Context: an optimization exercise on an open-source flow, tuned for small area and a short achievable clock period. The choices shown serve that exercise and are no tape-out recipe.
RTL that was checked went through simulation tests only; none was proved equivalent to the original.
Not every run is shown, and edits may drop behaviour that the tests do not exercise.
No functional check of the RTL was part of runs 7 to 9.
The clock cells of runs 9 to 15 come from the design's own scripts or RTL, not from TritonCTS.
No driver is modelled on the clock port, so clock power and skew are understated where the tree is cut down; a real chip needs a root buffer or a tree.

`flow/run.sh`:
```
#!/bin/bash
# synth_recipe.tcl (not shown) runs the flow's synth.tcl, then flattens the netlist and writes it again
# the make line also repeats each setting of config.mk as NAME=value (left out here)
make -C /OpenROAD-flow-scripts/flow DESIGN_CONFIG=/design/flow/config.mk WORK_HOME=/design/flow/orfs CLKGATE_MAP_FILE= SYNTH_SCRIPT=/design/flow/synth_recipe.tcl finish
```
`flow/config.mk`:
```
export PLATFORM = sky130hd
export DESIGN_NAME = SPI_Wrapper
export DESIGN_NICKNAME = SPI_Wrapper
export VERILOG_FILES = /design/flow/design.v
export SDC_FILE = /design/flow/constraint.sdc
export NUM_CORES = 4
export LEC_CHECK = 0
export CAP_MARGIN = 40
export CORE_MARGIN = 2
export CORE_UTILIZATION = 40
export SETUP_SLACK_MARGIN = 0.4
export SLEW_MARGIN = 40
```
`flow/constraint.sdc`:
```
create_clock -name core_clock -period 4.0 [get_ports {CLK}]
set_input_delay 0.8000 -clock core_clock [delete_from_list [all_inputs] [get_ports {CLK}]]
set_output_delay 0.8000 -clock core_clock [all_outputs]
set_load 0.01 [all_outputs]
```
`flow/design.v`:
```
module SPI_SLAVE
#(
    parameter  in_RAM_width  = 10, 
    parameter  out_RAM_width = 8 
) 
(
    input  wire                     CLK,
    input  wire                     rst_n,
    input  wire                     MOSI,
    input  wire                     SS_n,
    input  wire [out_RAM_width-1:0] tx_data,
    input  wire                     tx_valid,
    output reg                      MISO,
    output reg  [in_RAM_width-1:0]  rx_data,
    output wire                     rx_valid
);
    localparam IDLE      = 3'b000;
    localparam CHK_CMD   = 3'b001;
    localparam WRITE     = 3'b010;
    localparam READ_ADDR = 3'b011;
    localparam READ_DATA = 3'b100;
    reg       read_flag;
    reg rx_rec_en;
    reg tx_ser_en;
    reg [3:0] ser_cnt;
    reg [2:0] CS;
    reg [2:0] NS;
    always @(posedge CLK , negedge rst_n) begin
        if (!rst_n) begin
            CS <= IDLE;
        end
        else begin
            CS <= NS;
        end
    end
    always @(*) begin
        case (CS)
        IDLE : begin
            if (!SS_n) begin
                NS = CHK_CMD;
            end
            else begin               
                NS = IDLE;
            end
        end
        CHK_CMD : begin
            if (!SS_n && !MOSI) begin
                NS = WRITE;
            end
            else if (!SS_n && MOSI && read_flag) begin                
                NS = READ_DATA;
            end
            else if (!SS_n && MOSI && !read_flag) begin
                NS = READ_ADDR;
            end
            else begin                
                NS = IDLE;
            end
        end
        WRITE : begin
            if(!SS_n) begin
                NS = WRITE;
            end
            else begin
                NS = IDLE;
            end
        end
        READ_ADDR : begin
            if (!SS_n) begin
                NS = READ_ADDR;
            end
            else begin               
                NS = IDLE;
            end
        end
        READ_DATA : begin
            if (!SS_n) begin
                NS = READ_DATA;
            end
            else begin               
                NS = IDLE;
            end
        end
        default : NS = IDLE;
        endcase
    end
    always @(posedge CLK,negedge rst_n) begin
        if (!rst_n) begin 
            read_flag     <= 1'b0;
        end
        else if (CS == READ_ADDR) begin   
            read_flag     <= 1'b1;
        end
        else if (CS == READ_DATA) begin
            read_flag     <= 1'b0;
        end
    end
    always @(*) begin
        rx_rec_en  = 1'b0;
        tx_ser_en  = 1'b0;
        if ((CS == WRITE || CS == READ_ADDR) || (CS == READ_DATA && !tx_valid)) begin
            rx_rec_en = 1'b1;
        end
        else if (CS == READ_DATA && tx_valid) begin
            tx_ser_en = 1'b1;
        end
        else begin 
            rx_rec_en  = 1'b0;
            tx_ser_en  = 1'b0;
        end
    end
    always @(posedge CLK , negedge rst_n) begin
        if (!rst_n) begin
            rx_data       <= 10'b0;
            ser_cnt       <= 4'b0;
            MISO          <= 1'b0;
        end
        else if (rx_rec_en && ser_cnt != 10) begin
            rx_data       <= {rx_data[8:0],MOSI};
            ser_cnt       <= ser_cnt + 1'b1;
        end
        else if (tx_ser_en && ser_cnt != 4'd8) begin
            MISO          <= tx_data[7-ser_cnt];
            ser_cnt       <= ser_cnt + 1'b1;
        end
        else begin
            ser_cnt       <= 4'b0;
        end
    end
    assign rx_valid = (ser_cnt == 4'd10)? 1'b1:1'b0;
endmodule
module RAM
#(
    parameter IN_WIDTH  = 10,
    parameter OUT_WIDTH = 8,
    parameter MEM_DEPTH = 256,
    parameter ADDR_SIZE = 8
) 
(
    input  wire                CLK,
    input  wire                rst_n,
    input  wire [IN_WIDTH-1:0] din,
    input  wire                rx_valid,
    output reg                 tx_valid,
    output reg [OUT_WIDTH-1:0] dout
);
integer i;
reg [ADDR_SIZE-1:0] RAM [MEM_DEPTH-1:0];
reg [ADDR_SIZE-1:0] address;
always @(posedge CLK , negedge rst_n) begin
    if (!rst_n) begin 
        address  <= 8'b0;
        dout     <= 8'b0;
        tx_valid <= 0;
    end
    else if (rx_valid) begin
        case (din[9:8]) 
            2'b00: begin address      <= din[7:0];     tx_valid <= 0; end
            2'b01: begin RAM[address] <= din[7:0];     tx_valid <= 0; end
            2'b10: begin address      <= din[7:0];     tx_valid <= 0; end
            2'b11: begin dout         <= RAM[address]; tx_valid <= 1; end
        endcase
    end
end
endmodule
module SPI_Wrapper 
#(
    parameter  in_RAM_width  = 10, 
    parameter  out_RAM_width = 8 
) 
(
    input  wire CLK,
    input  wire rst_n,
    input  wire SS_n,
    input  wire MOSI,
    output wire MISO
);
    wire [in_RAM_width-1:0]  rx_data;
    wire [out_RAM_width-1:0] tx_data;
    wire                     rx_valid;
    wire                     tx_valid;
    SPI_SLAVE SLAVE (
        .CLK(CLK),
        .rst_n(rst_n),
        .SS_n(SS_n),
        .MOSI(MOSI),
        .MISO(MISO),
        .rx_data(rx_data),
        .tx_data(tx_data),
        .rx_valid(rx_valid),
        .tx_valid(tx_valid)
    );
    RAM RAM (
        .CLK(CLK),
        .rst_n(rst_n),
        .din(rx_data),
        .dout(tx_data),
        .rx_valid(rx_valid),
        .tx_valid(tx_valid)
    );
endmodule
```
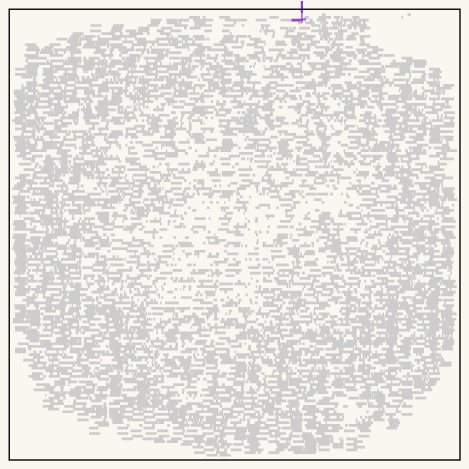
Run 1: nets reached from selected ports
(1 px per um)
purple -> MISO  # bits 1, direction output, edge north, end cells 1, buffers 1, wire 18.5 um

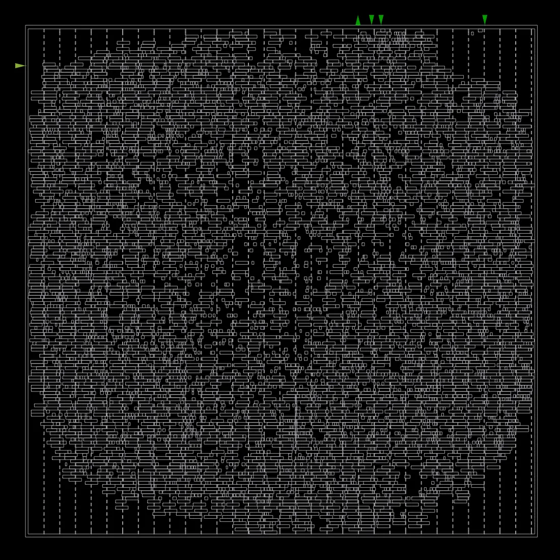
Run 1: cell placement
number of sequential storage elements: 2084
n_taps: 2640
final standard cell count with taps included and fillers excluded: 8600

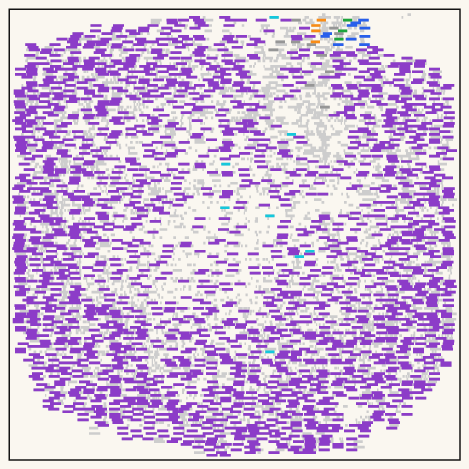
Run 1: where the registers sit
(1 px per um) Other sequential cells in the stronger gray, the rest of the logic in the fainter gray.
purple -> RAM.RAM  # flops 2048, where widely spread
cyan -> RAM.dout  # flops 8
green -> SLAVE.CS  # flops 3
blue -> SLAVE.rx_data  # flops 10, where north-east
orange -> SLAVE.ser_cnt  # flops 4
not colored = 11

==> flow_results.xml, run 1 <==
<?xml version="1.0" encoding="UTF-8"?>
<metrics>
  <group name="setup_path">
    <metric name="critical_path.reg2reg.endpoint" unit="">RAM.dout[5]</metric>
    <metric name="worstPathBufferInverterCount" unit="">2</metric>
    <metric name="critical-path-top-cell-by-count" unit="">sky130_fd_sc_hd__or4_4</metric>
    <metric name="critPathCaptureType" unit="">register</metric>
    <metric name="worst-endpoint-required" unit="ns">4.76</metric>
    <metric name="sequence_of_cells_on_the_critical_path" unit="">buf_6 -&gt; and4b_4 -&gt; buf_12 -&gt; nand3_1 -&gt; nand4_1 -&gt; or4_4 -&gt; or4_4 -&gt; nor3_2 -&gt; a21oi_1</metric>
    <metric name="crit_slowest_cell" unit="">sky130_fd_sc_hd__or4_4</metric>
    <metric name="reg2reg_depth" unit="">9</metric>
  </group>
  <group name="logic_synthesis">
    <metric name="synth_enable_flop_cells" unit="">2048</metric>
    <metric name="synthMostInstantiatedCell" unit="">sky130_fd_sc_hd__edfxtp_1</metric>
    <metric name="yosysTopAreaCell" unit="">sky130_fd_sc_hd__edfxtp_1</metric>
    <metric name="netlist_instances" unit="">4972</metric>
    <metric name="synth_area_in_compound_gates" unit="">0.0922</metric>
    <metric name="synth_sequential_area_ratio" unit="">0.787</metric>
  </group>
  <group name="floorplanning">
    <metric name="placement_rows" unit="">163</metric>
    <metric name="die_w" unit="um">449</metric>
  </group>
  <group name="cts">
    <metric name="ctsHtreeMaxLevel" unit="">4</metric>
    <metric name="post_cts.repair.setup_buffers" unit="">9</metric>
    <metric name="cts-resized-gates" unit="">28</metric>
  </group>
  <group name="detailed_routing">
    <metric name="remaining_drc_errors" unit="">0</metric>
    <metric name="drt-wirelength-per-cell" unit="um">51.3</metric>
  </group>
  <group name="layout">
    <metric name="multiInputGateArea" unit="mm2">0.0162</metric>
    <metric name="multi_input_comb_cells" unit="">2480</metric>
    <metric name="finish.instance_area" unit="mm2">0.0981</metric>
    <metric name="largest_cell_class" unit="">registers</metric>
    <metric name="buffers" unit="">939</metric>
  </group>
  <group name="timing">
    <metric name="rsz0062_at_grt" unit="">true</metric>
  </group>
  <group name="placed_design">
    <metric name="detailedPlacementHpwl" unit="um">310000</metric>
    <metric name="place.gp.congestion" unit="">1.04</metric>
  </group>
  <group name="run_status">
    <metric name="run_status" unit="">timing/DRC/antenna clean</metric>
  </group>
</metrics>
--- run 2 (changed files replaced; the others as in run 1) ---
==> flow/design.v <==
module SPI_SLAVE (
    input  wire       CLK,
    input  wire       rst_n,
    input  wire       MOSI,
    input  wire       SS_n,
    input  wire       tx_valid,
    input  wire       tx_bit,      
    output wire [2:0] tx_idx,
    output reg        MISO,
    output reg  [9:0] rx_data,
    output wire       rx_valid
);
    localparam IDLE      = 3'b000;
    localparam CHK_CMD   = 3'b001;
    localparam WRITE     = 3'b010;
    localparam READ_ADDR = 3'b011;
    localparam READ_DATA = 3'b100;
    reg       read_flag;
    reg [3:0] ser_cnt;
    reg [2:0] CS;
    reg [2:0] NS;
    always @(posedge CLK, negedge rst_n) begin
        if (!rst_n) CS <= IDLE;
        else        CS <= NS;
    end
    always @(*) begin
        case (CS)
        IDLE      : NS = SS_n ? IDLE : CHK_CMD;
        CHK_CMD   : NS = SS_n ? IDLE : (!MOSI ? WRITE : (read_flag ? READ_DATA : READ_ADDR));
        WRITE     : NS = SS_n ? IDLE : WRITE;
        READ_ADDR : NS = SS_n ? IDLE : READ_ADDR;
        READ_DATA : NS = SS_n ? IDLE : READ_DATA;
        default   : NS = IDLE;
        endcase
    end
    always @(posedge CLK, negedge rst_n) begin
        if (!rst_n)                read_flag <= 1'b0;
        else if (CS == READ_ADDR)  read_flag <= 1'b1;
        else if (CS == READ_DATA)  read_flag <= 1'b0;
    end
    wire rx_rec_en = (CS == WRITE) || (CS == READ_ADDR) || (CS == READ_DATA && !tx_valid);
    wire tx_ser_en = (CS == READ_DATA) && tx_valid;
    always @(posedge CLK)
        rx_data <= {rx_data[8:0], MOSI};
    always @(posedge CLK, negedge rst_n) begin
        if (!rst_n) begin
            ser_cnt <= 4'b0;
            MISO    <= 1'b0;
        end
        else if (rx_rec_en && ser_cnt != 4'd10) begin
            ser_cnt <= ser_cnt + 1'b1;
        end
        else if (tx_ser_en && ser_cnt != 4'd8) begin
            MISO    <= tx_bit;
            ser_cnt <= ser_cnt + 1'b1;
        end
        else begin
            ser_cnt <= 4'b0;
        end
    end
    assign tx_idx   = ~ser_cnt[2:0];
    assign rx_valid = (ser_cnt == 4'd10);
endmodule
module RAM (
    input  wire       CLK,
    input  wire       rst_n,
    input  wire [9:0] din,
    input  wire       rx_valid,
    input  wire [2:0] tx_idx,
    output reg        tx_valid,
    output wire       tx_bit
);
    integer r, p;
    reg [2:0] ph;
    always @(posedge CLK)
        case (ph)
        3'd0: ph <= 3'd1;
        3'd1: ph <= 3'd2;
        3'd2: ph <= 3'd3;
        3'd3: ph <= 3'd4;
        3'd4: ph <= 3'd5;
        3'd5: ph <= 3'd6;
        3'd6: ph <= 3'd7;
        3'd7: ph <= 3'd0;
        default: ph <= 3'd0;
        endcase
    reg [7:0] address;
    reg       zflag;
    always @(posedge CLK)
        if (rx_valid && !din[8]) address <= din[7:0];
    always @(posedge CLK, negedge rst_n) begin
        if (!rst_n) begin
            zflag    <= 1'b1;
            tx_valid <= 1'b0;
        end
        else if (rx_valid) begin
            if (!din[8]) zflag <= 1'b0;
            tx_valid <= din[9] & din[8];
        end
    end
    wire [7:0] raddr = zflag ? 8'd0 : address;
    reg [7:0] wdata;
    reg       wact;
    reg [2:0] wcnt;
    reg       wz;
    wire      wload = rx_valid && din[9:8] == 2'b01;
    always @(posedge CLK) begin
        if (wload) begin
            wdata <= din[7:0];
            wact  <= 1'b1;
            wcnt  <= 3'd0;
            wz    <= zflag;
        end
        else begin
            if (wcnt == 3'd7) wact <= 1'b0;
            wcnt <= wcnt + 1'b1;
        end
    end
    wire [7:0] waddr = wz ? 8'd0 : address;
    wire       wbit  = wdata[~ph];
    reg [2047:0] mem;
    always @(posedge CLK)
        for (r = 0; r < 256; r = r + 1) begin
            for (p = 1; p < 8; p = p + 1)
                mem[8*r+p] <= mem[8*r+p-1];
            mem[8*r] <= (wact && waddr == r) ? wbit : mem[8*r+7];
        end
    reg [15:0] m1;
    always @(posedge CLK)
        for (r = 0; r < 16; r = r + 1)
            m1[r] <= mem[8*(16*r + raddr[3:0])];
    reg [7:0] S;
    always @(posedge CLK)
        S <= {S[6:2], m1[raddr[7:4]], S[0], S[7]};
    assign tx_bit = S[ph + tx_idx];
endmodule
module SPI_Wrapper (
    input  wire CLK,
    input  wire rst_n,
    input  wire SS_n,
    input  wire MOSI,
    output wire MISO
);
    wire [9:0] rx_data;
    wire [2:0] tx_idx;
    wire       rx_valid;
    wire       tx_valid;
    wire       tx_bit;
    SPI_SLAVE SLAVE (
        .CLK(CLK),
        .rst_n(rst_n),
        .SS_n(SS_n),
        .MOSI(MOSI),
        .tx_valid(tx_valid),
        .tx_bit(tx_bit),
        .tx_idx(tx_idx),
        .MISO(MISO),
        .rx_data(rx_data),
        .rx_valid(rx_valid)
    );
    RAM RAM (
        .CLK(CLK),
        .rst_n(rst_n),
        .din(rx_data),
        .rx_valid(rx_valid),
        .tx_idx(tx_idx),
        .tx_valid(tx_valid),
        .tx_bit(tx_bit)
    );
endmodule
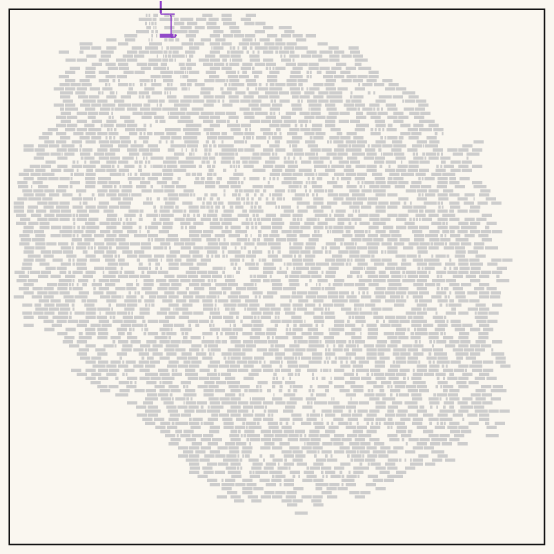
Run 2: nets reached from selected ports
(1.5 px per um)
purple -> MISO  # bits 1, direction output, edge north, end cells 1, buffers 1, wire 32.2 um

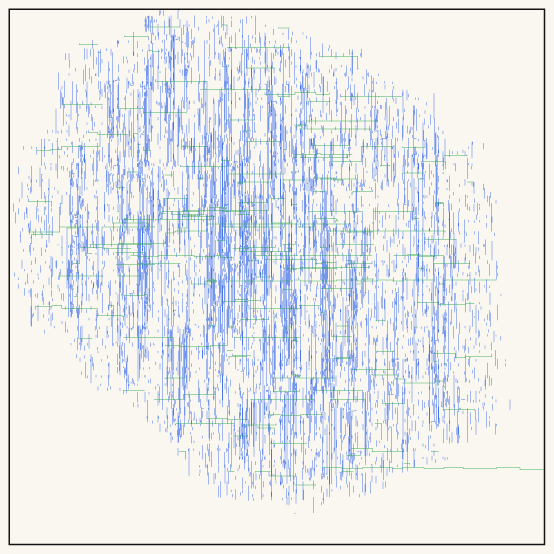
Run 2: routed metal, one color a layer
(1.5 px per um) Two of the layers only.
blue -> metal 2  # wire length 37.1 mm
green -> metal 3  # wire length 4170 um

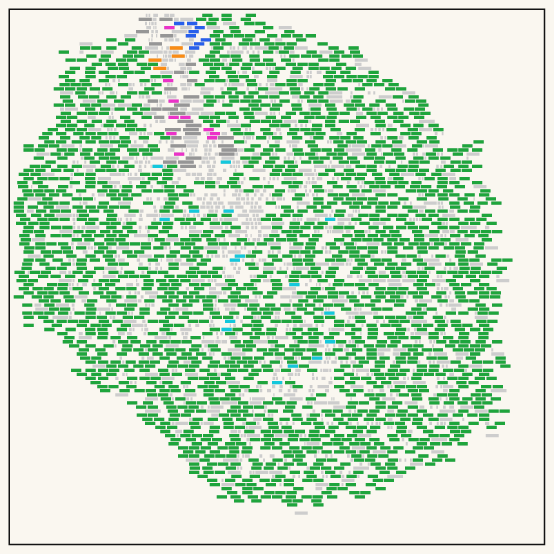
Run 2: where the registers sit
(1.5 px per um) Other sequential cells in the stronger gray, the rest of the logic in the fainter gray.
magenta -> SLAVE.rx_data  # flops 10
green -> RAM.mem  # flops 2048, where widely spread
cyan -> RAM.m1  # flops 16, where center
orange -> SLAVE.ser_cnt  # flops 4
blue -> RAM.S  # flops 8
not colored = 31

==> run 2 against run 1 <==
  * Highest routed layer is now met4
  * Via count down 62%
  * Register-to-register slack better by 0.69 ns
  * Still clean on timing, DRC and antenna
  * First-iteration DRC count down 88%
  * Critical endpoint is now RAM.m1[14]
  * Fmax up 23%
  * Critical path depth down 5
  * Cell area down 41%
==> flow_results.xml, run 2 <==
<?xml version="1.0" encoding="UTF-8"?>
<metrics>
  <group name="layout">
    <metric name="finish.instance_area" unit="mm2">0.0581</metric>
    <metric name="multi_input_comb_cells" unit="">905</metric>
    <metric name="number_of_sequential_storage_elements" unit="">2117</metric>
    <metric name="finalNonFillerCells" unit="">5068</metric>
    <metric name="layout-drive-gt1-share" unit="">0.134</metric>
    <metric name="largest_cell_class" unit="">registers</metric>
    <metric name="multi_input_area_share" unit="">0.109</metric>
    <metric name="most_frequent_cells_in_the_layout" unit="">sky130_fd_sc_hd__dfxtp_1, sky130_fd_sc_hd__a21oi_1, sky130_fd_sc_hd__a31oi_1</metric>
    <metric name="layout.filler_cells" unit="">10500</metric>
    <metric name="buffers" unit="">61</metric>
    <metric name="multiInputGateArea" unit="mm2">0.00631</metric>
  </group>
  <group name="setup_path">
    <metric name="critPathCaptureType" unit="">register</metric>
    <metric name="reg2reg_depth" unit="">4</metric>
    <metric name="critical_path.reg2reg.endpoint" unit="">RAM.m1[14]</metric>
    <metric name="worst-endpoint-required" unit="ns">4.59</metric>
    <metric name="sequence_of_cells_on_the_critical_path" unit="">nand2b_2 -&gt; mux2_2 -&gt; o21ai_0 -&gt; a31oi_1</metric>
    <metric name="reg2reg_setup_slack" unit="ns">0.98</metric>
    <metric name="worstPathBufferInverterCount" unit="">0</metric>
    <metric name="crit_slowest_cell" unit="">sky130_fd_sc_hd__dfstp_2</metric>
  </group>
  <group name="cts">
    <metric name="cts-resized-gates" unit="">0</metric>
    <metric name="post_cts.repair.setup_buffers" unit="">0</metric>
    <metric name="ctsHtreeMaxLevel" unit="">4</metric>
    <metric name="cts_hold_repair.buffers" unit="">0</metric>
  </group>
  <group name="logic_synthesis">
    <metric name="synthMostInstantiatedCell" unit="">sky130_fd_sc_hd__dfxtp_1</metric>
    <metric name="synth_area_in_compound_gates" unit="">0.0753</metric>
    <metric name="synth_area_per_cell" unit="um2">15.5</metric>
    <metric name="synth_enable_flop_cells" unit="">17</metric>
    <metric name="async_reset_ff_frac" unit="">0.00520</metric>
    <metric name="synth_sequential_area_ratio" unit="">0.861</metric>
    <metric name="yosysTopAreaCell" unit="">sky130_fd_sc_hd__dfxtp_1</metric>
    <metric name="netlist_instances" unit="">3199</metric>
  </group>
  <group name="timing">
    <metric name="rsz0062_at_grt" unit="">false</metric>
    <metric name="slew_headroom" unit="">0.432</metric>
  </group>
  <group name="grt">
    <metric name="grt_first_pass_wirelength" unit="um">133000</metric>
  </group>
  <group name="placed_design">
    <metric name="place.gp.congestion" unit="">0.758</metric>
    <metric name="detailedPlacementHpwl" unit="um">50100</metric>
  </group>
  <group name="detailed_routing">
    <metric name="remaining_drc_errors" unit="">0</metric>
    <metric name="drt-wirelength-per-cell" unit="um">17.2</metric>
    <metric name="detail_route.wirelength" unit="um">87000</metric>
  </group>
  <group name="floorplanning">
    <metric name="placement_rows" unit="">129</metric>
    <metric name="n_tap_cell" unit="">1637</metric>
  </group>
  <group name="run_status">
    <metric name="run_status" unit="">timing/DRC/antenna clean</metric>
  </group>
</metrics>
==> run 3: changes to the inputs <==
--- a/flow/config.mk
+++ b/flow/config.mk
@@ -10,3 +10,3 @@
 export CORE_UTILIZATION = 40
-export SETUP_SLACK_MARGIN = 0.4
+export SETUP_SLACK_MARGIN = 2.0
 export SLEW_MARGIN = 40
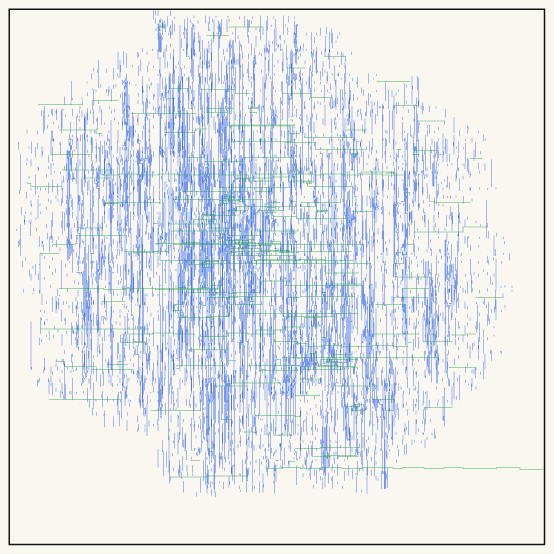
Run 3: routed metal, one color a layer
(1.5 px per um) Two of the layers only.
blue -> metal 2  # wire length 43.0 mm
green -> metal 3  # wire length 5140 um

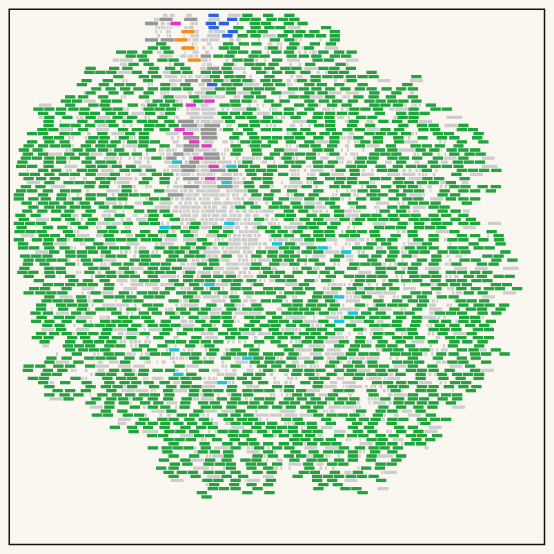
Run 3: where the registers sit
(1.5 px per um) Other sequential cells in the stronger gray, the rest of the logic in the fainter gray.
magenta -> SLAVE.rx_data  # flops 10
blue -> RAM.S  # flops 8, where north
orange -> SLAVE.ser_cnt  # flops 4
cyan -> RAM.m1  # flops 16
green -> RAM.mem  # flops 2048, where widely spread
not colored = 31

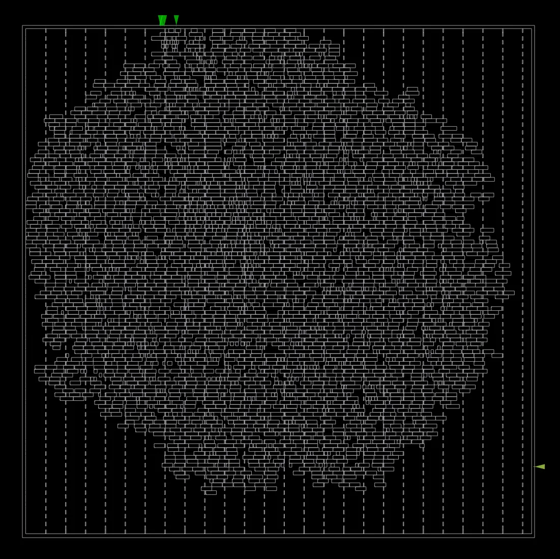
Run 3: cell placement
n_taps: 1637
sequential share of cell area: 0.708
share of the core filled with cells in the final layout: 0.488
final standard cell count with taps included and fillers excluded: 5189

==> run 3 against run 2 <==
  * Still clean on timing, DRC and antenna
  * Count of clock-buffer cells in the layout fell by 5
  * Critical path depth rose by 2
  * Sequential share of layout area fell by 2.6 points
  * Register-to-register slack improved by 0.93 ns
  * Clock skew fell by 0.0042 ns
  * Final cell count rose by 2.4%
  * Global-route usage rose by 0.96 points
  * Synthesized area did not move
  * Die area did not move
  * Utilization rose by 1.7 points
  * Highest routed layer unchanged
==> flow_results.xml, run 3 <==
<?xml version="1.0" encoding="UTF-8"?>
<metrics>
  <group name="run_status">
    <metric name="run_status" unit="">timing/DRC/antenna clean</metric>
  </group>
  <group name="logic_synthesis">
    <metric name="netlist_instances" unit="">3199</metric>
    <metric name="async_reset_ff_frac" unit="">0.00520</metric>
    <metric name="synth_area_per_cell" unit="um2">15.5</metric>
    <metric name="synth_area_in_compound_gates" unit="">0.0753</metric>
    <metric name="synth_enable_flop_cells" unit="">17</metric>
    <metric name="synth_sequential_area_ratio" unit="">0.861</metric>
    <metric name="synthTopCellsByCount" unit="">sky130_fd_sc_hd__dfxtp_1, sky130_fd_sc_hd__a21oi_1, sky130_fd_sc_hd__a31oi_1, sky130_fd_sc_hd__clkbuf_1, sky130_fd_sc_hd__buf_2</metric>
    <metric name="synth.ff_latch_count" unit="">2117</metric>
    <metric name="synthMostInstantiatedCell" unit="">sky130_fd_sc_hd__dfxtp_1</metric>
    <metric name="yosysTopAreaCell" unit="">sky130_fd_sc_hd__dfxtp_1</metric>
  </group>
  <group name="layout">
    <metric name="synth_to_layout_area_growth" unit="%">21.6</metric>
    <metric name="layout-drive-gt1-share" unit="">0.177</metric>
    <metric name="layout.filler_cells" unit="">10300</metric>
    <metric name="largest_cell_class" unit="">registers</metric>
    <metric name="nClkBuffers" unit="">262</metric>
    <metric name="buffers" unit="">174</metric>
    <metric name="number_of_sequential_storage_elements" unit="">2117</metric>
    <metric name="multi_input_area_share" unit="">0.112</metric>
    <metric name="multiInputGateArea" unit="mm2">0.00673</metric>
    <metric name="most_frequent_cells_in_the_layout" unit="">sky130_fd_sc_hd__dfxtp_1, sky130_fd_sc_hd__a21oi_1, sky130_fd_sc_hd__a31oi_1</metric>
    <metric name="finish.instance_area" unit="mm2">0.0602</metric>
  </group>
  <group name="setup_path">
    <metric name="crit_family" unit="">flip-flops</metric>
    <metric name="critical-path-top-cell-by-count" unit="">sky130_fd_sc_hd__buf_12</metric>
    <metric name="biggest_fanout_along_the_worst_timing_path" unit="">6</metric>
    <metric name="reg2reg_depth" unit="">6</metric>
    <metric name="sequence_of_cells_on_the_critical_path" unit="">and2b_4 -&gt; buf_12 -&gt; buf_12 -&gt; mux4_2 -&gt; a221oi_4 -&gt; a31oi_1</metric>
    <metric name="critPathCaptureType" unit="">register</metric>
    <metric name="crit_slowest_cell" unit="">sky130_fd_sc_hd__dfstp_2</metric>
    <metric name="reg2reg_setup_slack" unit="ns">1.91</metric>
    <metric name="worst-endpoint-required" unit="ns">4.62</metric>
    <metric name="worstPathBufferInverterCount" unit="">2</metric>
  </group>
  <group name="grt">
    <metric name="first_global_vias" unit="">22300</metric>
    <metric name="grt_first_pass_wirelength" unit="um">140000</metric>
    <metric name="grt_usage" unit="">0.148</metric>
  </group>
  <group name="cts">
    <metric name="ctsHtreeMaxLevel" unit="">4</metric>
    <metric name="cts_hold_repair.buffers" unit="">0</metric>
    <metric name="cts-resized-gates" unit="">102</metric>
  </group>
  <group name="timing">
    <metric name="finalWorstPathRequiredPeriod" unit="ns">2.09</metric>
    <metric name="post-route-worst-setup-slack" unit="ns">1.91</metric>
    <metric name="slew_headroom" unit="">0.564</metric>
    <metric name="rsz0062_at_grt" unit="">true</metric>
  </group>
  <group name="floorplanning">
    <metric name="placement_rows" unit="">129</metric>
    <metric name="die_w" unit="um">356</metric>
  </group>
  <group name="worst_hold_path">
    <metric name="hold_path.class" unit="">reg2reg</metric>
  </group>
  <group name="placed_design">
    <metric name="place.gp.congestion" unit="">0.747</metric>
    <metric name="detailedPlacementHpwl" unit="um">48500</metric>
  </group>
  <group name="detailed_routing">
    <metric name="remaining_drc_errors" unit="">0</metric>
    <metric name="drt-wirelength-per-cell" unit="um">19.1</metric>
    <metric name="detail_route.wirelength" unit="um">99000</metric>
  </group>
</metrics>
==> run 4: changes to the inputs <==
--- a/flow/config.mk
+++ b/flow/config.mk
@@ -10,3 +10,6 @@
 export CORE_UTILIZATION = 40
-export SETUP_SLACK_MARGIN = 2.0
+export CTS_BUF_LIST = sky130_fd_sc_hd__clkbuf_8
+export CTS_CLUSTER_DIAMETER = 60
+export CTS_CLUSTER_SIZE = 20
+export SETUP_SLACK_MARGIN = 0.4
 export SLEW_MARGIN = 40
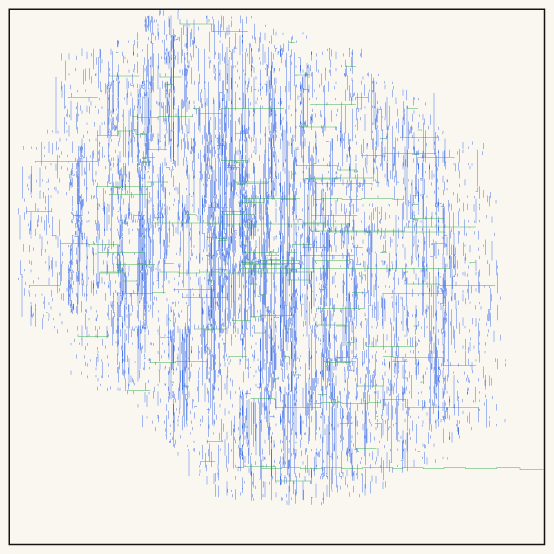
Run 4: routed metal, one color a layer
(1.5 px per um) Two of the layers only.
blue -> metal 2  # wire length 35.6 mm
green -> metal 3  # wire length 3330 um

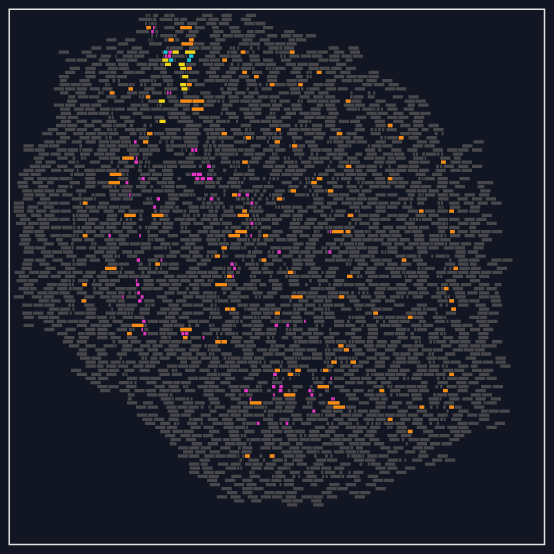
Run 4: selected gate families
(1.5 px per um)
magenta -> NAND gates  # cells 69
cyan -> XOR/XNOR gates  # cells 4
orange -> multiplexers  # cells 111
yellow -> adder and majority cells  # cells 11

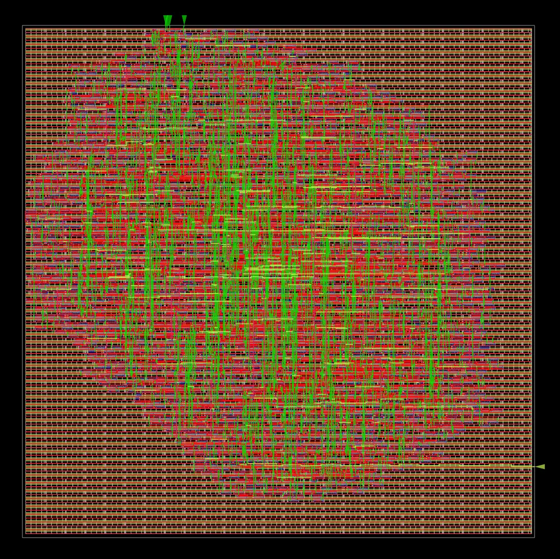
Run 4: signal routing as the flow saved it
max layer used: met4
gr usage total: 0.133

==> run 4 against run 3 <==
  * Still clean
  * Register-to-register slack worse by 0.94 ns
  * Utilization down 5.4 points
  * Synthesized cell count unchanged
  * Count of clock-buffer cells in the layout down 140
  * Synthesized area unchanged
  * Non-clock buffer count down 113
==> flow_results.xml, run 4 <==
<?xml version="1.0" encoding="UTF-8"?>
<metrics>
  <group name="run_status">
    <metric name="run_status" unit="">timing/DRC/antenna clean</metric>
  </group>
  <group name="layout">
    <metric name="area.share.sequential" unit="">0.796</metric>
    <metric name="synth_to_layout_area_growth" unit="%">8.08</metric>
    <metric name="layout-drive-gt1-share" unit="">0.0923</metric>
    <metric name="multi_input_comb_cells" unit="">905</metric>
    <metric name="multiInputGateArea" unit="mm2">0.00631</metric>
    <metric name="number_of_sequential_storage_elements" unit="">2117</metric>
    <metric name="buffers" unit="">61</metric>
    <metric name="finish.instance_area" unit="mm2">0.0535</metric>
    <metric name="multi_input_area_share" unit="">0.118</metric>
    <metric name="largest_cell_class" unit="">registers</metric>
    <metric name="most_frequent_cells_in_the_layout" unit="">sky130_fd_sc_hd__dfxtp_1, sky130_fd_sc_hd__a21oi_1, sky130_fd_sc_hd__a31oi_1</metric>
    <metric name="nClkBuffers" unit="">122</metric>
    <metric name="finalNonFillerCells" unit="">4877</metric>
  </group>
  <group name="detailed_routing">
    <metric name="drt-wirelength-per-cell" unit="um">17.3</metric>
    <metric name="detail_route.wirelength" unit="um">84400</metric>
  </group>
  <group name="setup_path">
    <metric name="sequence_of_cells_on_the_critical_path" unit="">nand2b_2 -&gt; mux2_2 -&gt; o21ai_0 -&gt; a31oi_1</metric>
    <metric name="critical_path.reg2reg.endpoint" unit="">RAM.m1[14]</metric>
    <metric name="critPathCaptureType" unit="">register</metric>
    <metric name="worst-endpoint-required" unit="ns">4.66</metric>
    <metric name="worstPathBufferInverterCount" unit="">0</metric>
    <metric name="reg2reg_setup_slack" unit="ns">0.97</metric>
    <metric name="reg2reg_depth" unit="">4</metric>
  </group>
  <group name="placed_design">
    <metric name="place.gp.congestion" unit="">0.758</metric>
    <metric name="detailedPlacementHpwl" unit="um">50100</metric>
  </group>
  <group name="cts">
    <metric name="post_cts.repair.setup_buffers" unit="">0</metric>
    <metric name="cts_hold_repair.buffers" unit="">0</metric>
    <metric name="cts-resized-gates" unit="">0</metric>
    <metric name="ctsHtreeMaxLevel" unit="">3</metric>
  </group>
  <group name="floorplanning">
    <metric name="placement_rows" unit="">129</metric>
    <metric name="n_tap_cell" unit="">1637</metric>
    <metric name="die_w" unit="um">356</metric>
  </group>
  <group name="grt">
    <metric name="first_global_vias" unit="">20700</metric>
  </group>
  <group name="timing">
    <metric name="post-route-worst-setup-slack" unit="ns">0.972</metric>
    <metric name="slew_headroom" unit="">0.437</metric>
    <metric name="rsz0062_at_grt" unit="">false</metric>
  </group>
  <group name="logic_synthesis">
    <metric name="yosysTopAreaCell" unit="">sky130_fd_sc_hd__dfxtp_1</metric>
    <metric name="synthMostInstantiatedCell" unit="">sky130_fd_sc_hd__dfxtp_1</metric>
    <metric name="synth_sequential_area_ratio" unit="">0.861</metric>
    <metric name="async_reset_ff_frac" unit="">0.00520</metric>
    <metric name="synth_enable_flop_cells" unit="">17</metric>
    <metric name="netlist_instances" unit="">3199</metric>
    <metric name="synth_area_per_cell" unit="um2">15.5</metric>
    <metric name="synthTopCellsByCount" unit="">sky130_fd_sc_hd__dfxtp_1, sky130_fd_sc_hd__a21oi_1, sky130_fd_sc_hd__a31oi_1, sky130_fd_sc_hd__clkbuf_1, sky130_fd_sc_hd__buf_2</metric>
    <metric name="synth_area_in_compound_gates" unit="">0.0753</metric>
  </group>
  <group name="worst_hold_path">
    <metric name="hold_path.class" unit="">reg2reg</metric>
  </group>
</metrics>
==> run 5: changes to the inputs <==
--- a/flow/config.mk
+++ b/flow/config.mk
@@ -10,5 +10,5 @@
 export CORE_UTILIZATION = 40
-export CTS_BUF_LIST = sky130_fd_sc_hd__clkbuf_8
-export CTS_CLUSTER_DIAMETER = 60
-export CTS_CLUSTER_SIZE = 20
+export CTS_BUF_LIST = sky130_fd_sc_hd__clkbuf_16
+export CTS_CLUSTER_DIAMETER = 80
+export CTS_CLUSTER_SIZE = 30
 export SETUP_SLACK_MARGIN = 0.4
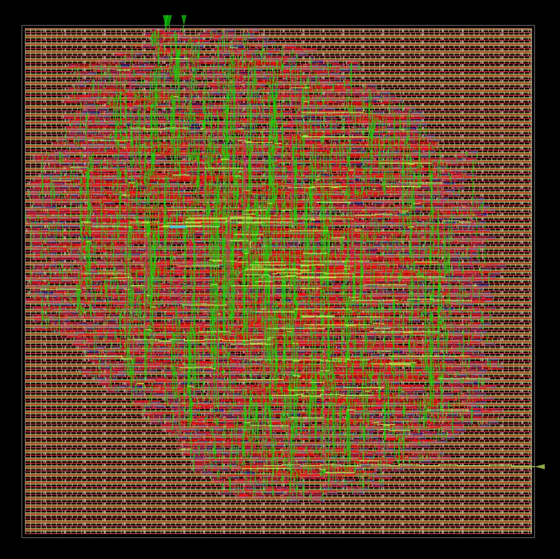
Run 5: signal routing as the flow saved it
WL per Instance: 17.3 um
max layer used: met5

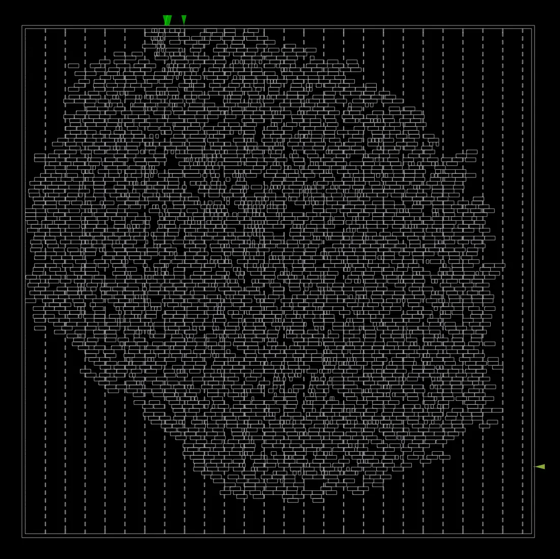
Run 5: cell placement
Fill cells: 10.9k
core outline area: 0.123 mm2

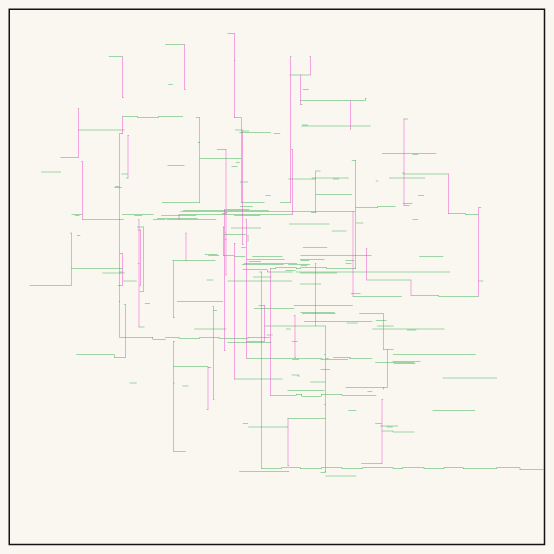
Run 5: routed metal, one color a layer
(1.5 px per um) Two of the layers only.
green -> metal 3  # wire length 3440 um
magenta -> metal 4  # wire length 2450 um

==> run 5 against run 4 <==
  * Utilization grew 0.24 points
  * Worst hold slack got worse by 0.0025 ns
  * Clock skew decreased by 0.0073 ns
  * Highest routed layer is now met5
==> flow_results.xml, run 5 <==
<?xml version="1.0" encoding="UTF-8"?>
<metrics>
  <group name="logic_synthesis">
    <metric name="synth.ff_latch_count" unit="">2117</metric>
    <metric name="synth_enable_flop_cells" unit="">17</metric>
    <metric name="synth_area_per_cell" unit="um2">15.5</metric>
    <metric name="synth_area_in_compound_gates" unit="">0.0753</metric>
    <metric name="synthMostInstantiatedCell" unit="">sky130_fd_sc_hd__dfxtp_1</metric>
    <metric name="synthTopCellsByCount" unit="">sky130_fd_sc_hd__dfxtp_1, sky130_fd_sc_hd__a21oi_1, sky130_fd_sc_hd__a31oi_1, sky130_fd_sc_hd__clkbuf_1, sky130_fd_sc_hd__buf_2</metric>
    <metric name="netlist_instances" unit="">3199</metric>
    <metric name="synth_sequential_area_ratio" unit="">0.861</metric>
    <metric name="async_reset_ff_frac" unit="">0.00520</metric>
    <metric name="yosysTopAreaCell" unit="">sky130_fd_sc_hd__dfxtp_1</metric>
  </group>
  <group name="floorplanning">
    <metric name="placement_rows" unit="">129</metric>
    <metric name="n_tap_cell" unit="">1637</metric>
    <metric name="die_w" unit="um">356</metric>
  </group>
  <group name="cts">
    <metric name="cts_hold_repair.buffers" unit="">0</metric>
    <metric name="post_cts.repair.setup_buffers" unit="">0</metric>
    <metric name="ctsHtreeMaxLevel" unit="">3</metric>
  </group>
  <group name="setup_path">
    <metric name="biggest_fanout_along_the_worst_timing_path" unit="">28</metric>
    <metric name="worst-endpoint-required" unit="ns">4.53</metric>
    <metric name="reg2reg_setup_slack" unit="ns">0.98</metric>
    <metric name="crit_slowest_cell" unit="">sky130_fd_sc_hd__dfstp_2</metric>
    <metric name="critPathCaptureType" unit="">register</metric>
    <metric name="critical_path.reg2reg.endpoint" unit="">RAM.m1[14]</metric>
    <metric name="reg2reg_depth" unit="">4</metric>
    <metric name="sequence_of_cells_on_the_critical_path" unit="">nand2b_2 -&gt; mux2_2 -&gt; o21ai_0 -&gt; a31oi_1</metric>
    <metric name="worstPathBufferInverterCount" unit="">0</metric>
  </group>
  <group name="timing">
    <metric name="slew_headroom" unit="">0.433</metric>
    <metric name="rsz0062_at_grt" unit="">false</metric>
    <metric name="post-route-worst-setup-slack" unit="ns">0.981</metric>
  </group>
  <group name="layout">
    <metric name="layout-drive-gt1-share" unit="">0.0783</metric>
    <metric name="nClkBuffers" unit="">83</metric>
    <metric name="most_frequent_cells_in_the_layout" unit="">sky130_fd_sc_hd__dfxtp_1, sky130_fd_sc_hd__a21oi_1, sky130_fd_sc_hd__a31oi_1</metric>
    <metric name="buffers" unit="">61</metric>
    <metric name="number_of_sequential_storage_elements" unit="">2117</metric>
    <metric name="multi_input_area_share" unit="">0.117</metric>
    <metric name="synth_to_layout_area_growth" unit="%">8.67</metric>
    <metric name="utilization" unit="">0.436</metric>
    <metric name="finish.instance_area" unit="mm2">0.0538</metric>
  </group>
  <group name="run_status">
    <metric name="run_status" unit="">timing/DRC/antenna clean</metric>
  </group>
  <group name="detailed_routing">
    <metric name="remaining_drc_errors" unit="">0</metric>
  </group>
  <group name="grt">
    <metric name="first_global_vias" unit="">20400</metric>
  </group>
  <group name="placed_design">
    <metric name="place.gp.congestion" unit="">0.758</metric>
  </group>
  <group name="worst_hold_path">
    <metric name="hold_path.class" unit="">reg2reg</metric>
  </group>
</metrics>
==> run 6: changes to the inputs <==
--- a/flow/config.mk
+++ b/flow/config.mk
@@ -13,3 +13,3 @@
 export CTS_CLUSTER_SIZE = 30
-export SETUP_SLACK_MARGIN = 0.4
+export SETUP_SLACK_MARGIN = 2.0
 export SLEW_MARGIN = 40
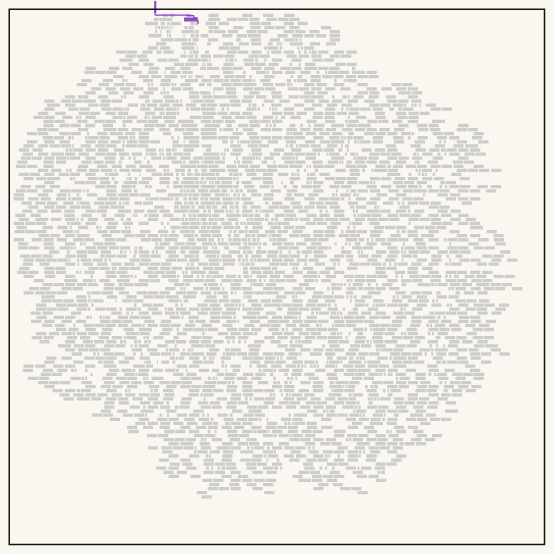
Run 6: nets reached from selected ports
(1.5 px per um)
purple -> MISO  # bits 1, direction output, edge north, end cells 1, buffers 1, wire 36.8 um

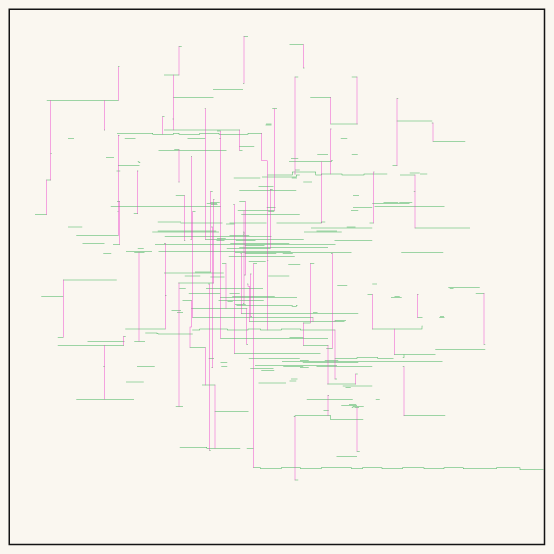
Run 6: routed metal, one color a layer
(1.5 px per um) Two of the layers only.
green -> metal 3  # wire length 4380 um
magenta -> metal 4  # wire length 2910 um

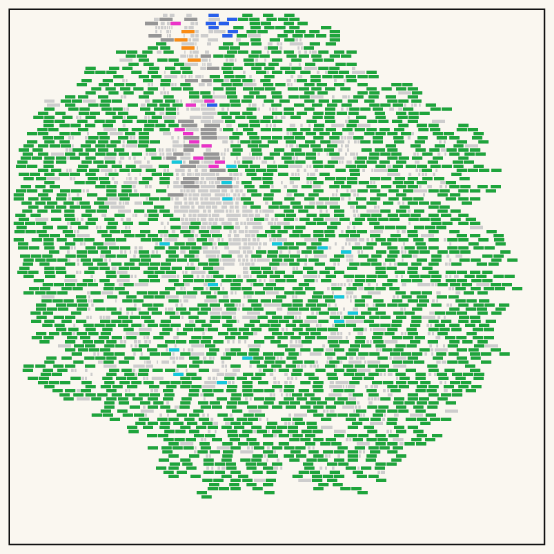
Run 6: where the registers sit
(1.5 px per um) Other sequential cells in the stronger gray, the rest of the logic in the fainter gray.
green -> RAM.mem  # flops 2048, where widely spread
blue -> RAM.S  # flops 8, where north
cyan -> RAM.m1  # flops 16
orange -> SLAVE.ser_cnt  # flops 4
magenta -> SLAVE.rx_data  # flops 10

==> run 6 against run 5 <==
  * Still clean
  * Fmax up 44%
  * Final cell count up 1.8%
  * Wire length up 10%
  * Critical endpoint is now RAM.m1[11]
==> flow_results.xml, run 6 <==
<?xml version="1.0" encoding="UTF-8"?>
<metrics>
  <group name="timing">
    <metric name="rsz0062_at_grt" unit="">true</metric>
    <metric name="slew_headroom" unit="">0.560</metric>
    <metric name="finalWorstPathRequiredPeriod" unit="ns">2.10</metric>
    <metric name="post-route-worst-setup-slack" unit="ns">1.90</metric>
  </group>
  <group name="cts">
    <metric name="ctsHtreeMaxLevel" unit="">3</metric>
    <metric name="cts-resized-gates" unit="">95</metric>
    <metric name="post_cts.repair.setup_buffers" unit="">61</metric>
  </group>
  <group name="detailed_routing">
    <metric name="remaining_drc_errors" unit="">0</metric>
    <metric name="drt-wirelength-per-cell" unit="um">18.8</metric>
    <metric name="detail_route.wirelength" unit="um">92500</metric>
  </group>
  <group name="logic_synthesis">
    <metric name="synthMostInstantiatedCell" unit="">sky130_fd_sc_hd__dfxtp_1</metric>
    <metric name="synth_area_in_compound_gates" unit="">0.0753</metric>
    <metric name="async_reset_ff_frac" unit="">0.00520</metric>
    <metric name="synth_enable_flop_cells" unit="">17</metric>
    <metric name="yosysTopAreaCell" unit="">sky130_fd_sc_hd__dfxtp_1</metric>
    <metric name="synth.ff_latch_count" unit="">2117</metric>
  </group>
  <group name="grt">
    <metric name="first_global_vias" unit="">20900</metric>
    <metric name="grt_first_pass_wirelength" unit="um">133000</metric>
  </group>
  <group name="setup_path">
    <metric name="sequence_of_cells_on_the_critical_path" unit="">and2b_4 -&gt; buf_12 -&gt; mux4_2 -&gt; a221oi_4 -&gt; a31oi_1</metric>
    <metric name="crit_family" unit="">flip-flops</metric>
    <metric name="worst-endpoint-required" unit="ns">4.52</metric>
  </group>
  <group name="layout">
    <metric name="buffers" unit="">148</metric>
    <metric name="most_frequent_cells_in_the_layout" unit="">sky130_fd_sc_hd__dfxtp_1, sky130_fd_sc_hd__a31oi_1, sky130_fd_sc_hd__a21oi_1</metric>
    <metric name="multi_input_area_share" unit="">0.120</metric>
    <metric name="finalNonFillerCells" unit="">4917</metric>
    <metric name="number_of_sequential_storage_elements" unit="">2117</metric>
    <metric name="multiInputGateArea" unit="mm2">0.00668</metric>
  </group>
  <group name="run_status">
    <metric name="run_status" unit="">timing/DRC/antenna clean</metric>
  </group>
  <group name="floorplanning">
    <metric name="n_tap_cell" unit="">1637</metric>
  </group>
  <group name="worst_hold_path">
    <metric name="hold_path.class" unit="">reg2reg</metric>
  </group>
</metrics>
==> run 7: changes to the inputs <==
--- a/flow/design.v
+++ b/flow/design.v
@@ -87,8 +87,5 @@
     reg [7:0] address;
-    reg       zflag;
-    always @(posedge CLK)
-        if (rx_valid && !din[8]) address <= din[7:0];
     always @(posedge CLK, negedge rst_n) begin
         if (!rst_n) begin
-            zflag    <= 1'b1;
+            address  <= 8'b0;
             tx_valid <= 1'b0;
@@ -96,3 +93,3 @@
         else if (rx_valid) begin
-            if (!din[8]) zflag <= 1'b0;
+            if (!din[8]) address <= din[7:0];
             tx_valid <= din[9] & din[8];
@@ -100,7 +97,7 @@
     end
-    wire [7:0] raddr = zflag ? 8'd0 : address;
     reg [7:0] wdata;
+    reg [7:0] waddr;
     reg       wact;
     reg [2:0] wcnt;
-    reg       wz;
+    reg       wbit;
     wire      wload = rx_valid && din[9:8] == 2'b01;
@@ -109,5 +106,5 @@
             wdata <= din[7:0];
+            waddr <= address;
             wact  <= 1'b1;
             wcnt  <= 3'd0;
-            wz    <= zflag;
         end
@@ -118,4 +115,4 @@
     end
-    wire [7:0] waddr = wz ? 8'd0 : address;
-    wire       wbit  = wdata[~ph];
+    always @(posedge CLK)
+        wbit <= wload ? din[~(ph + 3'd1)] : wdata[~(ph + 3'd1)];
     reg [2047:0] mem;
@@ -130,6 +127,6 @@
         for (r = 0; r < 16; r = r + 1)
-            m1[r] <= mem[8*(16*r + raddr[3:0])];
+            m1[r] <= mem[8*(16*r + address[3:0])];
     reg [7:0] S;
     always @(posedge CLK)
-        S <= {S[6:2], m1[raddr[7:4]], S[0], S[7]};
+        S <= {S[6:2], m1[address[7:4]], S[0], S[7]};
     assign tx_bit = S[ph + tx_idx];
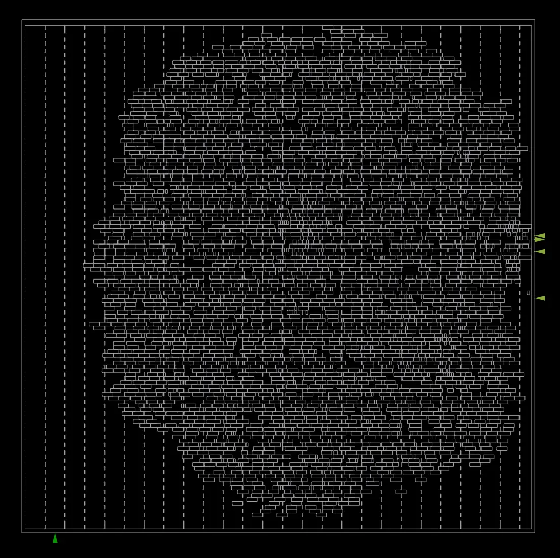
Run 7: cell placement
core outline area: 0.124 mm2
final standard cell count with taps included and fillers excluded: 4697

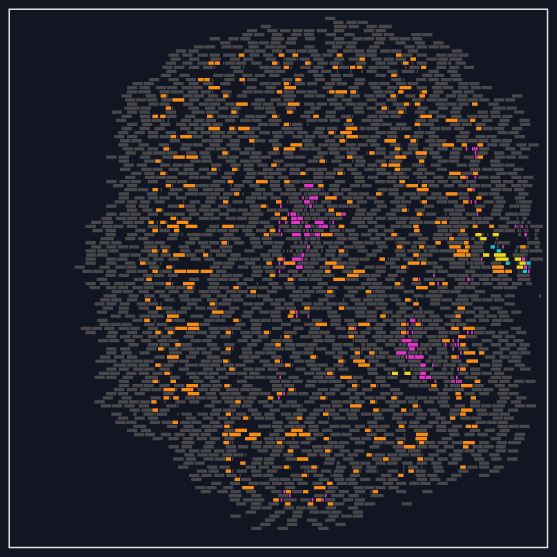
Run 7: selected gate families
(1.5 px per um)
cyan -> XOR/XNOR gates  # cells 5, where east
magenta -> NAND gates  # cells 104
orange -> multiplexers  # cells 363
yellow -> adder and majority cells  # cells 11, where east

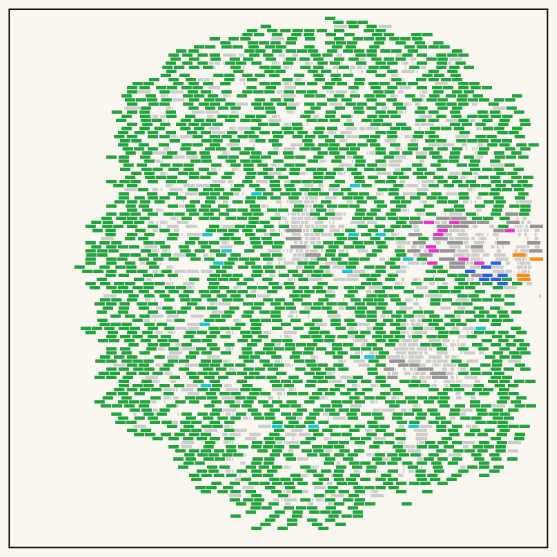
Run 7: where the registers sit
(1.5 px per um) Other sequential cells in the stronger gray, the rest of the logic in the fainter gray.
magenta -> SLAVE.rx_data  # flops 10, where east
cyan -> RAM.m1  # flops 16
green -> RAM.mem  # flops 2048, where widely spread
orange -> SLAVE.ser_cnt  # flops 4, where east
blue -> RAM.S  # flops 8, where east

==> run 7 against run 6 <==
  * Wire length shrank 13%
  * Largest cell class unchanged
  * Still clean
  * Final cell count shrank 4.5%
  * Utilization shrank 0.39 points
==> flow_results.xml, run 7 <==
<?xml version="1.0" encoding="UTF-8"?>
<metrics>
  <group name="run_status">
    <metric name="run_status" unit="">timing/DRC/antenna clean</metric>
  </group>
  <group name="logic_synthesis">
    <metric name="synth_enable_flop_cells" unit="">16</metric>
    <metric name="synth_area_in_compound_gates" unit="">0.00157</metric>
    <metric name="synthTopCellsByCount" unit="">sky130_fd_sc_hd__dfxtp_1, sky130_fd_sc_hd__mux2_2, sky130_fd_sc_hd__nor2_1, sky130_fd_sc_hd__mux4_2, sky130_fd_sc_hd__nand2_1</metric>
    <metric name="synth_sequential_area_ratio" unit="">0.854</metric>
    <metric name="synth_area_per_cell" unit="um2">16.9</metric>
    <metric name="yosysTopAreaCell" unit="">sky130_fd_sc_hd__dfxtp_1</metric>
  </group>
  <group name="layout">
    <metric name="multi_input_area_share" unit="">0.131</metric>
    <metric name="area.share.sequential" unit="">0.771</metric>
    <metric name="largest_cell_class" unit="">registers</metric>
    <metric name="multi_input_comb_cells" unit="">742</metric>
    <metric name="buffers" unit="">80</metric>
    <metric name="number_of_sequential_storage_elements" unit="">2124</metric>
    <metric name="most_frequent_cells_in_the_layout" unit="">sky130_fd_sc_hd__dfxtp_1, sky130_fd_sc_hd__mux2_2, sky130_fd_sc_hd__nor2_1</metric>
    <metric name="nClkBuffers" unit="">89</metric>
    <metric name="multiInputGateArea" unit="mm2">0.00727</metric>
  </group>
  <group name="setup_path">
    <metric name="worst-endpoint-required" unit="ns">4.54</metric>
    <metric name="sequence_of_cells_on_the_critical_path" unit="">buf_12 -&gt; buf_12 -&gt; mux4_2 -&gt; mux4_2</metric>
    <metric name="crit_slowest_cell" unit="">sky130_fd_sc_hd__mux4_2</metric>
    <metric name="crit_family" unit="">multiplexers</metric>
  </group>
  <group name="detailed_routing">
    <metric name="top_layer_used" unit="">met4</metric>
    <metric name="drt-wirelength-per-cell" unit="um">17.1</metric>
    <metric name="detail_route.wirelength" unit="um">80100</metric>
    <metric name="remaining_drc_errors" unit="">0</metric>
  </group>
  <group name="timing">
    <metric name="finalWorstPathRequiredPeriod" unit="ns">2.07</metric>
    <metric name="slew_headroom" unit="">0.539</metric>
  </group>
  <group name="cts">
    <metric name="cts_hold_repair.buffers" unit="">0</metric>
    <metric name="ctsHtreeMaxLevel" unit="">3</metric>
  </group>
  <group name="grt">
    <metric name="grt_first_pass_wirelength" unit="um">120000</metric>
    <metric name="grt_usage" unit="">0.125</metric>
  </group>
  <group name="placed_design">
    <metric name="place.gp.congestion" unit="">0.716</metric>
  </group>
  <group name="floorplanning">
    <metric name="placement_rows" unit="">129</metric>
  </group>
</metrics>
==> run 8: changes to the inputs <==
--- a/flow/design.v
+++ b/flow/design.v
@@ -6,4 +6,5 @@
     input  wire       tx_valid,
+    input  wire [2:0] ph,          
     input  wire       tx_bit,      
-    output wire [2:0] tx_idx,
+    output reg  [2:0] tx_pos,
     output reg        MISO,
@@ -42,2 +43,5 @@
     wire tx_ser_en = (CS == READ_DATA) && tx_valid;
+    wire tx_shift  = tx_ser_en && ser_cnt != 4'd8;
+    wire cnt_inc   = (rx_rec_en && ser_cnt != 4'd10) || tx_shift;
+    wire [3:0] cnt_next = cnt_inc ? ser_cnt + 1'b1 : 4'd0;
     always @(posedge CLK)
@@ -49,14 +53,9 @@
         end
-        else if (rx_rec_en && ser_cnt != 4'd10) begin
-            ser_cnt <= ser_cnt + 1'b1;
-        end
-        else if (tx_ser_en && ser_cnt != 4'd8) begin
-            MISO    <= tx_bit;
-            ser_cnt <= ser_cnt + 1'b1;
-        end
         else begin
-            ser_cnt <= 4'b0;
+            ser_cnt <= cnt_next;
+            if (tx_shift) MISO <= tx_bit;
         end
     end
-    assign tx_idx   = ~ser_cnt[2:0];
+    always @(posedge CLK)
+        tx_pos <= ph + 3'd1 + ~cnt_next[2:0];
     assign rx_valid = (ser_cnt == 4'd10);
@@ -68,3 +67,4 @@
     input  wire       rx_valid,
-    input  wire [2:0] tx_idx,
+    input  wire [2:0] tx_pos,
+    output reg  [2:0] ph,
     output reg        tx_valid,
@@ -72,4 +72,3 @@
 );
-    integer r, p;
-    reg [2:0] ph;
+    integer r, p, j;
     always @(posedge CLK)
@@ -86,3 +85,4 @@
         endcase
-    reg [7:0] address;
+    reg [7:0]  address;
+    reg [15:0] asel;
     always @(posedge CLK, negedge rst_n) begin
@@ -90,2 +90,3 @@
             address  <= 8'b0;
+            asel     <= 16'b1;
             tx_valid <= 1'b0;
@@ -93,3 +94,6 @@
         else if (rx_valid) begin
-            if (!din[8]) address <= din[7:0];
+            if (!din[8]) begin
+                address <= din[7:0];
+                asel    <= 16'b1 << din[3:0];
+            end
             tx_valid <= din[9] & din[8];
@@ -97,8 +101,8 @@
     end
-    reg [7:0] wdata;
-    reg [7:0] waddr;
-    reg       wact;
-    reg [2:0] wcnt;
-    reg       wbit;
-    wire      wload = rx_valid && din[9:8] == 2'b01;
+    reg [7:0]  wdata;
+    reg [15:0] whi;
+    reg [3:0]  wlo;
+    reg [2:0]  wcnt;
+    reg        wbit;
+    wire       wload = rx_valid && din[9:8] == 2'b01;
     always @(posedge CLK) begin
@@ -106,4 +110,4 @@
             wdata <= din[7:0];
-            waddr <= address;
-            wact  <= 1'b1;
+            whi   <= 16'b1 << address[7:4];
+            wlo   <= address[3:0];
             wcnt  <= 3'd0;
@@ -111,3 +115,3 @@
         else begin
-            if (wcnt == 3'd7) wact <= 1'b0;
+            if (wcnt == 3'd7) whi <= 16'b0;
             wcnt <= wcnt + 1'b1;
@@ -122,12 +126,21 @@
                 mem[8*r+p] <= mem[8*r+p-1];
-            mem[8*r] <= (wact && waddr == r) ? wbit : mem[8*r+7];
+            mem[8*r] <= (whi[r/16] && wlo == r%16) ? wbit : mem[8*r+7];
         end
     reg [15:0] m1;
-    always @(posedge CLK)
-        for (r = 0; r < 16; r = r + 1)
-            m1[r] <= mem[8*(16*r + address[3:0])];
+    reg [3:0]  m2;
+    reg        b;
+    always @(posedge CLK) begin
+        for (r = 0; r < 16; r = r + 1) begin
+            b = 1'b0;
+            for (j = 0; j < 16; j = j + 1)
+                b = b | (asel[j] & mem[8*(16*r + j)]);
+            m1[r] <= b;
+        end
+        for (r = 0; r < 4; r = r + 1)
+            m2[r] <= m1[4*r + address[5:4]];
+    end
     reg [7:0] S;
     always @(posedge CLK)
-        S <= {S[6:2], m1[address[7:4]], S[0], S[7]};
-    assign tx_bit = S[ph + tx_idx];
+        S <= {S[6:3], m2[address[7:6]], S[1:0], S[7]};
+    assign tx_bit = S[tx_pos];
 endmodule
@@ -141,3 +154,4 @@
     wire [9:0] rx_data;
-    wire [2:0] tx_idx;
+    wire [2:0] tx_pos;
+    wire [2:0] ph;
     wire       rx_valid;
@@ -151,4 +165,5 @@
         .tx_valid(tx_valid),
+        .ph(ph),
         .tx_bit(tx_bit),
-        .tx_idx(tx_idx),
+        .tx_pos(tx_pos),
         .MISO(MISO),
@@ -162,3 +177,4 @@
         .rx_valid(rx_valid),
-        .tx_idx(tx_idx),
+        .tx_pos(tx_pos),
+        .ph(ph),
         .tx_valid(tx_valid),
--- a/flow/config.mk
+++ b/flow/config.mk
@@ -13,3 +13,3 @@
 export CTS_CLUSTER_SIZE = 30
-export SETUP_SLACK_MARGIN = 2.0
+export SETUP_SLACK_MARGIN = 2.3
 export SLEW_MARGIN = 40
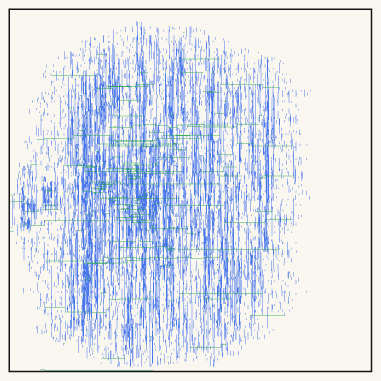
Run 8: routed metal, one color a layer
(1 px per um) Two of the layers only.
green -> metal 3  # wire length 3520 um
blue -> metal 2  # wire length 44.8 mm

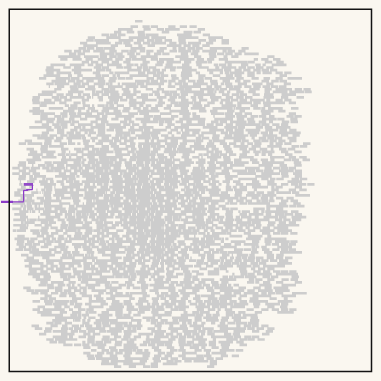
Run 8: nets reached from selected ports
(1 px per um)
purple -> MISO  # bits 1, direction output, edge west, end cells 1, buffers 1, wire 39.8 um

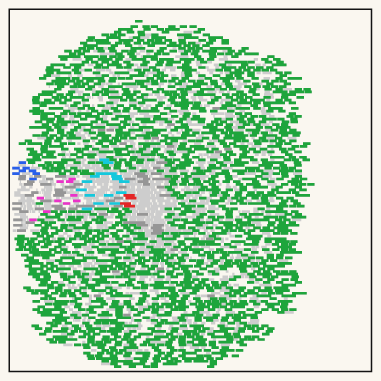
Run 8: where the registers sit
(1 px per um) Other sequential cells in the stronger gray, the rest of the logic in the fainter gray.
blue -> RAM.S  # flops 8, where west
cyan -> RAM.asel  # flops 16, where west
magenta -> SLAVE.rx_data  # flops 10, where west
green -> RAM.mem  # flops 2048
red -> RAM.wlo  # flops 4
not colored = 72

==> run 8 against run 7 <==
  * Die area up 1.7%
  * Count of clock-buffer cells in the layout is 5 lower
  * Fmax shrank 9.4%
  * Register-to-register slack worse by 0.21 ns
  * Global-route usage rose by 2.3 points
  * First-iteration DRC count increased by 7.5%
  * Final cell count increased by 6.0%
  * Flip-flop and latch count is 34 higher
  * Via count is 13% higher
  * Clock skew increased by 0.0016 ns
  * Worst setup slack got worse by 0.21 ns
  * Highest routed layer unchanged
==> flow_results.xml, run 8 <==
<?xml version="1.0" encoding="UTF-8"?>
<metrics>
  <group name="run_status">
    <metric name="run_status" unit="">timing/DRC/antenna clean</metric>
  </group>
  <group name="setup_path">
    <metric name="biggest_fanout_along_the_worst_timing_path" unit="">2</metric>
    <metric name="critical_path.reg2reg.endpoint" unit="">SLAVE.tx_pos[2]</metric>
    <metric name="sequence_of_cells_on_the_critical_path" unit="">inv_2 -&gt; ha_2 -&gt; mux2i_1 -&gt; o311ai_1 -&gt; o21a_1 -&gt; or2_4 -&gt; ha_4 -&gt; inv_2 -&gt; fa_2 -&gt; xor2_1 -&gt; xnor2_1</metric>
    <metric name="worst-endpoint-required" unit="ns">4.58</metric>
    <metric name="worstPathBufferInverterCount" unit="">2</metric>
    <metric name="crit_slowest_cell" unit="">sky130_fd_sc_hd__dfrtp_1</metric>
    <metric name="reg2reg_depth" unit="">11</metric>
  </group>
  <group name="logic_synthesis">
    <metric name="async_reset_ff_frac" unit="">0.0158</metric>
    <metric name="synth_sequential_area_ratio" unit="">0.857</metric>
    <metric name="synth.ff_latch_count" unit="">2158</metric>
    <metric name="netlist_instances" unit="">3123</metric>
  </group>
  <group name="floorplanning">
    <metric name="n_tap_cell" unit="">1650</metric>
    <metric name="die_w" unit="um">361</metric>
    <metric name="design.core.area" unit="mm2">0.126</metric>
  </group>
  <group name="cts">
    <metric name="cts_hold_repair.buffers" unit="">0</metric>
    <metric name="post_cts.repair.setup_buffers" unit="">119</metric>
  </group>
  <group name="placed_design">
    <metric name="detailedPlacementHpwl" unit="um">54500</metric>
  </group>
  <group name="timing">
    <metric name="rsz0062_at_grt" unit="">true</metric>
    <metric name="slew_headroom" unit="">0.426</metric>
    <metric name="finalWorstPathRequiredPeriod" unit="ns">2.29</metric>
  </group>
  <group name="layout">
    <metric name="multiInputGateArea" unit="mm2">0.00922</metric>
    <metric name="number_of_sequential_storage_elements" unit="">2158</metric>
    <metric name="finish.instance_area" unit="mm2">0.0604</metric>
    <metric name="synth_to_layout_area_growth" unit="%">18.6</metric>
    <metric name="multi_input_area_share" unit="">0.153</metric>
    <metric name="area.share.sequential" unit="">0.724</metric>
    <metric name="utilization" unit="">0.480</metric>
  </group>
  <group name="grt">
    <metric name="grt_usage" unit="">0.147</metric>
  </group>
  <group name="detailed_routing">
    <metric name="remaining_drc_errors" unit="">0</metric>
    <metric name="drt-wirelength-per-cell" unit="um">20.0</metric>
  </group>
</metrics>
==> run 9: changes to the inputs <==
==> flow/flow/run.sh (new file) <==
#!/bin/bash
# The standard layout, with the clock tree built by flow/cts_hook.tcl.
set -euo pipefail
W=$(pwd)
bash standard.sh PRE_CTS_TCL="$W/flow/cts_hook.tcl" finish > "$W/orfs_make.log" 2>&1
==> flow/flow/cts_hook.tcl (new file) <==
# Runs before ORFS's CTS step: builds a two-level clock tree (the clock port
# drives 4 clkbuf_16, each driving a quarter of the leaf buffers, each leaf
# driving a compact cluster of flip-flops), then stands in for
# clock_tree_synthesis so the rest of cts.tcl (legalisation, repair) runs as usual.
source [file join [file dirname [info script]] mytree.tcl]
set ::mytree_leafn 30
set ::mytree_nmid 4
set ::mytree_leaf_cell sky130_fd_sc_hd__clkbuf_16
mytree_build
proc clock_tree_synthesis {args} {
  puts "clock_tree_synthesis: tree built by cts_hook.tcl"
  set_propagated_clock [all_clocks]
}
==> flow/flow/mytree.tcl (new file) <==
# Two-level clock tree: the clock port drives NMID mid buffers, each driving
# leaf buffers; each leaf buffer drives a compact cluster of about LEAFN flops.
proc mytree_build {} {
  set block [ord::get_db_block]
  set db [ord::get_db]
  set lib_master [$db findMaster sky130_fd_sc_hd__clkbuf_16]
  set leaf_master [$db findMaster $::mytree_leaf_cell]
  set clknet [$block findNet CLK]
  set pts {}
  foreach it [$clknet getITerms] {
    set inst [$it getInst]
    set bb [$inst getBBox]
    set x [expr {([$bb xMin] + [$bb xMax]) / 2}]
    set y [expr {([$bb yMin] + [$bb yMax]) / 2}]
    lappend pts [list $x $y $it]
  }
  set n [llength $pts]
  set k [expr {int(ceil(double($n) / $::mytree_leafn))}]
  set bands [expr {max(1, int(round(sqrt($k))))}]
  set pts [lsort -integer -index 1 $pts]
  # split into bands with a whole number of clusters each
  set clusters {}
  set start 0
  for {set b 0} {$b < $bands} {incr b} {
    set kb [expr {($k * ($b + 1)) / $bands - ($k * $b) / $bands}]
    set cnt [expr {(($n * (($k * ($b + 1)) / $bands)) / $k) - $start}]
    if {$b == $bands - 1} { set cnt [expr {$n - $start}] }
    set band [lsort -integer -index 0 [lrange $pts $start [expr {$start + $cnt - 1}]]]
    set start [expr {$start + $cnt}]
    set bn [llength $band]
    set s 0
    for {set c 0} {$c < $kb} {incr c} {
      set e [expr {($bn * ($c + 1)) / $kb}]
      lappend clusters [lrange $band $s [expr {$e - 1}]]
      set s $e
    }
  }
  # leaf buffers
  set leaves {}
  set i 0
  foreach cl $clusters {
    set sx 0; set sy 0
    foreach p $cl { set sx [expr {$sx + [lindex $p 0]}]; set sy [expr {$sy + [lindex $p 1]}] }
    set cx [expr {$sx / [llength $cl]}]; set cy [expr {$sy / [llength $cl]}]
    set inst [odb::dbInst_create $block $leaf_master "ctsleaf_$i"]
    $inst setLocation $cx $cy
    $inst setPlacementStatus PLACED
    set net [odb::dbNet_create $block "clknet_leaf_$i"]
    $net setSigType CLOCK
    [$inst findITerm X] connect $net
    foreach p $cl {
      set it [lindex $p 2]
      $it disconnect
      $it connect $net
    }
    lappend leaves [list $cx $cy $inst]
    incr i
  }
  # mid buffers: split leaves into NMID groups (by x halves then y halves)
  set groups [list $leaves]
  set axis 0
  while {[llength $groups] < $::mytree_nmid} {
    set ng {}
    foreach g $groups {
      set g [lsort -integer -index $axis $g]
      set h [expr {[llength $g] / 2}]
      lappend ng [lrange $g 0 [expr {$h - 1}]] [lrange $g $h end]
    }
    set groups $ng
    set axis [expr {1 - $axis}]
  }
  set j 0
  foreach g $groups {
    set sx 0; set sy 0
    foreach p $g { set sx [expr {$sx + [lindex $p 0]}]; set sy [expr {$sy + [lindex $p 1]}] }
    set cx [expr {$sx / [llength $g]}]; set cy [expr {$sy / [llength $g]}]
    set inst [odb::dbInst_create $block $lib_master "ctsmid_$j"]
    $inst setLocation $cx $cy
    $inst setPlacementStatus PLACED
    set net [odb::dbNet_create $block "clknet_mid_$j"]
    $net setSigType CLOCK
    [$inst findITerm X] connect $net
    foreach p $g { [[lindex $p 2] findITerm A] connect $net }
    [$inst findITerm A] connect $clknet
    incr j
  }
  $clknet setSigType CLOCK
  puts "mytree: $n sinks, [llength $clusters] leaves, $j mids"
}
==> flow/standard.sh (new file) <==
#!/bin/bash
# synth_recipe.tcl (not shown) runs the flow's synth.tcl, then flattens the netlist and writes it again
# the make line also repeats each setting of config.mk as NAME=value (left out here)
make -C /OpenROAD-flow-scripts/flow DESIGN_CONFIG=/design/flow/config.mk WORK_HOME=/design/flow/orfs CLKGATE_MAP_FILE= SYNTH_SCRIPT=/design/flow/synth_recipe.tcl "${@:-finish}"
--- a/flow/config.mk
+++ b/flow/config.mk
@@ -10,5 +10,2 @@
 export CORE_UTILIZATION = 40
-export CTS_BUF_LIST = sky130_fd_sc_hd__clkbuf_16
-export CTS_CLUSTER_DIAMETER = 80
-export CTS_CLUSTER_SIZE = 30
 export SETUP_SLACK_MARGIN = 2.3
removed: flow/run.sh
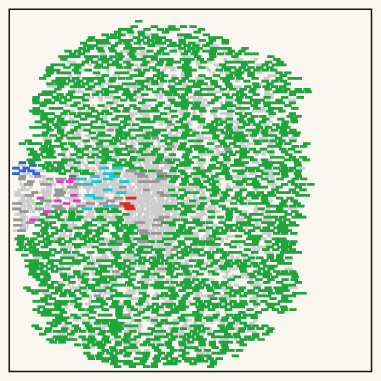
Run 9: where the registers sit
(1 px per um) Other sequential cells in the stronger gray, the rest of the logic in the fainter gray.
green -> RAM.mem  # flops 2048
blue -> RAM.S  # flops 8, where west
red -> RAM.wlo  # flops 4
cyan -> RAM.asel  # flops 16, where west
magenta -> SLAVE.rx_data  # flops 10, where west

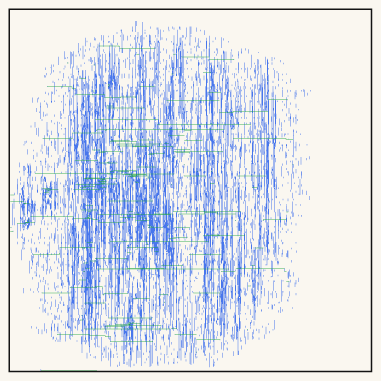
Run 9: routed metal, one color a layer
(1 px per um) Two of the layers only.
green -> metal 3  # wire length 3530 um
blue -> metal 2  # wire length 42.8 mm

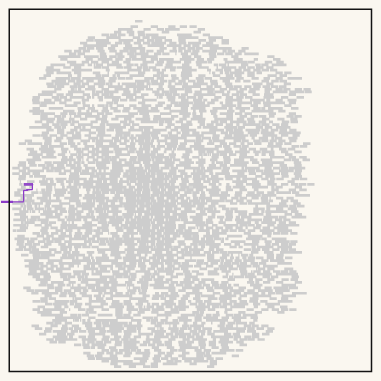
Run 9: nets reached from selected ports
(1 px per um)
purple -> MISO  # bits 1, direction output, edge west, end cells 1, buffers 1, wire 40.5 um

==> run 9 against run 8 <==
  * Still clean on timing, DRC and antenna
  * Synthesized cell count is the same
  * Utilization fell by 0.68 points
  * Cell area is 1.4% lower
  * Critical path depth unchanged
  * Global-route usage is 0.77 points lower
  * Flip-flop and latch count unchanged
  * Register-to-register slack is essentially flat
  * Worst hold slack gained 0.0082 ns
==> flow_results.xml, run 9 <==
<?xml version="1.0" encoding="UTF-8"?>
<metrics>
  <group name="detailed_routing">
    <metric name="top_layer_used" unit="">met4</metric>
    <metric name="detail_route.wirelength" unit="um">97700</metric>
    <metric name="drt-wirelength-per-cell" unit="um">19.6</metric>
  </group>
  <group name="setup_path">
    <metric name="critical-path-top-cell-by-count" unit="">sky130_fd_sc_hd__inv_2</metric>
    <metric name="sequence_of_cells_on_the_critical_path" unit="">inv_2 -&gt; ha_2 -&gt; mux2i_1 -&gt; o311ai_1 -&gt; o21a_1 -&gt; or2_4 -&gt; ha_4 -&gt; inv_2 -&gt; fa_2 -&gt; xor2_1 -&gt; xnor2_1</metric>
    <metric name="reg2reg_setup_slack" unit="ns">1.72</metric>
    <metric name="worst-endpoint-required" unit="ns">4.42</metric>
    <metric name="reg2reg_depth" unit="">11</metric>
    <metric name="worstPathBufferInverterCount" unit="">2</metric>
    <metric name="critPathCaptureType" unit="">register</metric>
    <metric name="critical_path.reg2reg.endpoint" unit="">SLAVE.tx_pos[2]</metric>
    <metric name="crit_family" unit="">adder cells</metric>
    <metric name="crit_slowest_cell" unit="">sky130_fd_sc_hd__dfrtp_1</metric>
  </group>
  <group name="layout">
    <metric name="largest_cell_class" unit="">registers</metric>
    <metric name="multi_input_area_share" unit="">0.144</metric>
    <metric name="area.share.sequential" unit="">0.734</metric>
    <metric name="number_of_sequential_storage_elements" unit="">2158</metric>
    <metric name="layout-drive-gt1-share" unit="">0.258</metric>
    <metric name="most_frequent_cells_in_the_layout" unit="">sky130_fd_sc_hd__dfxtp_1, sky130_fd_sc_hd__mux2_4, sky130_fd_sc_hd__nand2_4</metric>
    <metric name="layout.filler_cells" unit="">10600</metric>
    <metric name="finalNonFillerCells" unit="">4974</metric>
    <metric name="finish.instance_area" unit="mm2">0.0595</metric>
    <metric name="synth_to_layout_area_growth" unit="%">16.9</metric>
    <metric name="utilization" unit="">0.473</metric>
    <metric name="multiInputGateArea" unit="mm2">0.00859</metric>
  </group>
  <group name="cts">
    <metric name="cts_hold_repair.buffers" unit="">0</metric>
    <metric name="post_cts.repair.setup_buffers" unit="">93</metric>
    <metric name="cts-resized-gates" unit="">138</metric>
  </group>
  <group name="logic_synthesis">
    <metric name="synthTopCellsByCount" unit="">sky130_fd_sc_hd__dfxtp_1, sky130_fd_sc_hd__nand2_1, sky130_fd_sc_hd__mux2_2, sky130_fd_sc_hd__clkbuf_1</metric>
    <metric name="synth_enable_flop_cells" unit="">28</metric>
    <metric name="synth_area_in_compound_gates" unit="">0.0270</metric>
    <metric name="synthMostInstantiatedCell" unit="">sky130_fd_sc_hd__dfxtp_1</metric>
    <metric name="netlist_instances" unit="">3123</metric>
    <metric name="yosysTopAreaCell" unit="">sky130_fd_sc_hd__dfxtp_1</metric>
    <metric name="synth.ff_latch_count" unit="">2158</metric>
  </group>
  <group name="grt">
    <metric name="grt_usage" unit="">0.140</metric>
    <metric name="first_global_vias" unit="">20600</metric>
    <metric name="grt_first_pass_wirelength" unit="um">136000</metric>
  </group>
  <group name="timing">
    <metric name="finalWorstPathRequiredPeriod" unit="ns">2.28</metric>
    <metric name="slew_headroom" unit="">0.443</metric>
    <metric name="rsz0062_at_grt" unit="">true</metric>
  </group>
  <group name="placed_design">
    <metric name="detailedPlacementHpwl" unit="um">54500</metric>
    <metric name="place.gp.congestion" unit="">0.723</metric>
  </group>
  <group name="run_status">
    <metric name="run_status" unit="">timing/DRC/antenna clean</metric>
  </group>
  <group name="floorplanning">
    <metric name="placement_rows" unit="">130</metric>
    <metric name="die_w" unit="um">361</metric>
  </group>
</metrics>
==> run 10: changes to the inputs <==
--- a/flow/design.v
+++ b/flow/design.v
@@ -11,3 +11,3 @@
     output reg  [9:0] rx_data,
-    output wire       rx_valid
+    output reg        rx_valid
 );
@@ -50,7 +50,9 @@
         if (!rst_n) begin
-            ser_cnt <= 4'b0;
-            MISO    <= 1'b0;
+            ser_cnt  <= 4'b0;
+            rx_valid <= 1'b0;
+            MISO     <= 1'b0;
         end
         else begin
-            ser_cnt <= cnt_next;
+            ser_cnt  <= cnt_next;
+            rx_valid <= cnt_inc && ser_cnt == 4'd9;
             if (tx_shift) MISO <= tx_bit;
@@ -59,4 +61,3 @@
     always @(posedge CLK)
-        tx_pos <= ph + 3'd1 + ~cnt_next[2:0];
-    assign rx_valid = (ser_cnt == 4'd10);
+        tx_pos <= cnt_inc ? tx_pos : ph;
 endmodule
@@ -103,4 +104,5 @@
     reg [15:0] whi;
-    reg [3:0]  wlo;
+    reg [15:0] wlo;
     reg [2:0]  wcnt;
+    reg [2:0]  wpos;
     reg        wbit;
@@ -111,3 +113,3 @@
             whi   <= 16'b1 << address[7:4];
-            wlo   <= address[3:0];
+            wlo   <= asel;
             wcnt  <= 3'd0;
@@ -119,4 +121,6 @@
     end
-    always @(posedge CLK)
-        wbit <= wload ? din[~(ph + 3'd1)] : wdata[~(ph + 3'd1)];
+    always @(posedge CLK) begin
+        wpos <= ~(ph + 3'd2);
+        wbit <= wload ? din[wpos] : wdata[wpos];
+    end
     reg [2047:0] mem;
@@ -126,3 +130,3 @@
                 mem[8*r+p] <= mem[8*r+p-1];
-            mem[8*r] <= (whi[r/16] && wlo == r%16) ? wbit : mem[8*r+7];
+            mem[8*r] <= (whi[r/16] && wlo[r%16]) ? wbit : mem[8*r+7];
         end
--- a/flow/config.mk
+++ b/flow/config.mk
@@ -10,3 +10,3 @@
 export CORE_UTILIZATION = 40
-export SETUP_SLACK_MARGIN = 2.3
+export SETUP_SLACK_MARGIN = 2.6
 export SLEW_MARGIN = 40
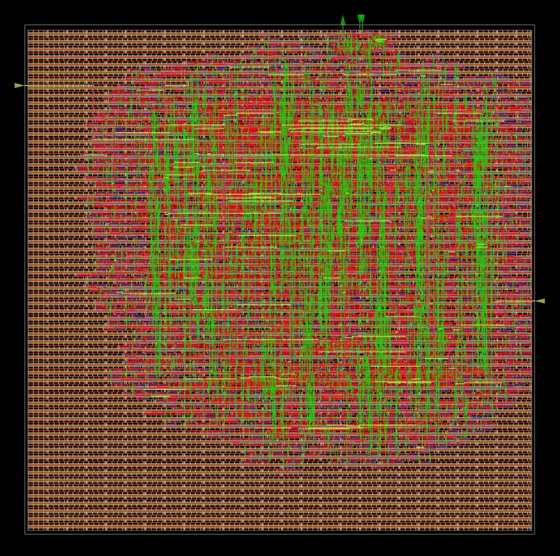
Run 10: signal routing as the flow saved it
DRT Wirelength: 92000 um
Met1 Routed Length: 46100 um
detailed-routed wire length on met3: 2860 um
WL per Instance: 19.0 um
sum of met2 wire segment lengths after detailed routing: 41300 um

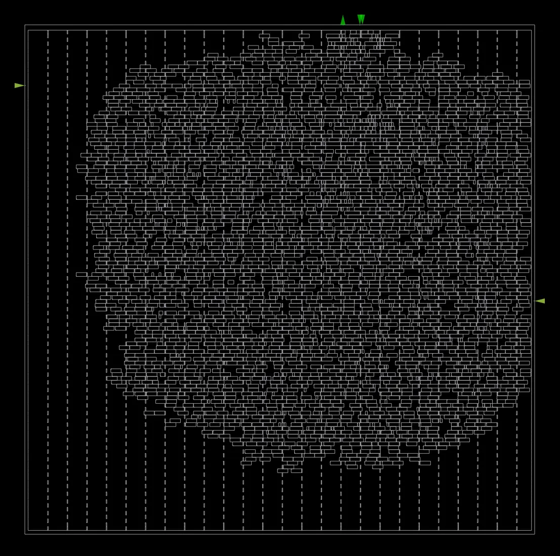
Run 10: cell placement
row count: 130
Fill cells: 10.9k

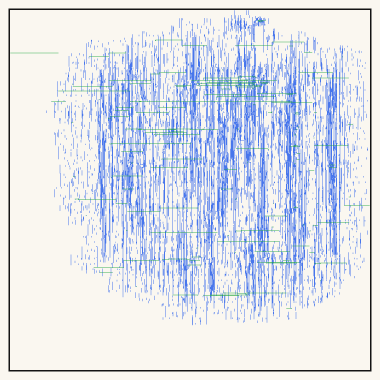
Run 10: routed metal, one color a layer
(1 px per um) Two of the layers only.
blue -> metal 2  # wire length 41.3 mm
green -> metal 3  # wire length 2860 um

==> run 10 against run 9 <==
  * Still clean
  * Clock skew grew 0.012 ns
  * Synthesized cell count decreased by 0.86%
  * Via count decreased by 4.5%
  * Wire length is 5.8% lower
  * Utilization shrank 2.4 points
  * Critical path depth down 10
  * Final cell count shrank 2.9%
  * Flip-flop and latch count rose by 11
  * Cell area decreased by 5.3%
  * Fmax is 20% higher
  * Largest cell class unchanged
  * Highest routed layer unchanged
==> flow_results.xml, run 10 <==
<?xml version="1.0" encoding="UTF-8"?>
<metrics>
  <group name="cts">
    <metric name="cts-resized-gates" unit="">110</metric>
  </group>
  <group name="detailed_routing">
    <metric name="top_layer_used" unit="">met4</metric>
    <metric name="remaining_drc_errors" unit="">0</metric>
  </group>
  <group name="layout">
    <metric name="area.share.sequential" unit="">0.781</metric>
    <metric name="finalNonFillerCells" unit="">4832</metric>
    <metric name="finish.instance_area" unit="mm2">0.0564</metric>
    <metric name="number_of_sequential_storage_elements" unit="">2169</metric>
    <metric name="multi_input_comb_cells" unit="">785</metric>
    <metric name="largest_cell_class" unit="">registers</metric>
    <metric name="multiInputGateArea" unit="mm2">0.00655</metric>
    <metric name="layout-drive-gt1-share" unit="">0.177</metric>
    <metric name="most_frequent_cells_in_the_layout" unit="">sky130_fd_sc_hd__dfxtp_1, sky130_fd_sc_hd__nand2_1, sky130_fd_sc_hd__mux2_2</metric>
  </group>
  <group name="setup_path">
    <metric name="worstPathBufferInverterCount" unit="">1</metric>
    <metric name="crit_slowest_cell" unit="">sky130_fd_sc_hd__dfrtp_1</metric>
    <metric name="critical_path.reg2reg.endpoint" unit="">SLAVE.tx_pos[1]</metric>
    <metric name="critPathCaptureType" unit="">output pin</metric>
    <metric name="crit_family" unit="">flip-flops</metric>
    <metric name="biggest_fanout_along_the_worst_timing_path" unit="">2</metric>
  </group>
  <group name="grt">
    <metric name="grt_first_pass_wirelength" unit="um">134000</metric>
  </group>
  <group name="placed_design">
    <metric name="detailedPlacementHpwl" unit="um">52100</metric>
  </group>
  <group name="logic_synthesis">
    <metric name="synth_area_per_cell" unit="um2">16.4</metric>
    <metric name="synth_sequential_area_ratio" unit="">0.868</metric>
    <metric name="synth_area_in_compound_gates" unit="">0.0267</metric>
    <metric name="synth_enable_flop_cells" unit="">43</metric>
    <metric name="netlist_instances" unit="">3096</metric>
    <metric name="synthMostInstantiatedCell" unit="">sky130_fd_sc_hd__dfxtp_1</metric>
  </group>
  <group name="floorplanning">
    <metric name="design.core.area" unit="mm2">0.126</metric>
    <metric name="die_w" unit="um">360</metric>
  </group>
  <group name="worst_hold_path">
    <metric name="hold_path.class" unit="">in2async</metric>
  </group>
  <group name="timing">
    <metric name="rsz0062_at_grt" unit="">true</metric>
    <metric name="post-route-worst-setup-slack" unit="ns">2.11</metric>
  </group>
  <group name="run_status">
    <metric name="run_status" unit="">timing/DRC/antenna clean</metric>
  </group>
</metrics>
==> run 11: changes to the inputs <==
--- a/flow/config.mk
+++ b/flow/config.mk
@@ -7,2 +7,3 @@
 export LEC_CHECK = 0
+export ABC_AREA = 1
 export CAP_MARGIN = 40
@@ -10,3 +11,3 @@
 export CORE_UTILIZATION = 40
-export SETUP_SLACK_MARGIN = 2.6
+export SETUP_SLACK_MARGIN = 2.3
 export SLEW_MARGIN = 40
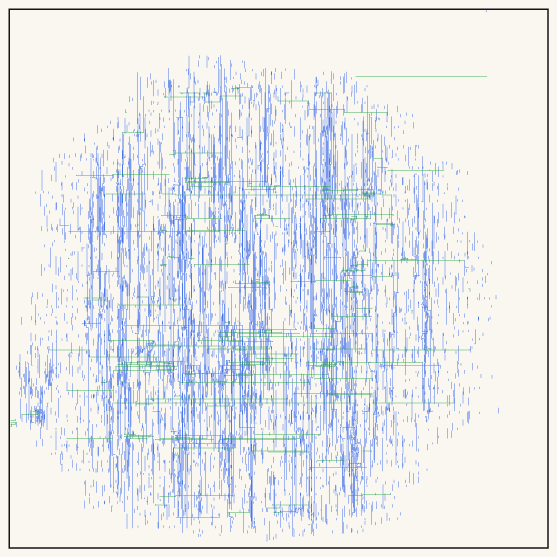
Run 11: routed metal, one color a layer
(1.5 px per um) Two of the layers only.
blue -> metal 2  # wire length 37.6 mm
green -> metal 3  # wire length 4570 um

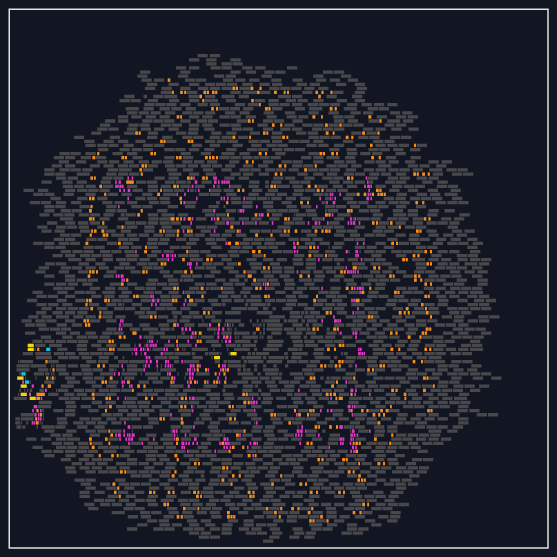
Run 11: selected gate families
(1.5 px per um)
yellow -> adder and majority cells  # cells 8
orange -> inverting AOI/OAI gates  # cells 567
cyan -> XOR/XNOR gates  # cells 3
magenta -> NAND gates  # cells 369

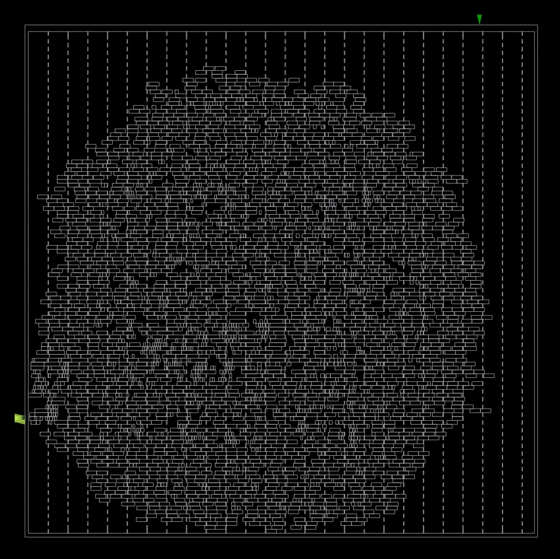
Run 11: cell placement
sequential share of cell area: 0.812
number of sequential storage elements: 2169
row count: 129
Fill cells: 11.0k

==> run 11 against run 10 <==
  * Synthesized area down 1.1%
  * Synthesized cell count grew 9.9%
  * Die area is 1.0% lower
  * Worst setup slack gained 0.021 ns
  * Register-to-register slack lost 0.08 ns
  * Cell area fell by 3.8%
  * Final cell count rose by 4.2%
  * Critical path depth did not move
  * Flip-flop and latch count stayed put
  * Largest cell class unchanged
  * Highest routed layer unchanged
==> flow_results.xml, run 11 <==
<?xml version="1.0" encoding="UTF-8"?>
<metrics>
  <group name="setup_path">
    <metric name="crit_slowest_cell" unit="">sky130_fd_sc_hd__dfrtp_1</metric>
    <metric name="sequence_of_cells_on_the_critical_path" unit="">buf_2</metric>
    <metric name="worst-endpoint-required" unit="ns">3.20</metric>
    <metric name="critical_path.reg2reg.endpoint" unit="">RAM.m1[7]</metric>
    <metric name="crit_family" unit="">flip-flops</metric>
    <metric name="critPathCaptureType" unit="">output pin</metric>
    <metric name="biggest_fanout_along_the_worst_timing_path" unit="">2</metric>
    <metric name="reg2reg_setup_slack" unit="ns">2.37</metric>
  </group>
  <group name="logic_synthesis">
    <metric name="synth.ff_latch_count" unit="">2169</metric>
    <metric name="synth_area_per_cell" unit="um2">14.7</metric>
    <metric name="async_reset_ff_frac" unit="">0.0143</metric>
    <metric name="netlist_instances" unit="">3403</metric>
    <metric name="synthTopCellsByCount" unit="">sky130_fd_sc_hd__dfxtp_1, sky130_fd_sc_hd__nand2_1, sky130_fd_sc_hd__a21oi_1, sky130_fd_sc_hd__a31oi_1, sky130_fd_sc_hd__clkbuf_1</metric>
    <metric name="synth_area_in_compound_gates" unit="">0.0668</metric>
    <metric name="yosysTopAreaCell" unit="">sky130_fd_sc_hd__dfxtp_1</metric>
    <metric name="synth_sequential_area_ratio" unit="">0.877</metric>
  </group>
  <group name="run_status">
    <metric name="run_status" unit="">timing/DRC/antenna clean</metric>
  </group>
  <group name="detailed_routing">
    <metric name="met3WireLength" unit="um">4570</metric>
    <metric name="drt-wirelength-per-cell" unit="um">17.9</metric>
    <metric name="remaining_drc_errors" unit="">0</metric>
    <metric name="top_layer_used" unit="">met4</metric>
  </group>
  <group name="floorplanning">
    <metric name="design.core.area" unit="mm2">0.124</metric>
    <metric name="die_w" unit="um">358</metric>
  </group>
  <group name="cts">
    <metric name="cts_hold_repair.buffers" unit="">0</metric>
  </group>
  <group name="placed_design">
    <metric name="detailedPlacementHpwl" unit="um">53800</metric>
  </group>
  <group name="grt">
    <metric name="first_global_vias" unit="">20700</metric>
  </group>
</metrics>
==> run 12: changes to the inputs <==
--- a/flow/config.mk
+++ b/flow/config.mk
@@ -11,3 +11,3 @@
 export CORE_UTILIZATION = 40
-export SETUP_SLACK_MARGIN = 2.3
+export SETUP_SLACK_MARGIN = 2.15
 export SLEW_MARGIN = 40
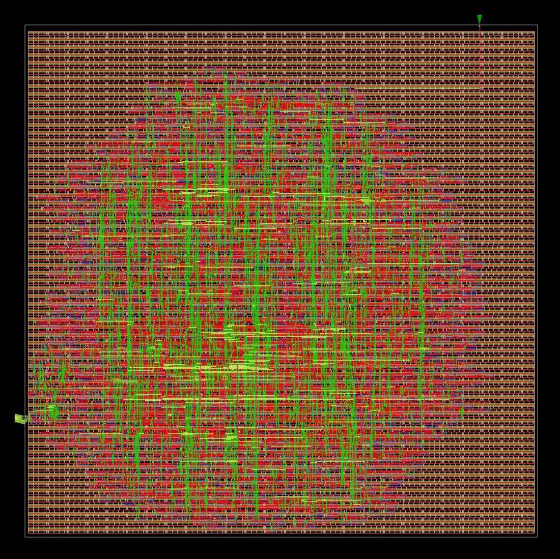
Run 12: signal routing as the flow saved it
Met1 Routed Length: 45700 um
gr usage total: 0.135

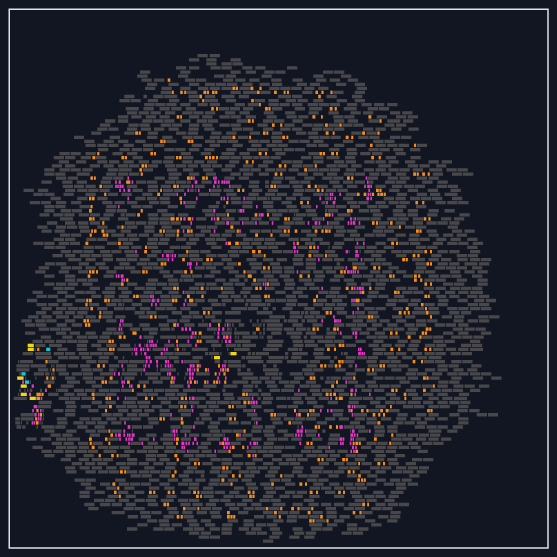
Run 12: selected gate families
(1.5 px per um)
magenta -> NAND gates  # cells 369
cyan -> XOR/XNOR gates  # cells 3
orange -> inverting AOI/OAI gates  # cells 567
yellow -> adder and majority cells  # cells 8

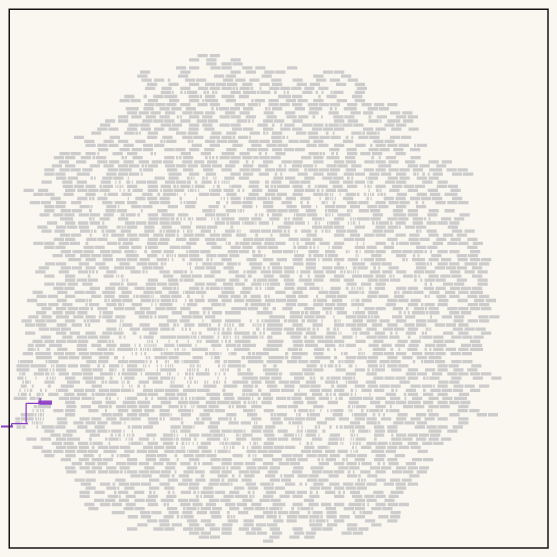
Run 12: nets reached from selected ports
(1.5 px per um)
purple -> MISO  # bits 1, direction output, edge west, end cells 1, buffers 1, wire 47.2 um

==> run 12 against run 11 <==
  * Worst hold slack got worse by 0.00087 ns
  * Critical path depth unchanged
  * Cell area decreased by 0.29%
  * Utilization decreased by 0.13 points
  * Worst setup slack got worse by 0.0011 ns
  * Register-to-register slack got worse by 0.15 ns
  * Global-route usage about the same
  * Die area unchanged
==> flow_results.xml, run 12 <==
<?xml version="1.0" encoding="UTF-8"?>
<metrics>
  <group name="cts">
    <metric name="cts-resized-gates" unit="">5</metric>
    <metric name="cts_hold_repair.buffers" unit="">0</metric>
  </group>
  <group name="grt">
    <metric name="grt_first_pass_wirelength" unit="um">132000</metric>
  </group>
  <group name="layout">
    <metric name="layout.filler_cells" unit="">11000</metric>
    <metric name="utilization" unit="">0.436</metric>
    <metric name="number_of_sequential_storage_elements" unit="">2169</metric>
    <metric name="multiInputGateArea" unit="mm2">0.00538</metric>
    <metric name="layout-drive-gt1-share" unit="">0.0455</metric>
    <metric name="finish.instance_area" unit="mm2">0.0541</metric>
    <metric name="multi_input_area_share" unit="">0.0994</metric>
    <metric name="most_frequent_cells_in_the_layout" unit="">sky130_fd_sc_hd__dfxtp_1, sky130_fd_sc_hd__nand2_1, sky130_fd_sc_hd__a21oi_1</metric>
  </group>
  <group name="placed_design">
    <metric name="detailedPlacementHpwl" unit="um">53800</metric>
    <metric name="place.gp.congestion" unit="">0.795</metric>
  </group>
  <group name="floorplanning">
    <metric name="design.core.area" unit="mm2">0.124</metric>
    <metric name="n_tap_cell" unit="">1637</metric>
  </group>
  <group name="detailed_routing">
    <metric name="detail_route.wirelength" unit="um">89000</metric>
    <metric name="remaining_drc_errors" unit="">0</metric>
    <metric name="met3WireLength" unit="um">4280</metric>
  </group>
  <group name="setup_path">
    <metric name="reg2reg_setup_slack" unit="ns">2.22</metric>
    <metric name="worstPathBufferInverterCount" unit="">1</metric>
    <metric name="reg2reg_depth" unit="">3</metric>
    <metric name="worst-endpoint-required" unit="ns">3.20</metric>
    <metric name="biggest_fanout_along_the_worst_timing_path" unit="">2</metric>
    <metric name="crit_family" unit="">flip-flops</metric>
    <metric name="sequence_of_cells_on_the_critical_path" unit="">buf_2</metric>
    <metric name="critPathCaptureType" unit="">output pin</metric>
    <metric name="crit_slowest_cell" unit="">sky130_fd_sc_hd__dfrtp_1</metric>
  </group>
  <group name="timing">
    <metric name="finalWorstPathRequiredPeriod" unit="ns">1.87</metric>
    <metric name="rsz0062_at_grt" unit="">true</metric>
    <metric name="slew_headroom" unit="">0.426</metric>
    <metric name="post-route-worst-setup-slack" unit="ns">2.13</metric>
  </group>
  <group name="run_status">
    <metric name="run_status" unit="">timing/DRC/antenna clean</metric>
  </group>
  <group name="logic_synthesis">
    <metric name="yosysTopAreaCell" unit="">sky130_fd_sc_hd__dfxtp_1</metric>
    <metric name="synthMostInstantiatedCell" unit="">sky130_fd_sc_hd__dfxtp_1</metric>
    <metric name="synthTopCellsByCount" unit="">sky130_fd_sc_hd__dfxtp_1, sky130_fd_sc_hd__nand2_1, sky130_fd_sc_hd__a21oi_1, sky130_fd_sc_hd__a31oi_1, sky130_fd_sc_hd__clkbuf_1</metric>
    <metric name="synth_sequential_area_ratio" unit="">0.877</metric>
  </group>
</metrics>
==> run 13: changes to the inputs <==
--- a/flow/config.mk
+++ b/flow/config.mk
@@ -10,4 +10,5 @@
 export CORE_MARGIN = 2
-export CORE_UTILIZATION = 40
-export SETUP_SLACK_MARGIN = 2.15
+export CORE_UTILIZATION = 65
+export PLACE_DENSITY = 0.75
+export SETUP_SLACK_MARGIN = 2.2
 export SLEW_MARGIN = 40
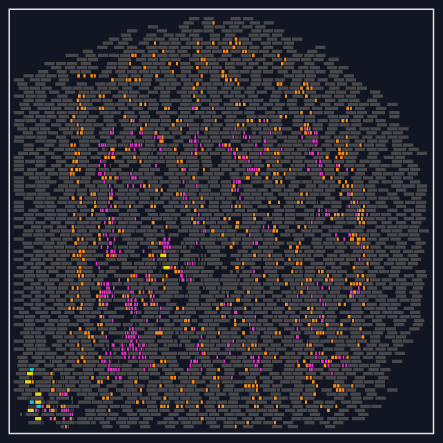
Run 13: selected gate families
(1.5 px per um)
yellow -> adder and majority cells  # cells 8
cyan -> XOR/XNOR gates  # cells 3
magenta -> NAND gates  # cells 369
orange -> inverting AOI/OAI gates  # cells 567, where widely spread

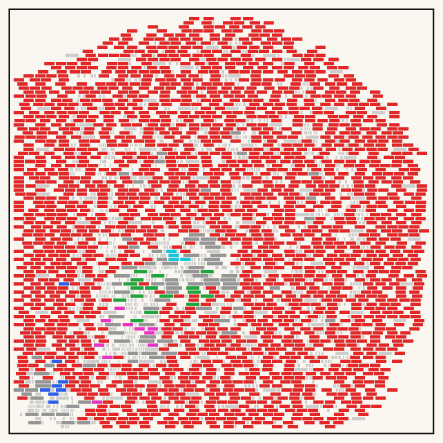
Run 13: where the registers sit
(1.5 px per um) Other sequential cells in the stronger gray, the rest of the logic in the fainter gray.
green -> RAM.asel  # flops 16
magenta -> SLAVE.rx_data  # flops 10, where south-west
cyan -> RAM.m2  # flops 4, where center
blue -> RAM.S  # flops 8, where south-west
red -> RAM.mem  # flops 2048, where widely spread
not colored = 83

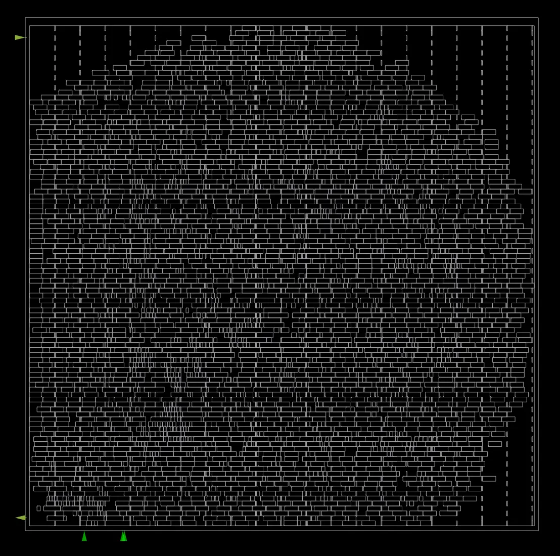
Run 13: cell placement
core outline area: 0.0762 mm2
n_taps: 1030
Fill cells: 4823
sequential share of cell area: 0.826

==> run 13 against run 12 <==
  * Still clean
  * Final cell count is 12% lower
  * Wire length is 6.2% higher
  * Critical path depth unchanged
  * Worst hold slack worse by 0.0042 ns
  * Sequential share of layout area up 1.1 points
  * Flip-flop and latch count unchanged
==> flow_results.xml, run 13 <==
<?xml version="1.0" encoding="UTF-8"?>
<metrics>
  <group name="grt">
    <metric name="first_global_vias" unit="">23300</metric>
  </group>
  <group name="setup_path">
    <metric name="crit_family" unit="">flip-flops</metric>
    <metric name="reg2reg_setup_slack" unit="ns">2.20</metric>
    <metric name="critical_path.reg2reg.endpoint" unit="">RAM.mem[1632]</metric>
    <metric name="crit_slowest_cell" unit="">sky130_fd_sc_hd__dfrtp_1</metric>
  </group>
  <group name="timing">
    <metric name="finalWorstPathRequiredPeriod" unit="ns">1.87</metric>
    <metric name="slew_headroom" unit="">0.383</metric>
  </group>
  <group name="logic_synthesis">
    <metric name="netlist_instances" unit="">3403</metric>
    <metric name="synth_area_in_compound_gates" unit="">0.0668</metric>
    <metric name="synth_sequential_area_ratio" unit="">0.877</metric>
  </group>
  <group name="layout">
    <metric name="most_frequent_cells_in_the_layout" unit="">sky130_fd_sc_hd__dfxtp_1, sky130_fd_sc_hd__nand2_1, sky130_fd_sc_hd__a21oi_1</metric>
    <metric name="multi_input_area_share" unit="">0.101</metric>
    <metric name="finalNonFillerCells" unit="">4413</metric>
    <metric name="multiInputGateArea" unit="mm2">0.00537</metric>
    <metric name="layout-drive-gt1-share" unit="">0.0449</metric>
  </group>
  <group name="worst_hold_path">
    <metric name="hold_path.class" unit="">reg2reg</metric>
  </group>
  <group name="floorplanning">
    <metric name="placement_rows" unit="">101</metric>
  </group>
  <group name="detailed_routing">
    <metric name="top_layer_used" unit="">met4</metric>
    <metric name="wl_met2" unit="um">43300</metric>
    <metric name="detail_route.wirelength" unit="um">94400</metric>
    <metric name="met3WireLength" unit="um">5370</metric>
  </group>
  <group name="cts">
    <metric name="post_cts.repair.setup_buffers" unit="">1</metric>
  </group>
  <group name="run_status">
    <metric name="run_status" unit="">timing/DRC/antenna clean</metric>
  </group>
  <group name="placed_design">
    <metric name="place.gp.congestion" unit="">0.820</metric>
  </group>
</metrics>
==> run 14: changes to the inputs <==
--- a/flow/config.mk
+++ b/flow/config.mk
@@ -7,3 +7,2 @@
 export LEC_CHECK = 0
-export ABC_AREA = 1
 export CAP_MARGIN = 40
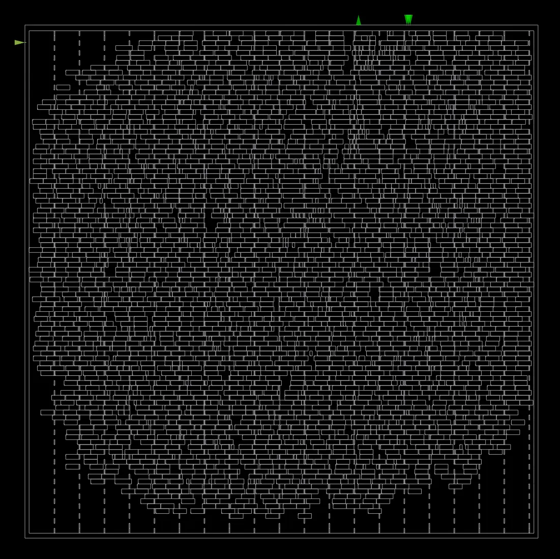
Run 14: cell placement
Fill cells: 5003
final standard cell count with taps included and fillers excluded: 4117

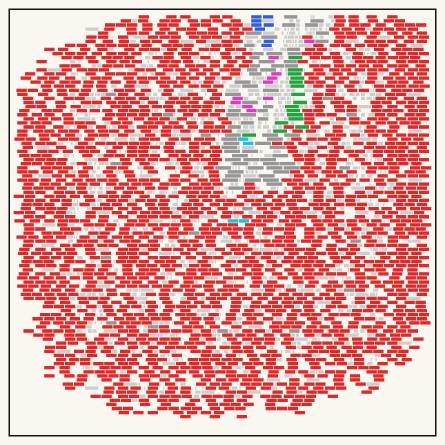
Run 14: where the registers sit
(1.5 px per um) Other sequential cells in the stronger gray, the rest of the logic in the fainter gray.
blue -> RAM.S  # flops 8, where north
red -> RAM.mem  # flops 2048, where widely spread
green -> RAM.asel  # flops 16
cyan -> RAM.m2  # flops 4, where center
magenta -> SLAVE.rx_data  # flops 10, where north
not colored = 83

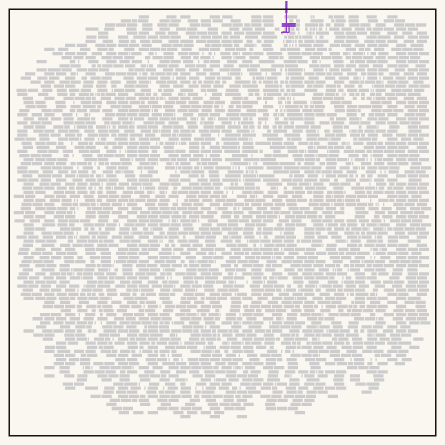
Run 14: nets reached from selected ports
(1.5 px per um)
purple -> MISO  # bits 1, direction output, edge north, end cells 1, buffers 1, wire 32.0 um

==> run 14 against run 13 <==
  * Register-to-register slack improved by 0.02 ns
  * Die area rose by 1.0%
  * Worst hold slack improved by 0.0069 ns
  * Utilization fell by 0.46 points
  * Synthesized area rose by 1.1%
  * Synthesized cell count fell by 9.0%
  * Cell area rose by 0.82%
  * Fmax rose by 0.38%
  * Final cell count fell by 6.7%
  * Critical path type unchanged
  * Critical endpoint unchanged
==> flow_results.xml, run 14 <==
<?xml version="1.0" encoding="UTF-8"?>
<metrics>
  <group name="detailed_routing">
    <metric name="remaining_drc_errors" unit="">0</metric>
    <metric name="top_layer_used" unit="">met5</metric>
    <metric name="drt-wirelength-per-cell" unit="um">22.0</metric>
    <metric name="met3WireLength" unit="um">4120</metric>
    <metric name="wl_met2" unit="um">41100</metric>
  </group>
  <group name="layout">
    <metric name="synth_to_layout_area_growth" unit="%">5.95</metric>
    <metric name="multi_input_comb_cells" unit="">785</metric>
    <metric name="area.share.sequential" unit="">0.819</metric>
    <metric name="largest_cell_class" unit="">registers</metric>
    <metric name="utilization" unit="">0.695</metric>
    <metric name="number_of_sequential_storage_elements" unit="">2169</metric>
    <metric name="multi_input_area_share" unit="">0.114</metric>
    <metric name="layout-drive-gt1-share" unit="">0.126</metric>
    <metric name="most_frequent_cells_in_the_layout" unit="">sky130_fd_sc_hd__dfxtp_1, sky130_fd_sc_hd__nand2_1, sky130_fd_sc_hd__mux2_2</metric>
  </group>
  <group name="run_status">
    <metric name="run_status" unit="">timing/DRC/antenna clean</metric>
  </group>
  <group name="placed_design">
    <metric name="place.gp.congestion" unit="">0.791</metric>
  </group>
  <group name="logic_synthesis">
    <metric name="synthMostInstantiatedCell" unit="">sky130_fd_sc_hd__dfxtp_1</metric>
    <metric name="synth_area_in_compound_gates" unit="">0.0267</metric>
    <metric name="synth_area_per_cell" unit="um2">16.4</metric>
    <metric name="netlist_instances" unit="">3096</metric>
    <metric name="yosysTopAreaCell" unit="">sky130_fd_sc_hd__dfxtp_1</metric>
    <metric name="synth_sequential_area_ratio" unit="">0.868</metric>
  </group>
  <group name="grt">
    <metric name="grt_first_pass_wirelength" unit="um">133000</metric>
    <metric name="grt_usage" unit="">0.220</metric>
  </group>
  <group name="cts">
    <metric name="cts_hold_repair.buffers" unit="">0</metric>
    <metric name="post_cts.repair.setup_buffers" unit="">2</metric>
    <metric name="cts-resized-gates" unit="">9</metric>
  </group>
  <group name="setup_path">
    <metric name="sequence_of_cells_on_the_critical_path" unit="">buf_2</metric>
    <metric name="crit_family" unit="">flip-flops</metric>
    <metric name="reg2reg_depth" unit="">3</metric>
    <metric name="reg2reg_setup_slack" unit="ns">2.22</metric>
    <metric name="critPathCaptureType" unit="">output pin</metric>
    <metric name="crit_slowest_cell" unit="">sky130_fd_sc_hd__dfrtp_1</metric>
    <metric name="biggest_fanout_along_the_worst_timing_path" unit="">2</metric>
  </group>
  <group name="floorplanning">
    <metric name="die_w" unit="um">283</metric>
    <metric name="design.core.area" unit="mm2">0.0773</metric>
    <metric name="n_tap_cell" unit="">1040</metric>
    <metric name="placement_rows" unit="">102</metric>
  </group>
  <group name="timing">
    <metric name="post-route-worst-setup-slack" unit="ns">2.14</metric>
    <metric name="slew_headroom" unit="">0.374</metric>
    <metric name="finalWorstPathRequiredPeriod" unit="ns">1.86</metric>
    <metric name="rsz0062_at_grt" unit="">true</metric>
  </group>
</metrics>
==> run 15: changes to the inputs <==
--- a/flow/flow/cts_hook.tcl
+++ b/flow/flow/cts_hook.tcl
@@ -5,3 +5,3 @@
 source [file join [file dirname [info script]] mytree.tcl]
-set ::mytree_leafn 30
+set ::mytree_leafn 24
 set ::mytree_nmid 4
--- a/flow/config.mk
+++ b/flow/config.mk
@@ -7,2 +7,3 @@
 export LEC_CHECK = 0
+export ABC_AREA = 1
 export CAP_MARGIN = 40
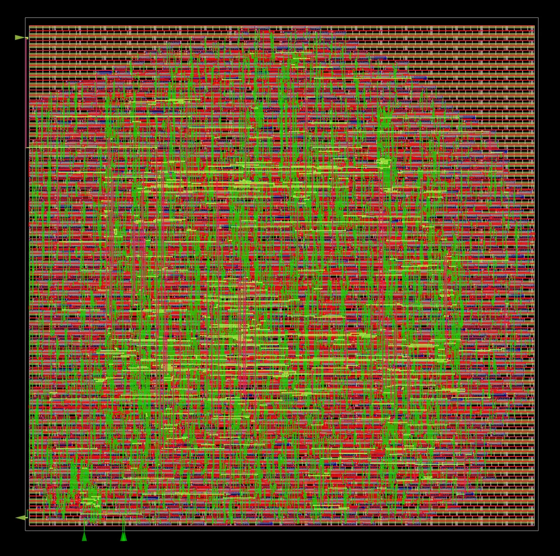
Run 15: signal routing as the flow saved it
max layer used: met4
WL per Instance: 21.1 um
gr usage total: 0.234

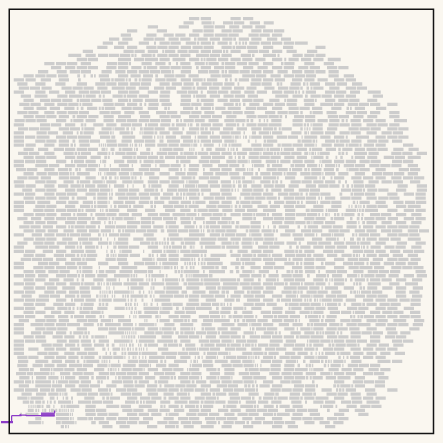
Run 15: nets reached from selected ports
(1.5 px per um)
purple -> MISO  # bits 1, direction output, edge west, end cells 1, buffers 1, wire 37.1 um

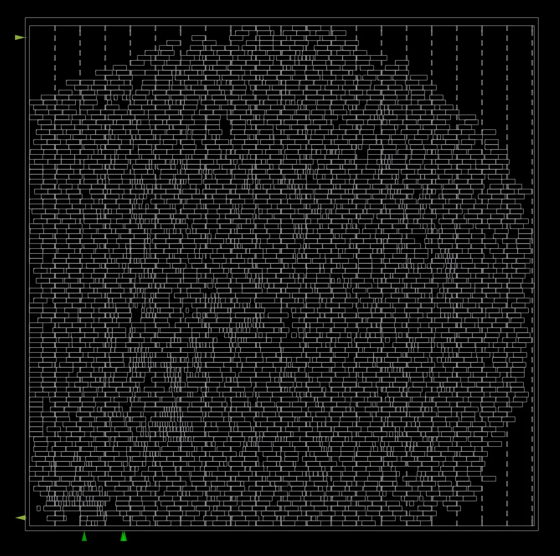
Run 15: cell placement
sequential share of cell area: 0.819
Fill cells: 4782
row count: 101
final standard cell count with taps included and fillers excluded: 4433
share of the core filled with cells in the final layout: 0.706

==> run 15 against run 14 <==
  * Fmax is 1.3% lower
  * First-iteration DRC count is 27% higher
  * Register-to-register slack better by 0.05 ns
  * Synthesized area down 1.1%
  * Still clean
  * Utilization up 1.1 points
==> flow_results.xml, run 15 <==
<?xml version="1.0" encoding="UTF-8"?>
<metrics>
  <group name="setup_path">
    <metric name="sequence_of_cells_on_the_critical_path" unit="">buf_2</metric>
    <metric name="worst-endpoint-required" unit="ns">3.20</metric>
    <metric name="crit_family" unit="">flip-flops</metric>
    <metric name="crit_slowest_cell" unit="">sky130_fd_sc_hd__dfrtp_1</metric>
    <metric name="critPathLaunchType" unit="">register</metric>
    <metric name="critical_path.reg2reg.endpoint" unit="">RAM.mem[776]</metric>
    <metric name="biggest_fanout_along_the_worst_timing_path" unit="">2</metric>
    <metric name="critPathCaptureType" unit="">output pin</metric>
    <metric name="reg2reg_depth" unit="">3</metric>
    <metric name="worstPathBufferInverterCount" unit="">1</metric>
    <metric name="reg2reg_setup_slack" unit="ns">2.27</metric>
  </group>
  <group name="detailed_routing">
    <metric name="met3WireLength" unit="um">5560</metric>
    <metric name="remaining_drc_errors" unit="">0</metric>
    <metric name="detail_route.wirelength.met1" unit="um">42300</metric>
    <metric name="detail_route.wirelength" unit="um">93400</metric>
    <metric name="wl_met2" unit="um">42100</metric>
  </group>
  <group name="timing">
    <metric name="post-route-worst-setup-slack" unit="ns">2.12</metric>
    <metric name="finalWorstPathRequiredPeriod" unit="ns">1.88</metric>
    <metric name="rsz0062_at_grt" unit="">true</metric>
    <metric name="finalMaxSlewViolations" unit="">0</metric>
    <metric name="slew_headroom" unit="">0.449</metric>
    <metric name="fin_crit_sh" unit="">0.471</metric>
  </group>
  <group name="floorplanning">
    <metric name="die_w" unit="um">282</metric>
    <metric name="n_tap_cell" unit="">1030</metric>
    <metric name="floorplan.io_pins" unit="">5</metric>
    <metric name="design.core.area" unit="mm2">0.0762</metric>
  </group>
  <group name="placed_design">
    <metric name="detailedPlacementHpwl" unit="um">57100</metric>
  </group>
  <group name="layout">
    <metric name="largest_cell_class" unit="">registers</metric>
    <metric name="number_of_sequential_storage_elements" unit="">2169</metric>
    <metric name="synth_to_layout_area_growth" unit="%">7.11</metric>
    <metric name="multi_input_comb_cells" unit="">1033</metric>
    <metric name="finish.instance_area" unit="mm2">0.0538</metric>
    <metric name="multi_input_area_share" unit="">0.0998</metric>
    <metric name="num-nets-final" unit="">3417</metric>
    <metric name="most_frequent_cells_in_the_layout" unit="">sky130_fd_sc_hd__dfxtp_1, sky130_fd_sc_hd__nand2_1, sky130_fd_sc_hd__a21oi_1</metric>
    <metric name="multiInputGateArea" unit="mm2">0.00537</metric>
  </group>
  <group name="cts">
    <metric name="cts_hold_repair.buffers" unit="">0</metric>
    <metric name="post_cts.repair.setup_buffers" unit="">1</metric>
  </group>
  <group name="logic_synthesis">
    <metric name="synth.ff_latch_count" unit="">2169</metric>
    <metric name="synth_enable_flop_cells" unit="">43</metric>
    <metric name="async_reset_ff_frac" unit="">0.0143</metric>
    <metric name="synth_sequential_area_ratio" unit="">0.877</metric>
    <metric name="yosysTopAreaCell" unit="">sky130_fd_sc_hd__dfxtp_1</metric>
    <metric name="synth_area_per_cell" unit="um2">14.7</metric>
    <metric name="synth_top_family_by_area" unit="">compound AO/OA/AOI/OAI gates</metric>
    <metric name="synth_warnings" unit="">2</metric>
    <metric name="synth_area_in_compound_gates" unit="">0.0668</metric>
    <metric name="synthTopCellsByCount" unit="">sky130_fd_sc_hd__dfxtp_1, sky130_fd_sc_hd__nand2_1, sky130_fd_sc_hd__a21oi_1, sky130_fd_sc_hd__a31oi_1, sky130_fd_sc_hd__clkbuf_1</metric>
    <metric name="netlist_instances" unit="">3403</metric>
  </group>
  <group name="grt">
    <metric name="first_global_vias" unit="">23400</metric>
    <metric name="grt_first_pass_wirelength" unit="um">141000</metric>
  </group>
  <group name="run_status">
    <metric name="run_status" unit="">timing/DRC/antenna clean</metric>
  </group>
  <group name="worst_hold_path">
    <metric name="hold_path.class" unit="">reg2reg</metric>
  </group>
</metrics>

==> layout pictures side by side <==
Signal routing as the flow saved it.
panel A
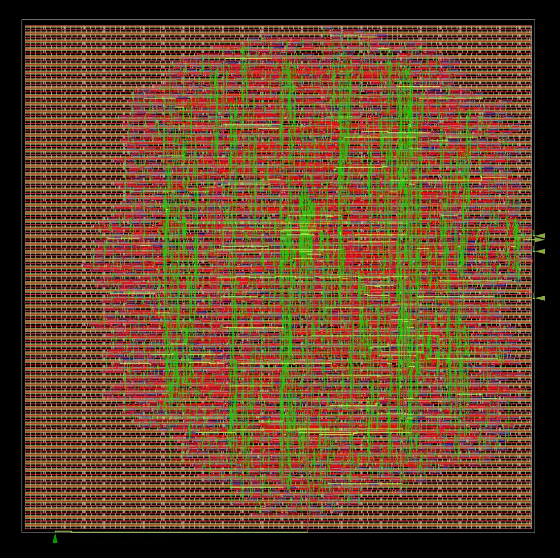
panel B
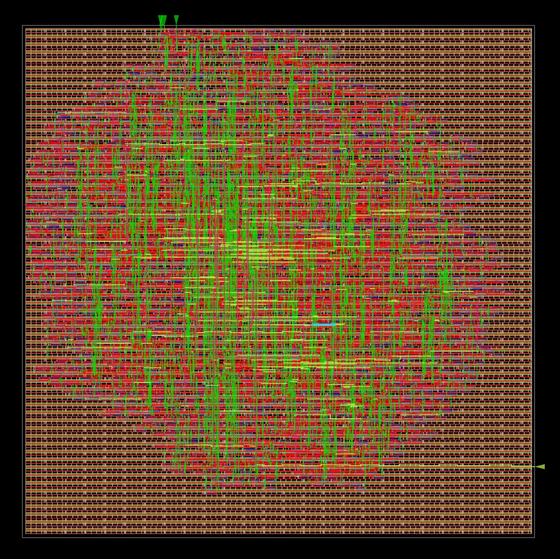
panel C
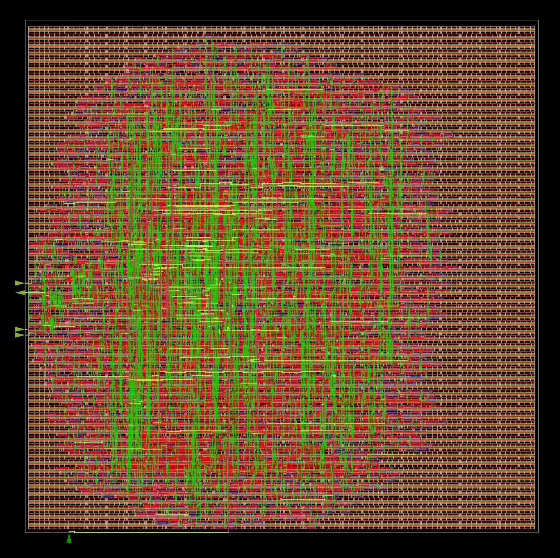
panel D
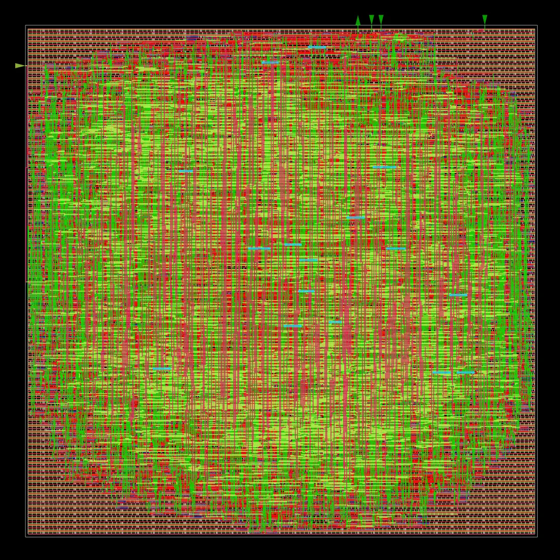
panel E
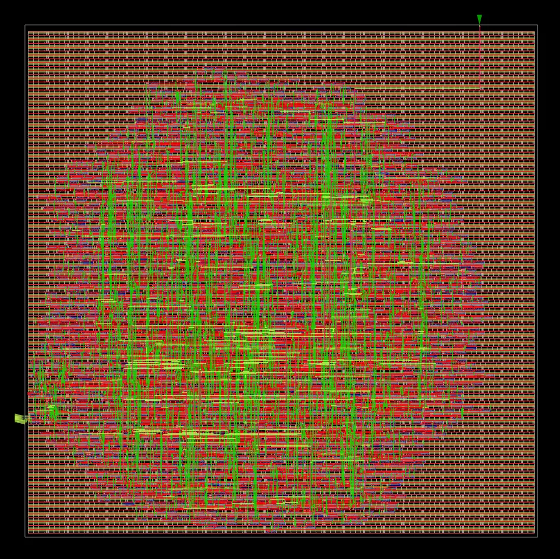
panel F
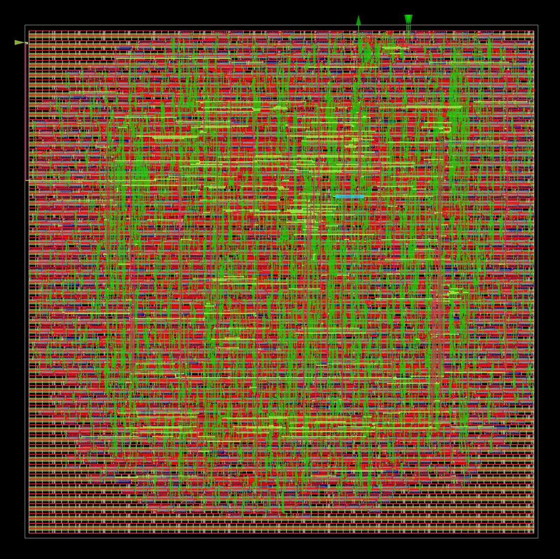
| picture | from |
|---|---|
| panel B | run 6 |
| panel C | run 8 |
| panel E | run 11 |
| panel F | run 14 |
| panel A | run 7 |
| panel D | run 1 |
The one with the most wire is panel D.
The one with the highest track usage is panel D.


==> notes/layouts.md <==
Pictures saved along the way, in no particular order.

Selected gate families.
(1.5 px per um)
image #1
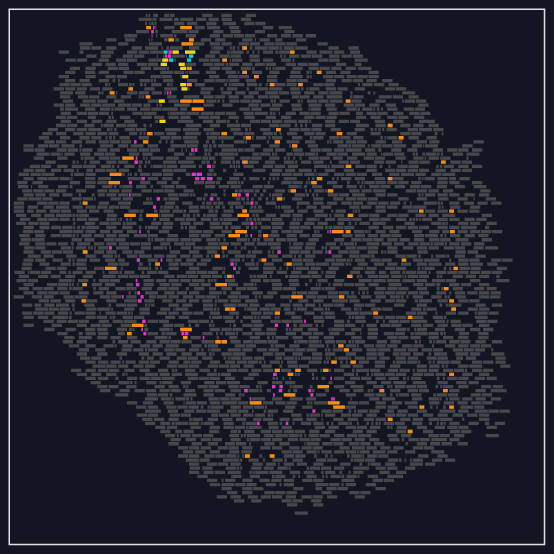
image #2
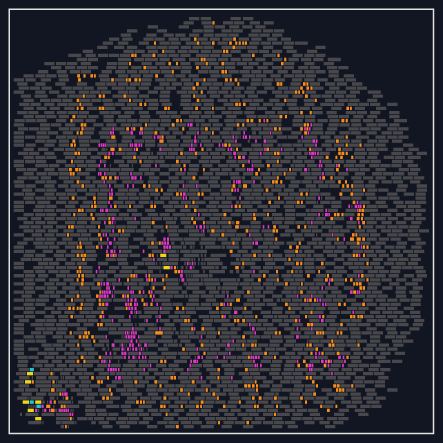
image #3
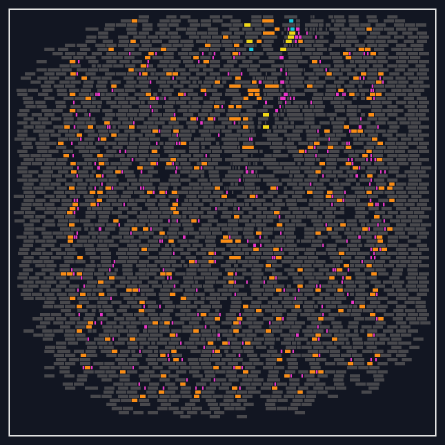
image #1: run 2
image #3: run 14
image #2: run 15
- largest die: image #1

[static timing again, ports no longer ideal]
How much do the figures lean on ideal ports? The routed layouts below were timed once more, with nothing changed but the port constraints. Step 1 (the two cells are an assumption about what drives the block):
set clk [get_ports {CLK}]
set_driving_cell -lib_cell sky130_fd_sc_hd__clkbuf_16 $clk
set_driving_cell -lib_cell sky130_fd_sc_hd__buf_2 [delete_from_list [all_inputs] $clk]
Step 2 times the ports against the registers' clock, not the clock port: input delays grow and output delays shrink by t, the midpoint of the rising clock arrivals with the driver on. Three values: ideal ports, drivers, drivers and shift; two values: the first two.
run	t, ns	setup WS [ns]	hold slack, ns	worst slew at a driven data input, ns
run 1	0.976	0.289 / 0.289 / -0.039	0.472 / 0.404 / 0.490	0.03
run 2	0.818	0.980 / 0.980 / 0.980	0.294 / 0.294 / 0.294	0.03
run 3	0.835	1.914 / 1.844 / 1.914	0.303 / 0.303 / 0.303	0.03
run 4	0.869	0.972 / 0.972 / 0.972	0.310 / 0.310 / 0.310	0.03
run 5	0.756	0.981 / 0.981 / 0.981	0.307 / 0.307 / 0.307	0.03
run 6	0.746	1.904 / 1.904 / 1.904	0.324 / 0.324 / 0.324	0.03
run 7	0.739	1.928 / 1.925 / 1.928	0.050 / 0.005 / 0.313	0.03
run 8	0.736	1.714 / 1.714 / 1.714	0.312 / 0.312 / 0.312	0.03
run 9	0.665	1.723 / 1.723 / 1.723	0.320 / 0.320 / 0.320	0.03
run 10	0.661	2.106 / 1.960 / 2.223	0.196 / 0.160 / 0.309	0.10
run 11	0.665	2.127 / 1.979 / 2.297	0.315 / 0.315 / 0.315	0.03
run 12	0.670	2.126 / 1.974 / 2.224	0.314 / 0.314 / 0.314	0.03
run 13	0.651	2.134 / 1.990 / 2.197	0.310 / 0.310 / 0.310	0.03
run 14	0.650	2.141 / 2.003 / 1.962	0.317 / 0.317 / 0.317	0.03
run 15	0.681	2.117 / 1.977 / 2.265	0.318 / 0.319 / 0.319	0.03
With both steps, setup timing fails in run 1, where it was met with ideal ports. For run 1, which loses most, drivers alone change the setup slack by 0.000 ns; drivers and shift together by -0.328 ns.
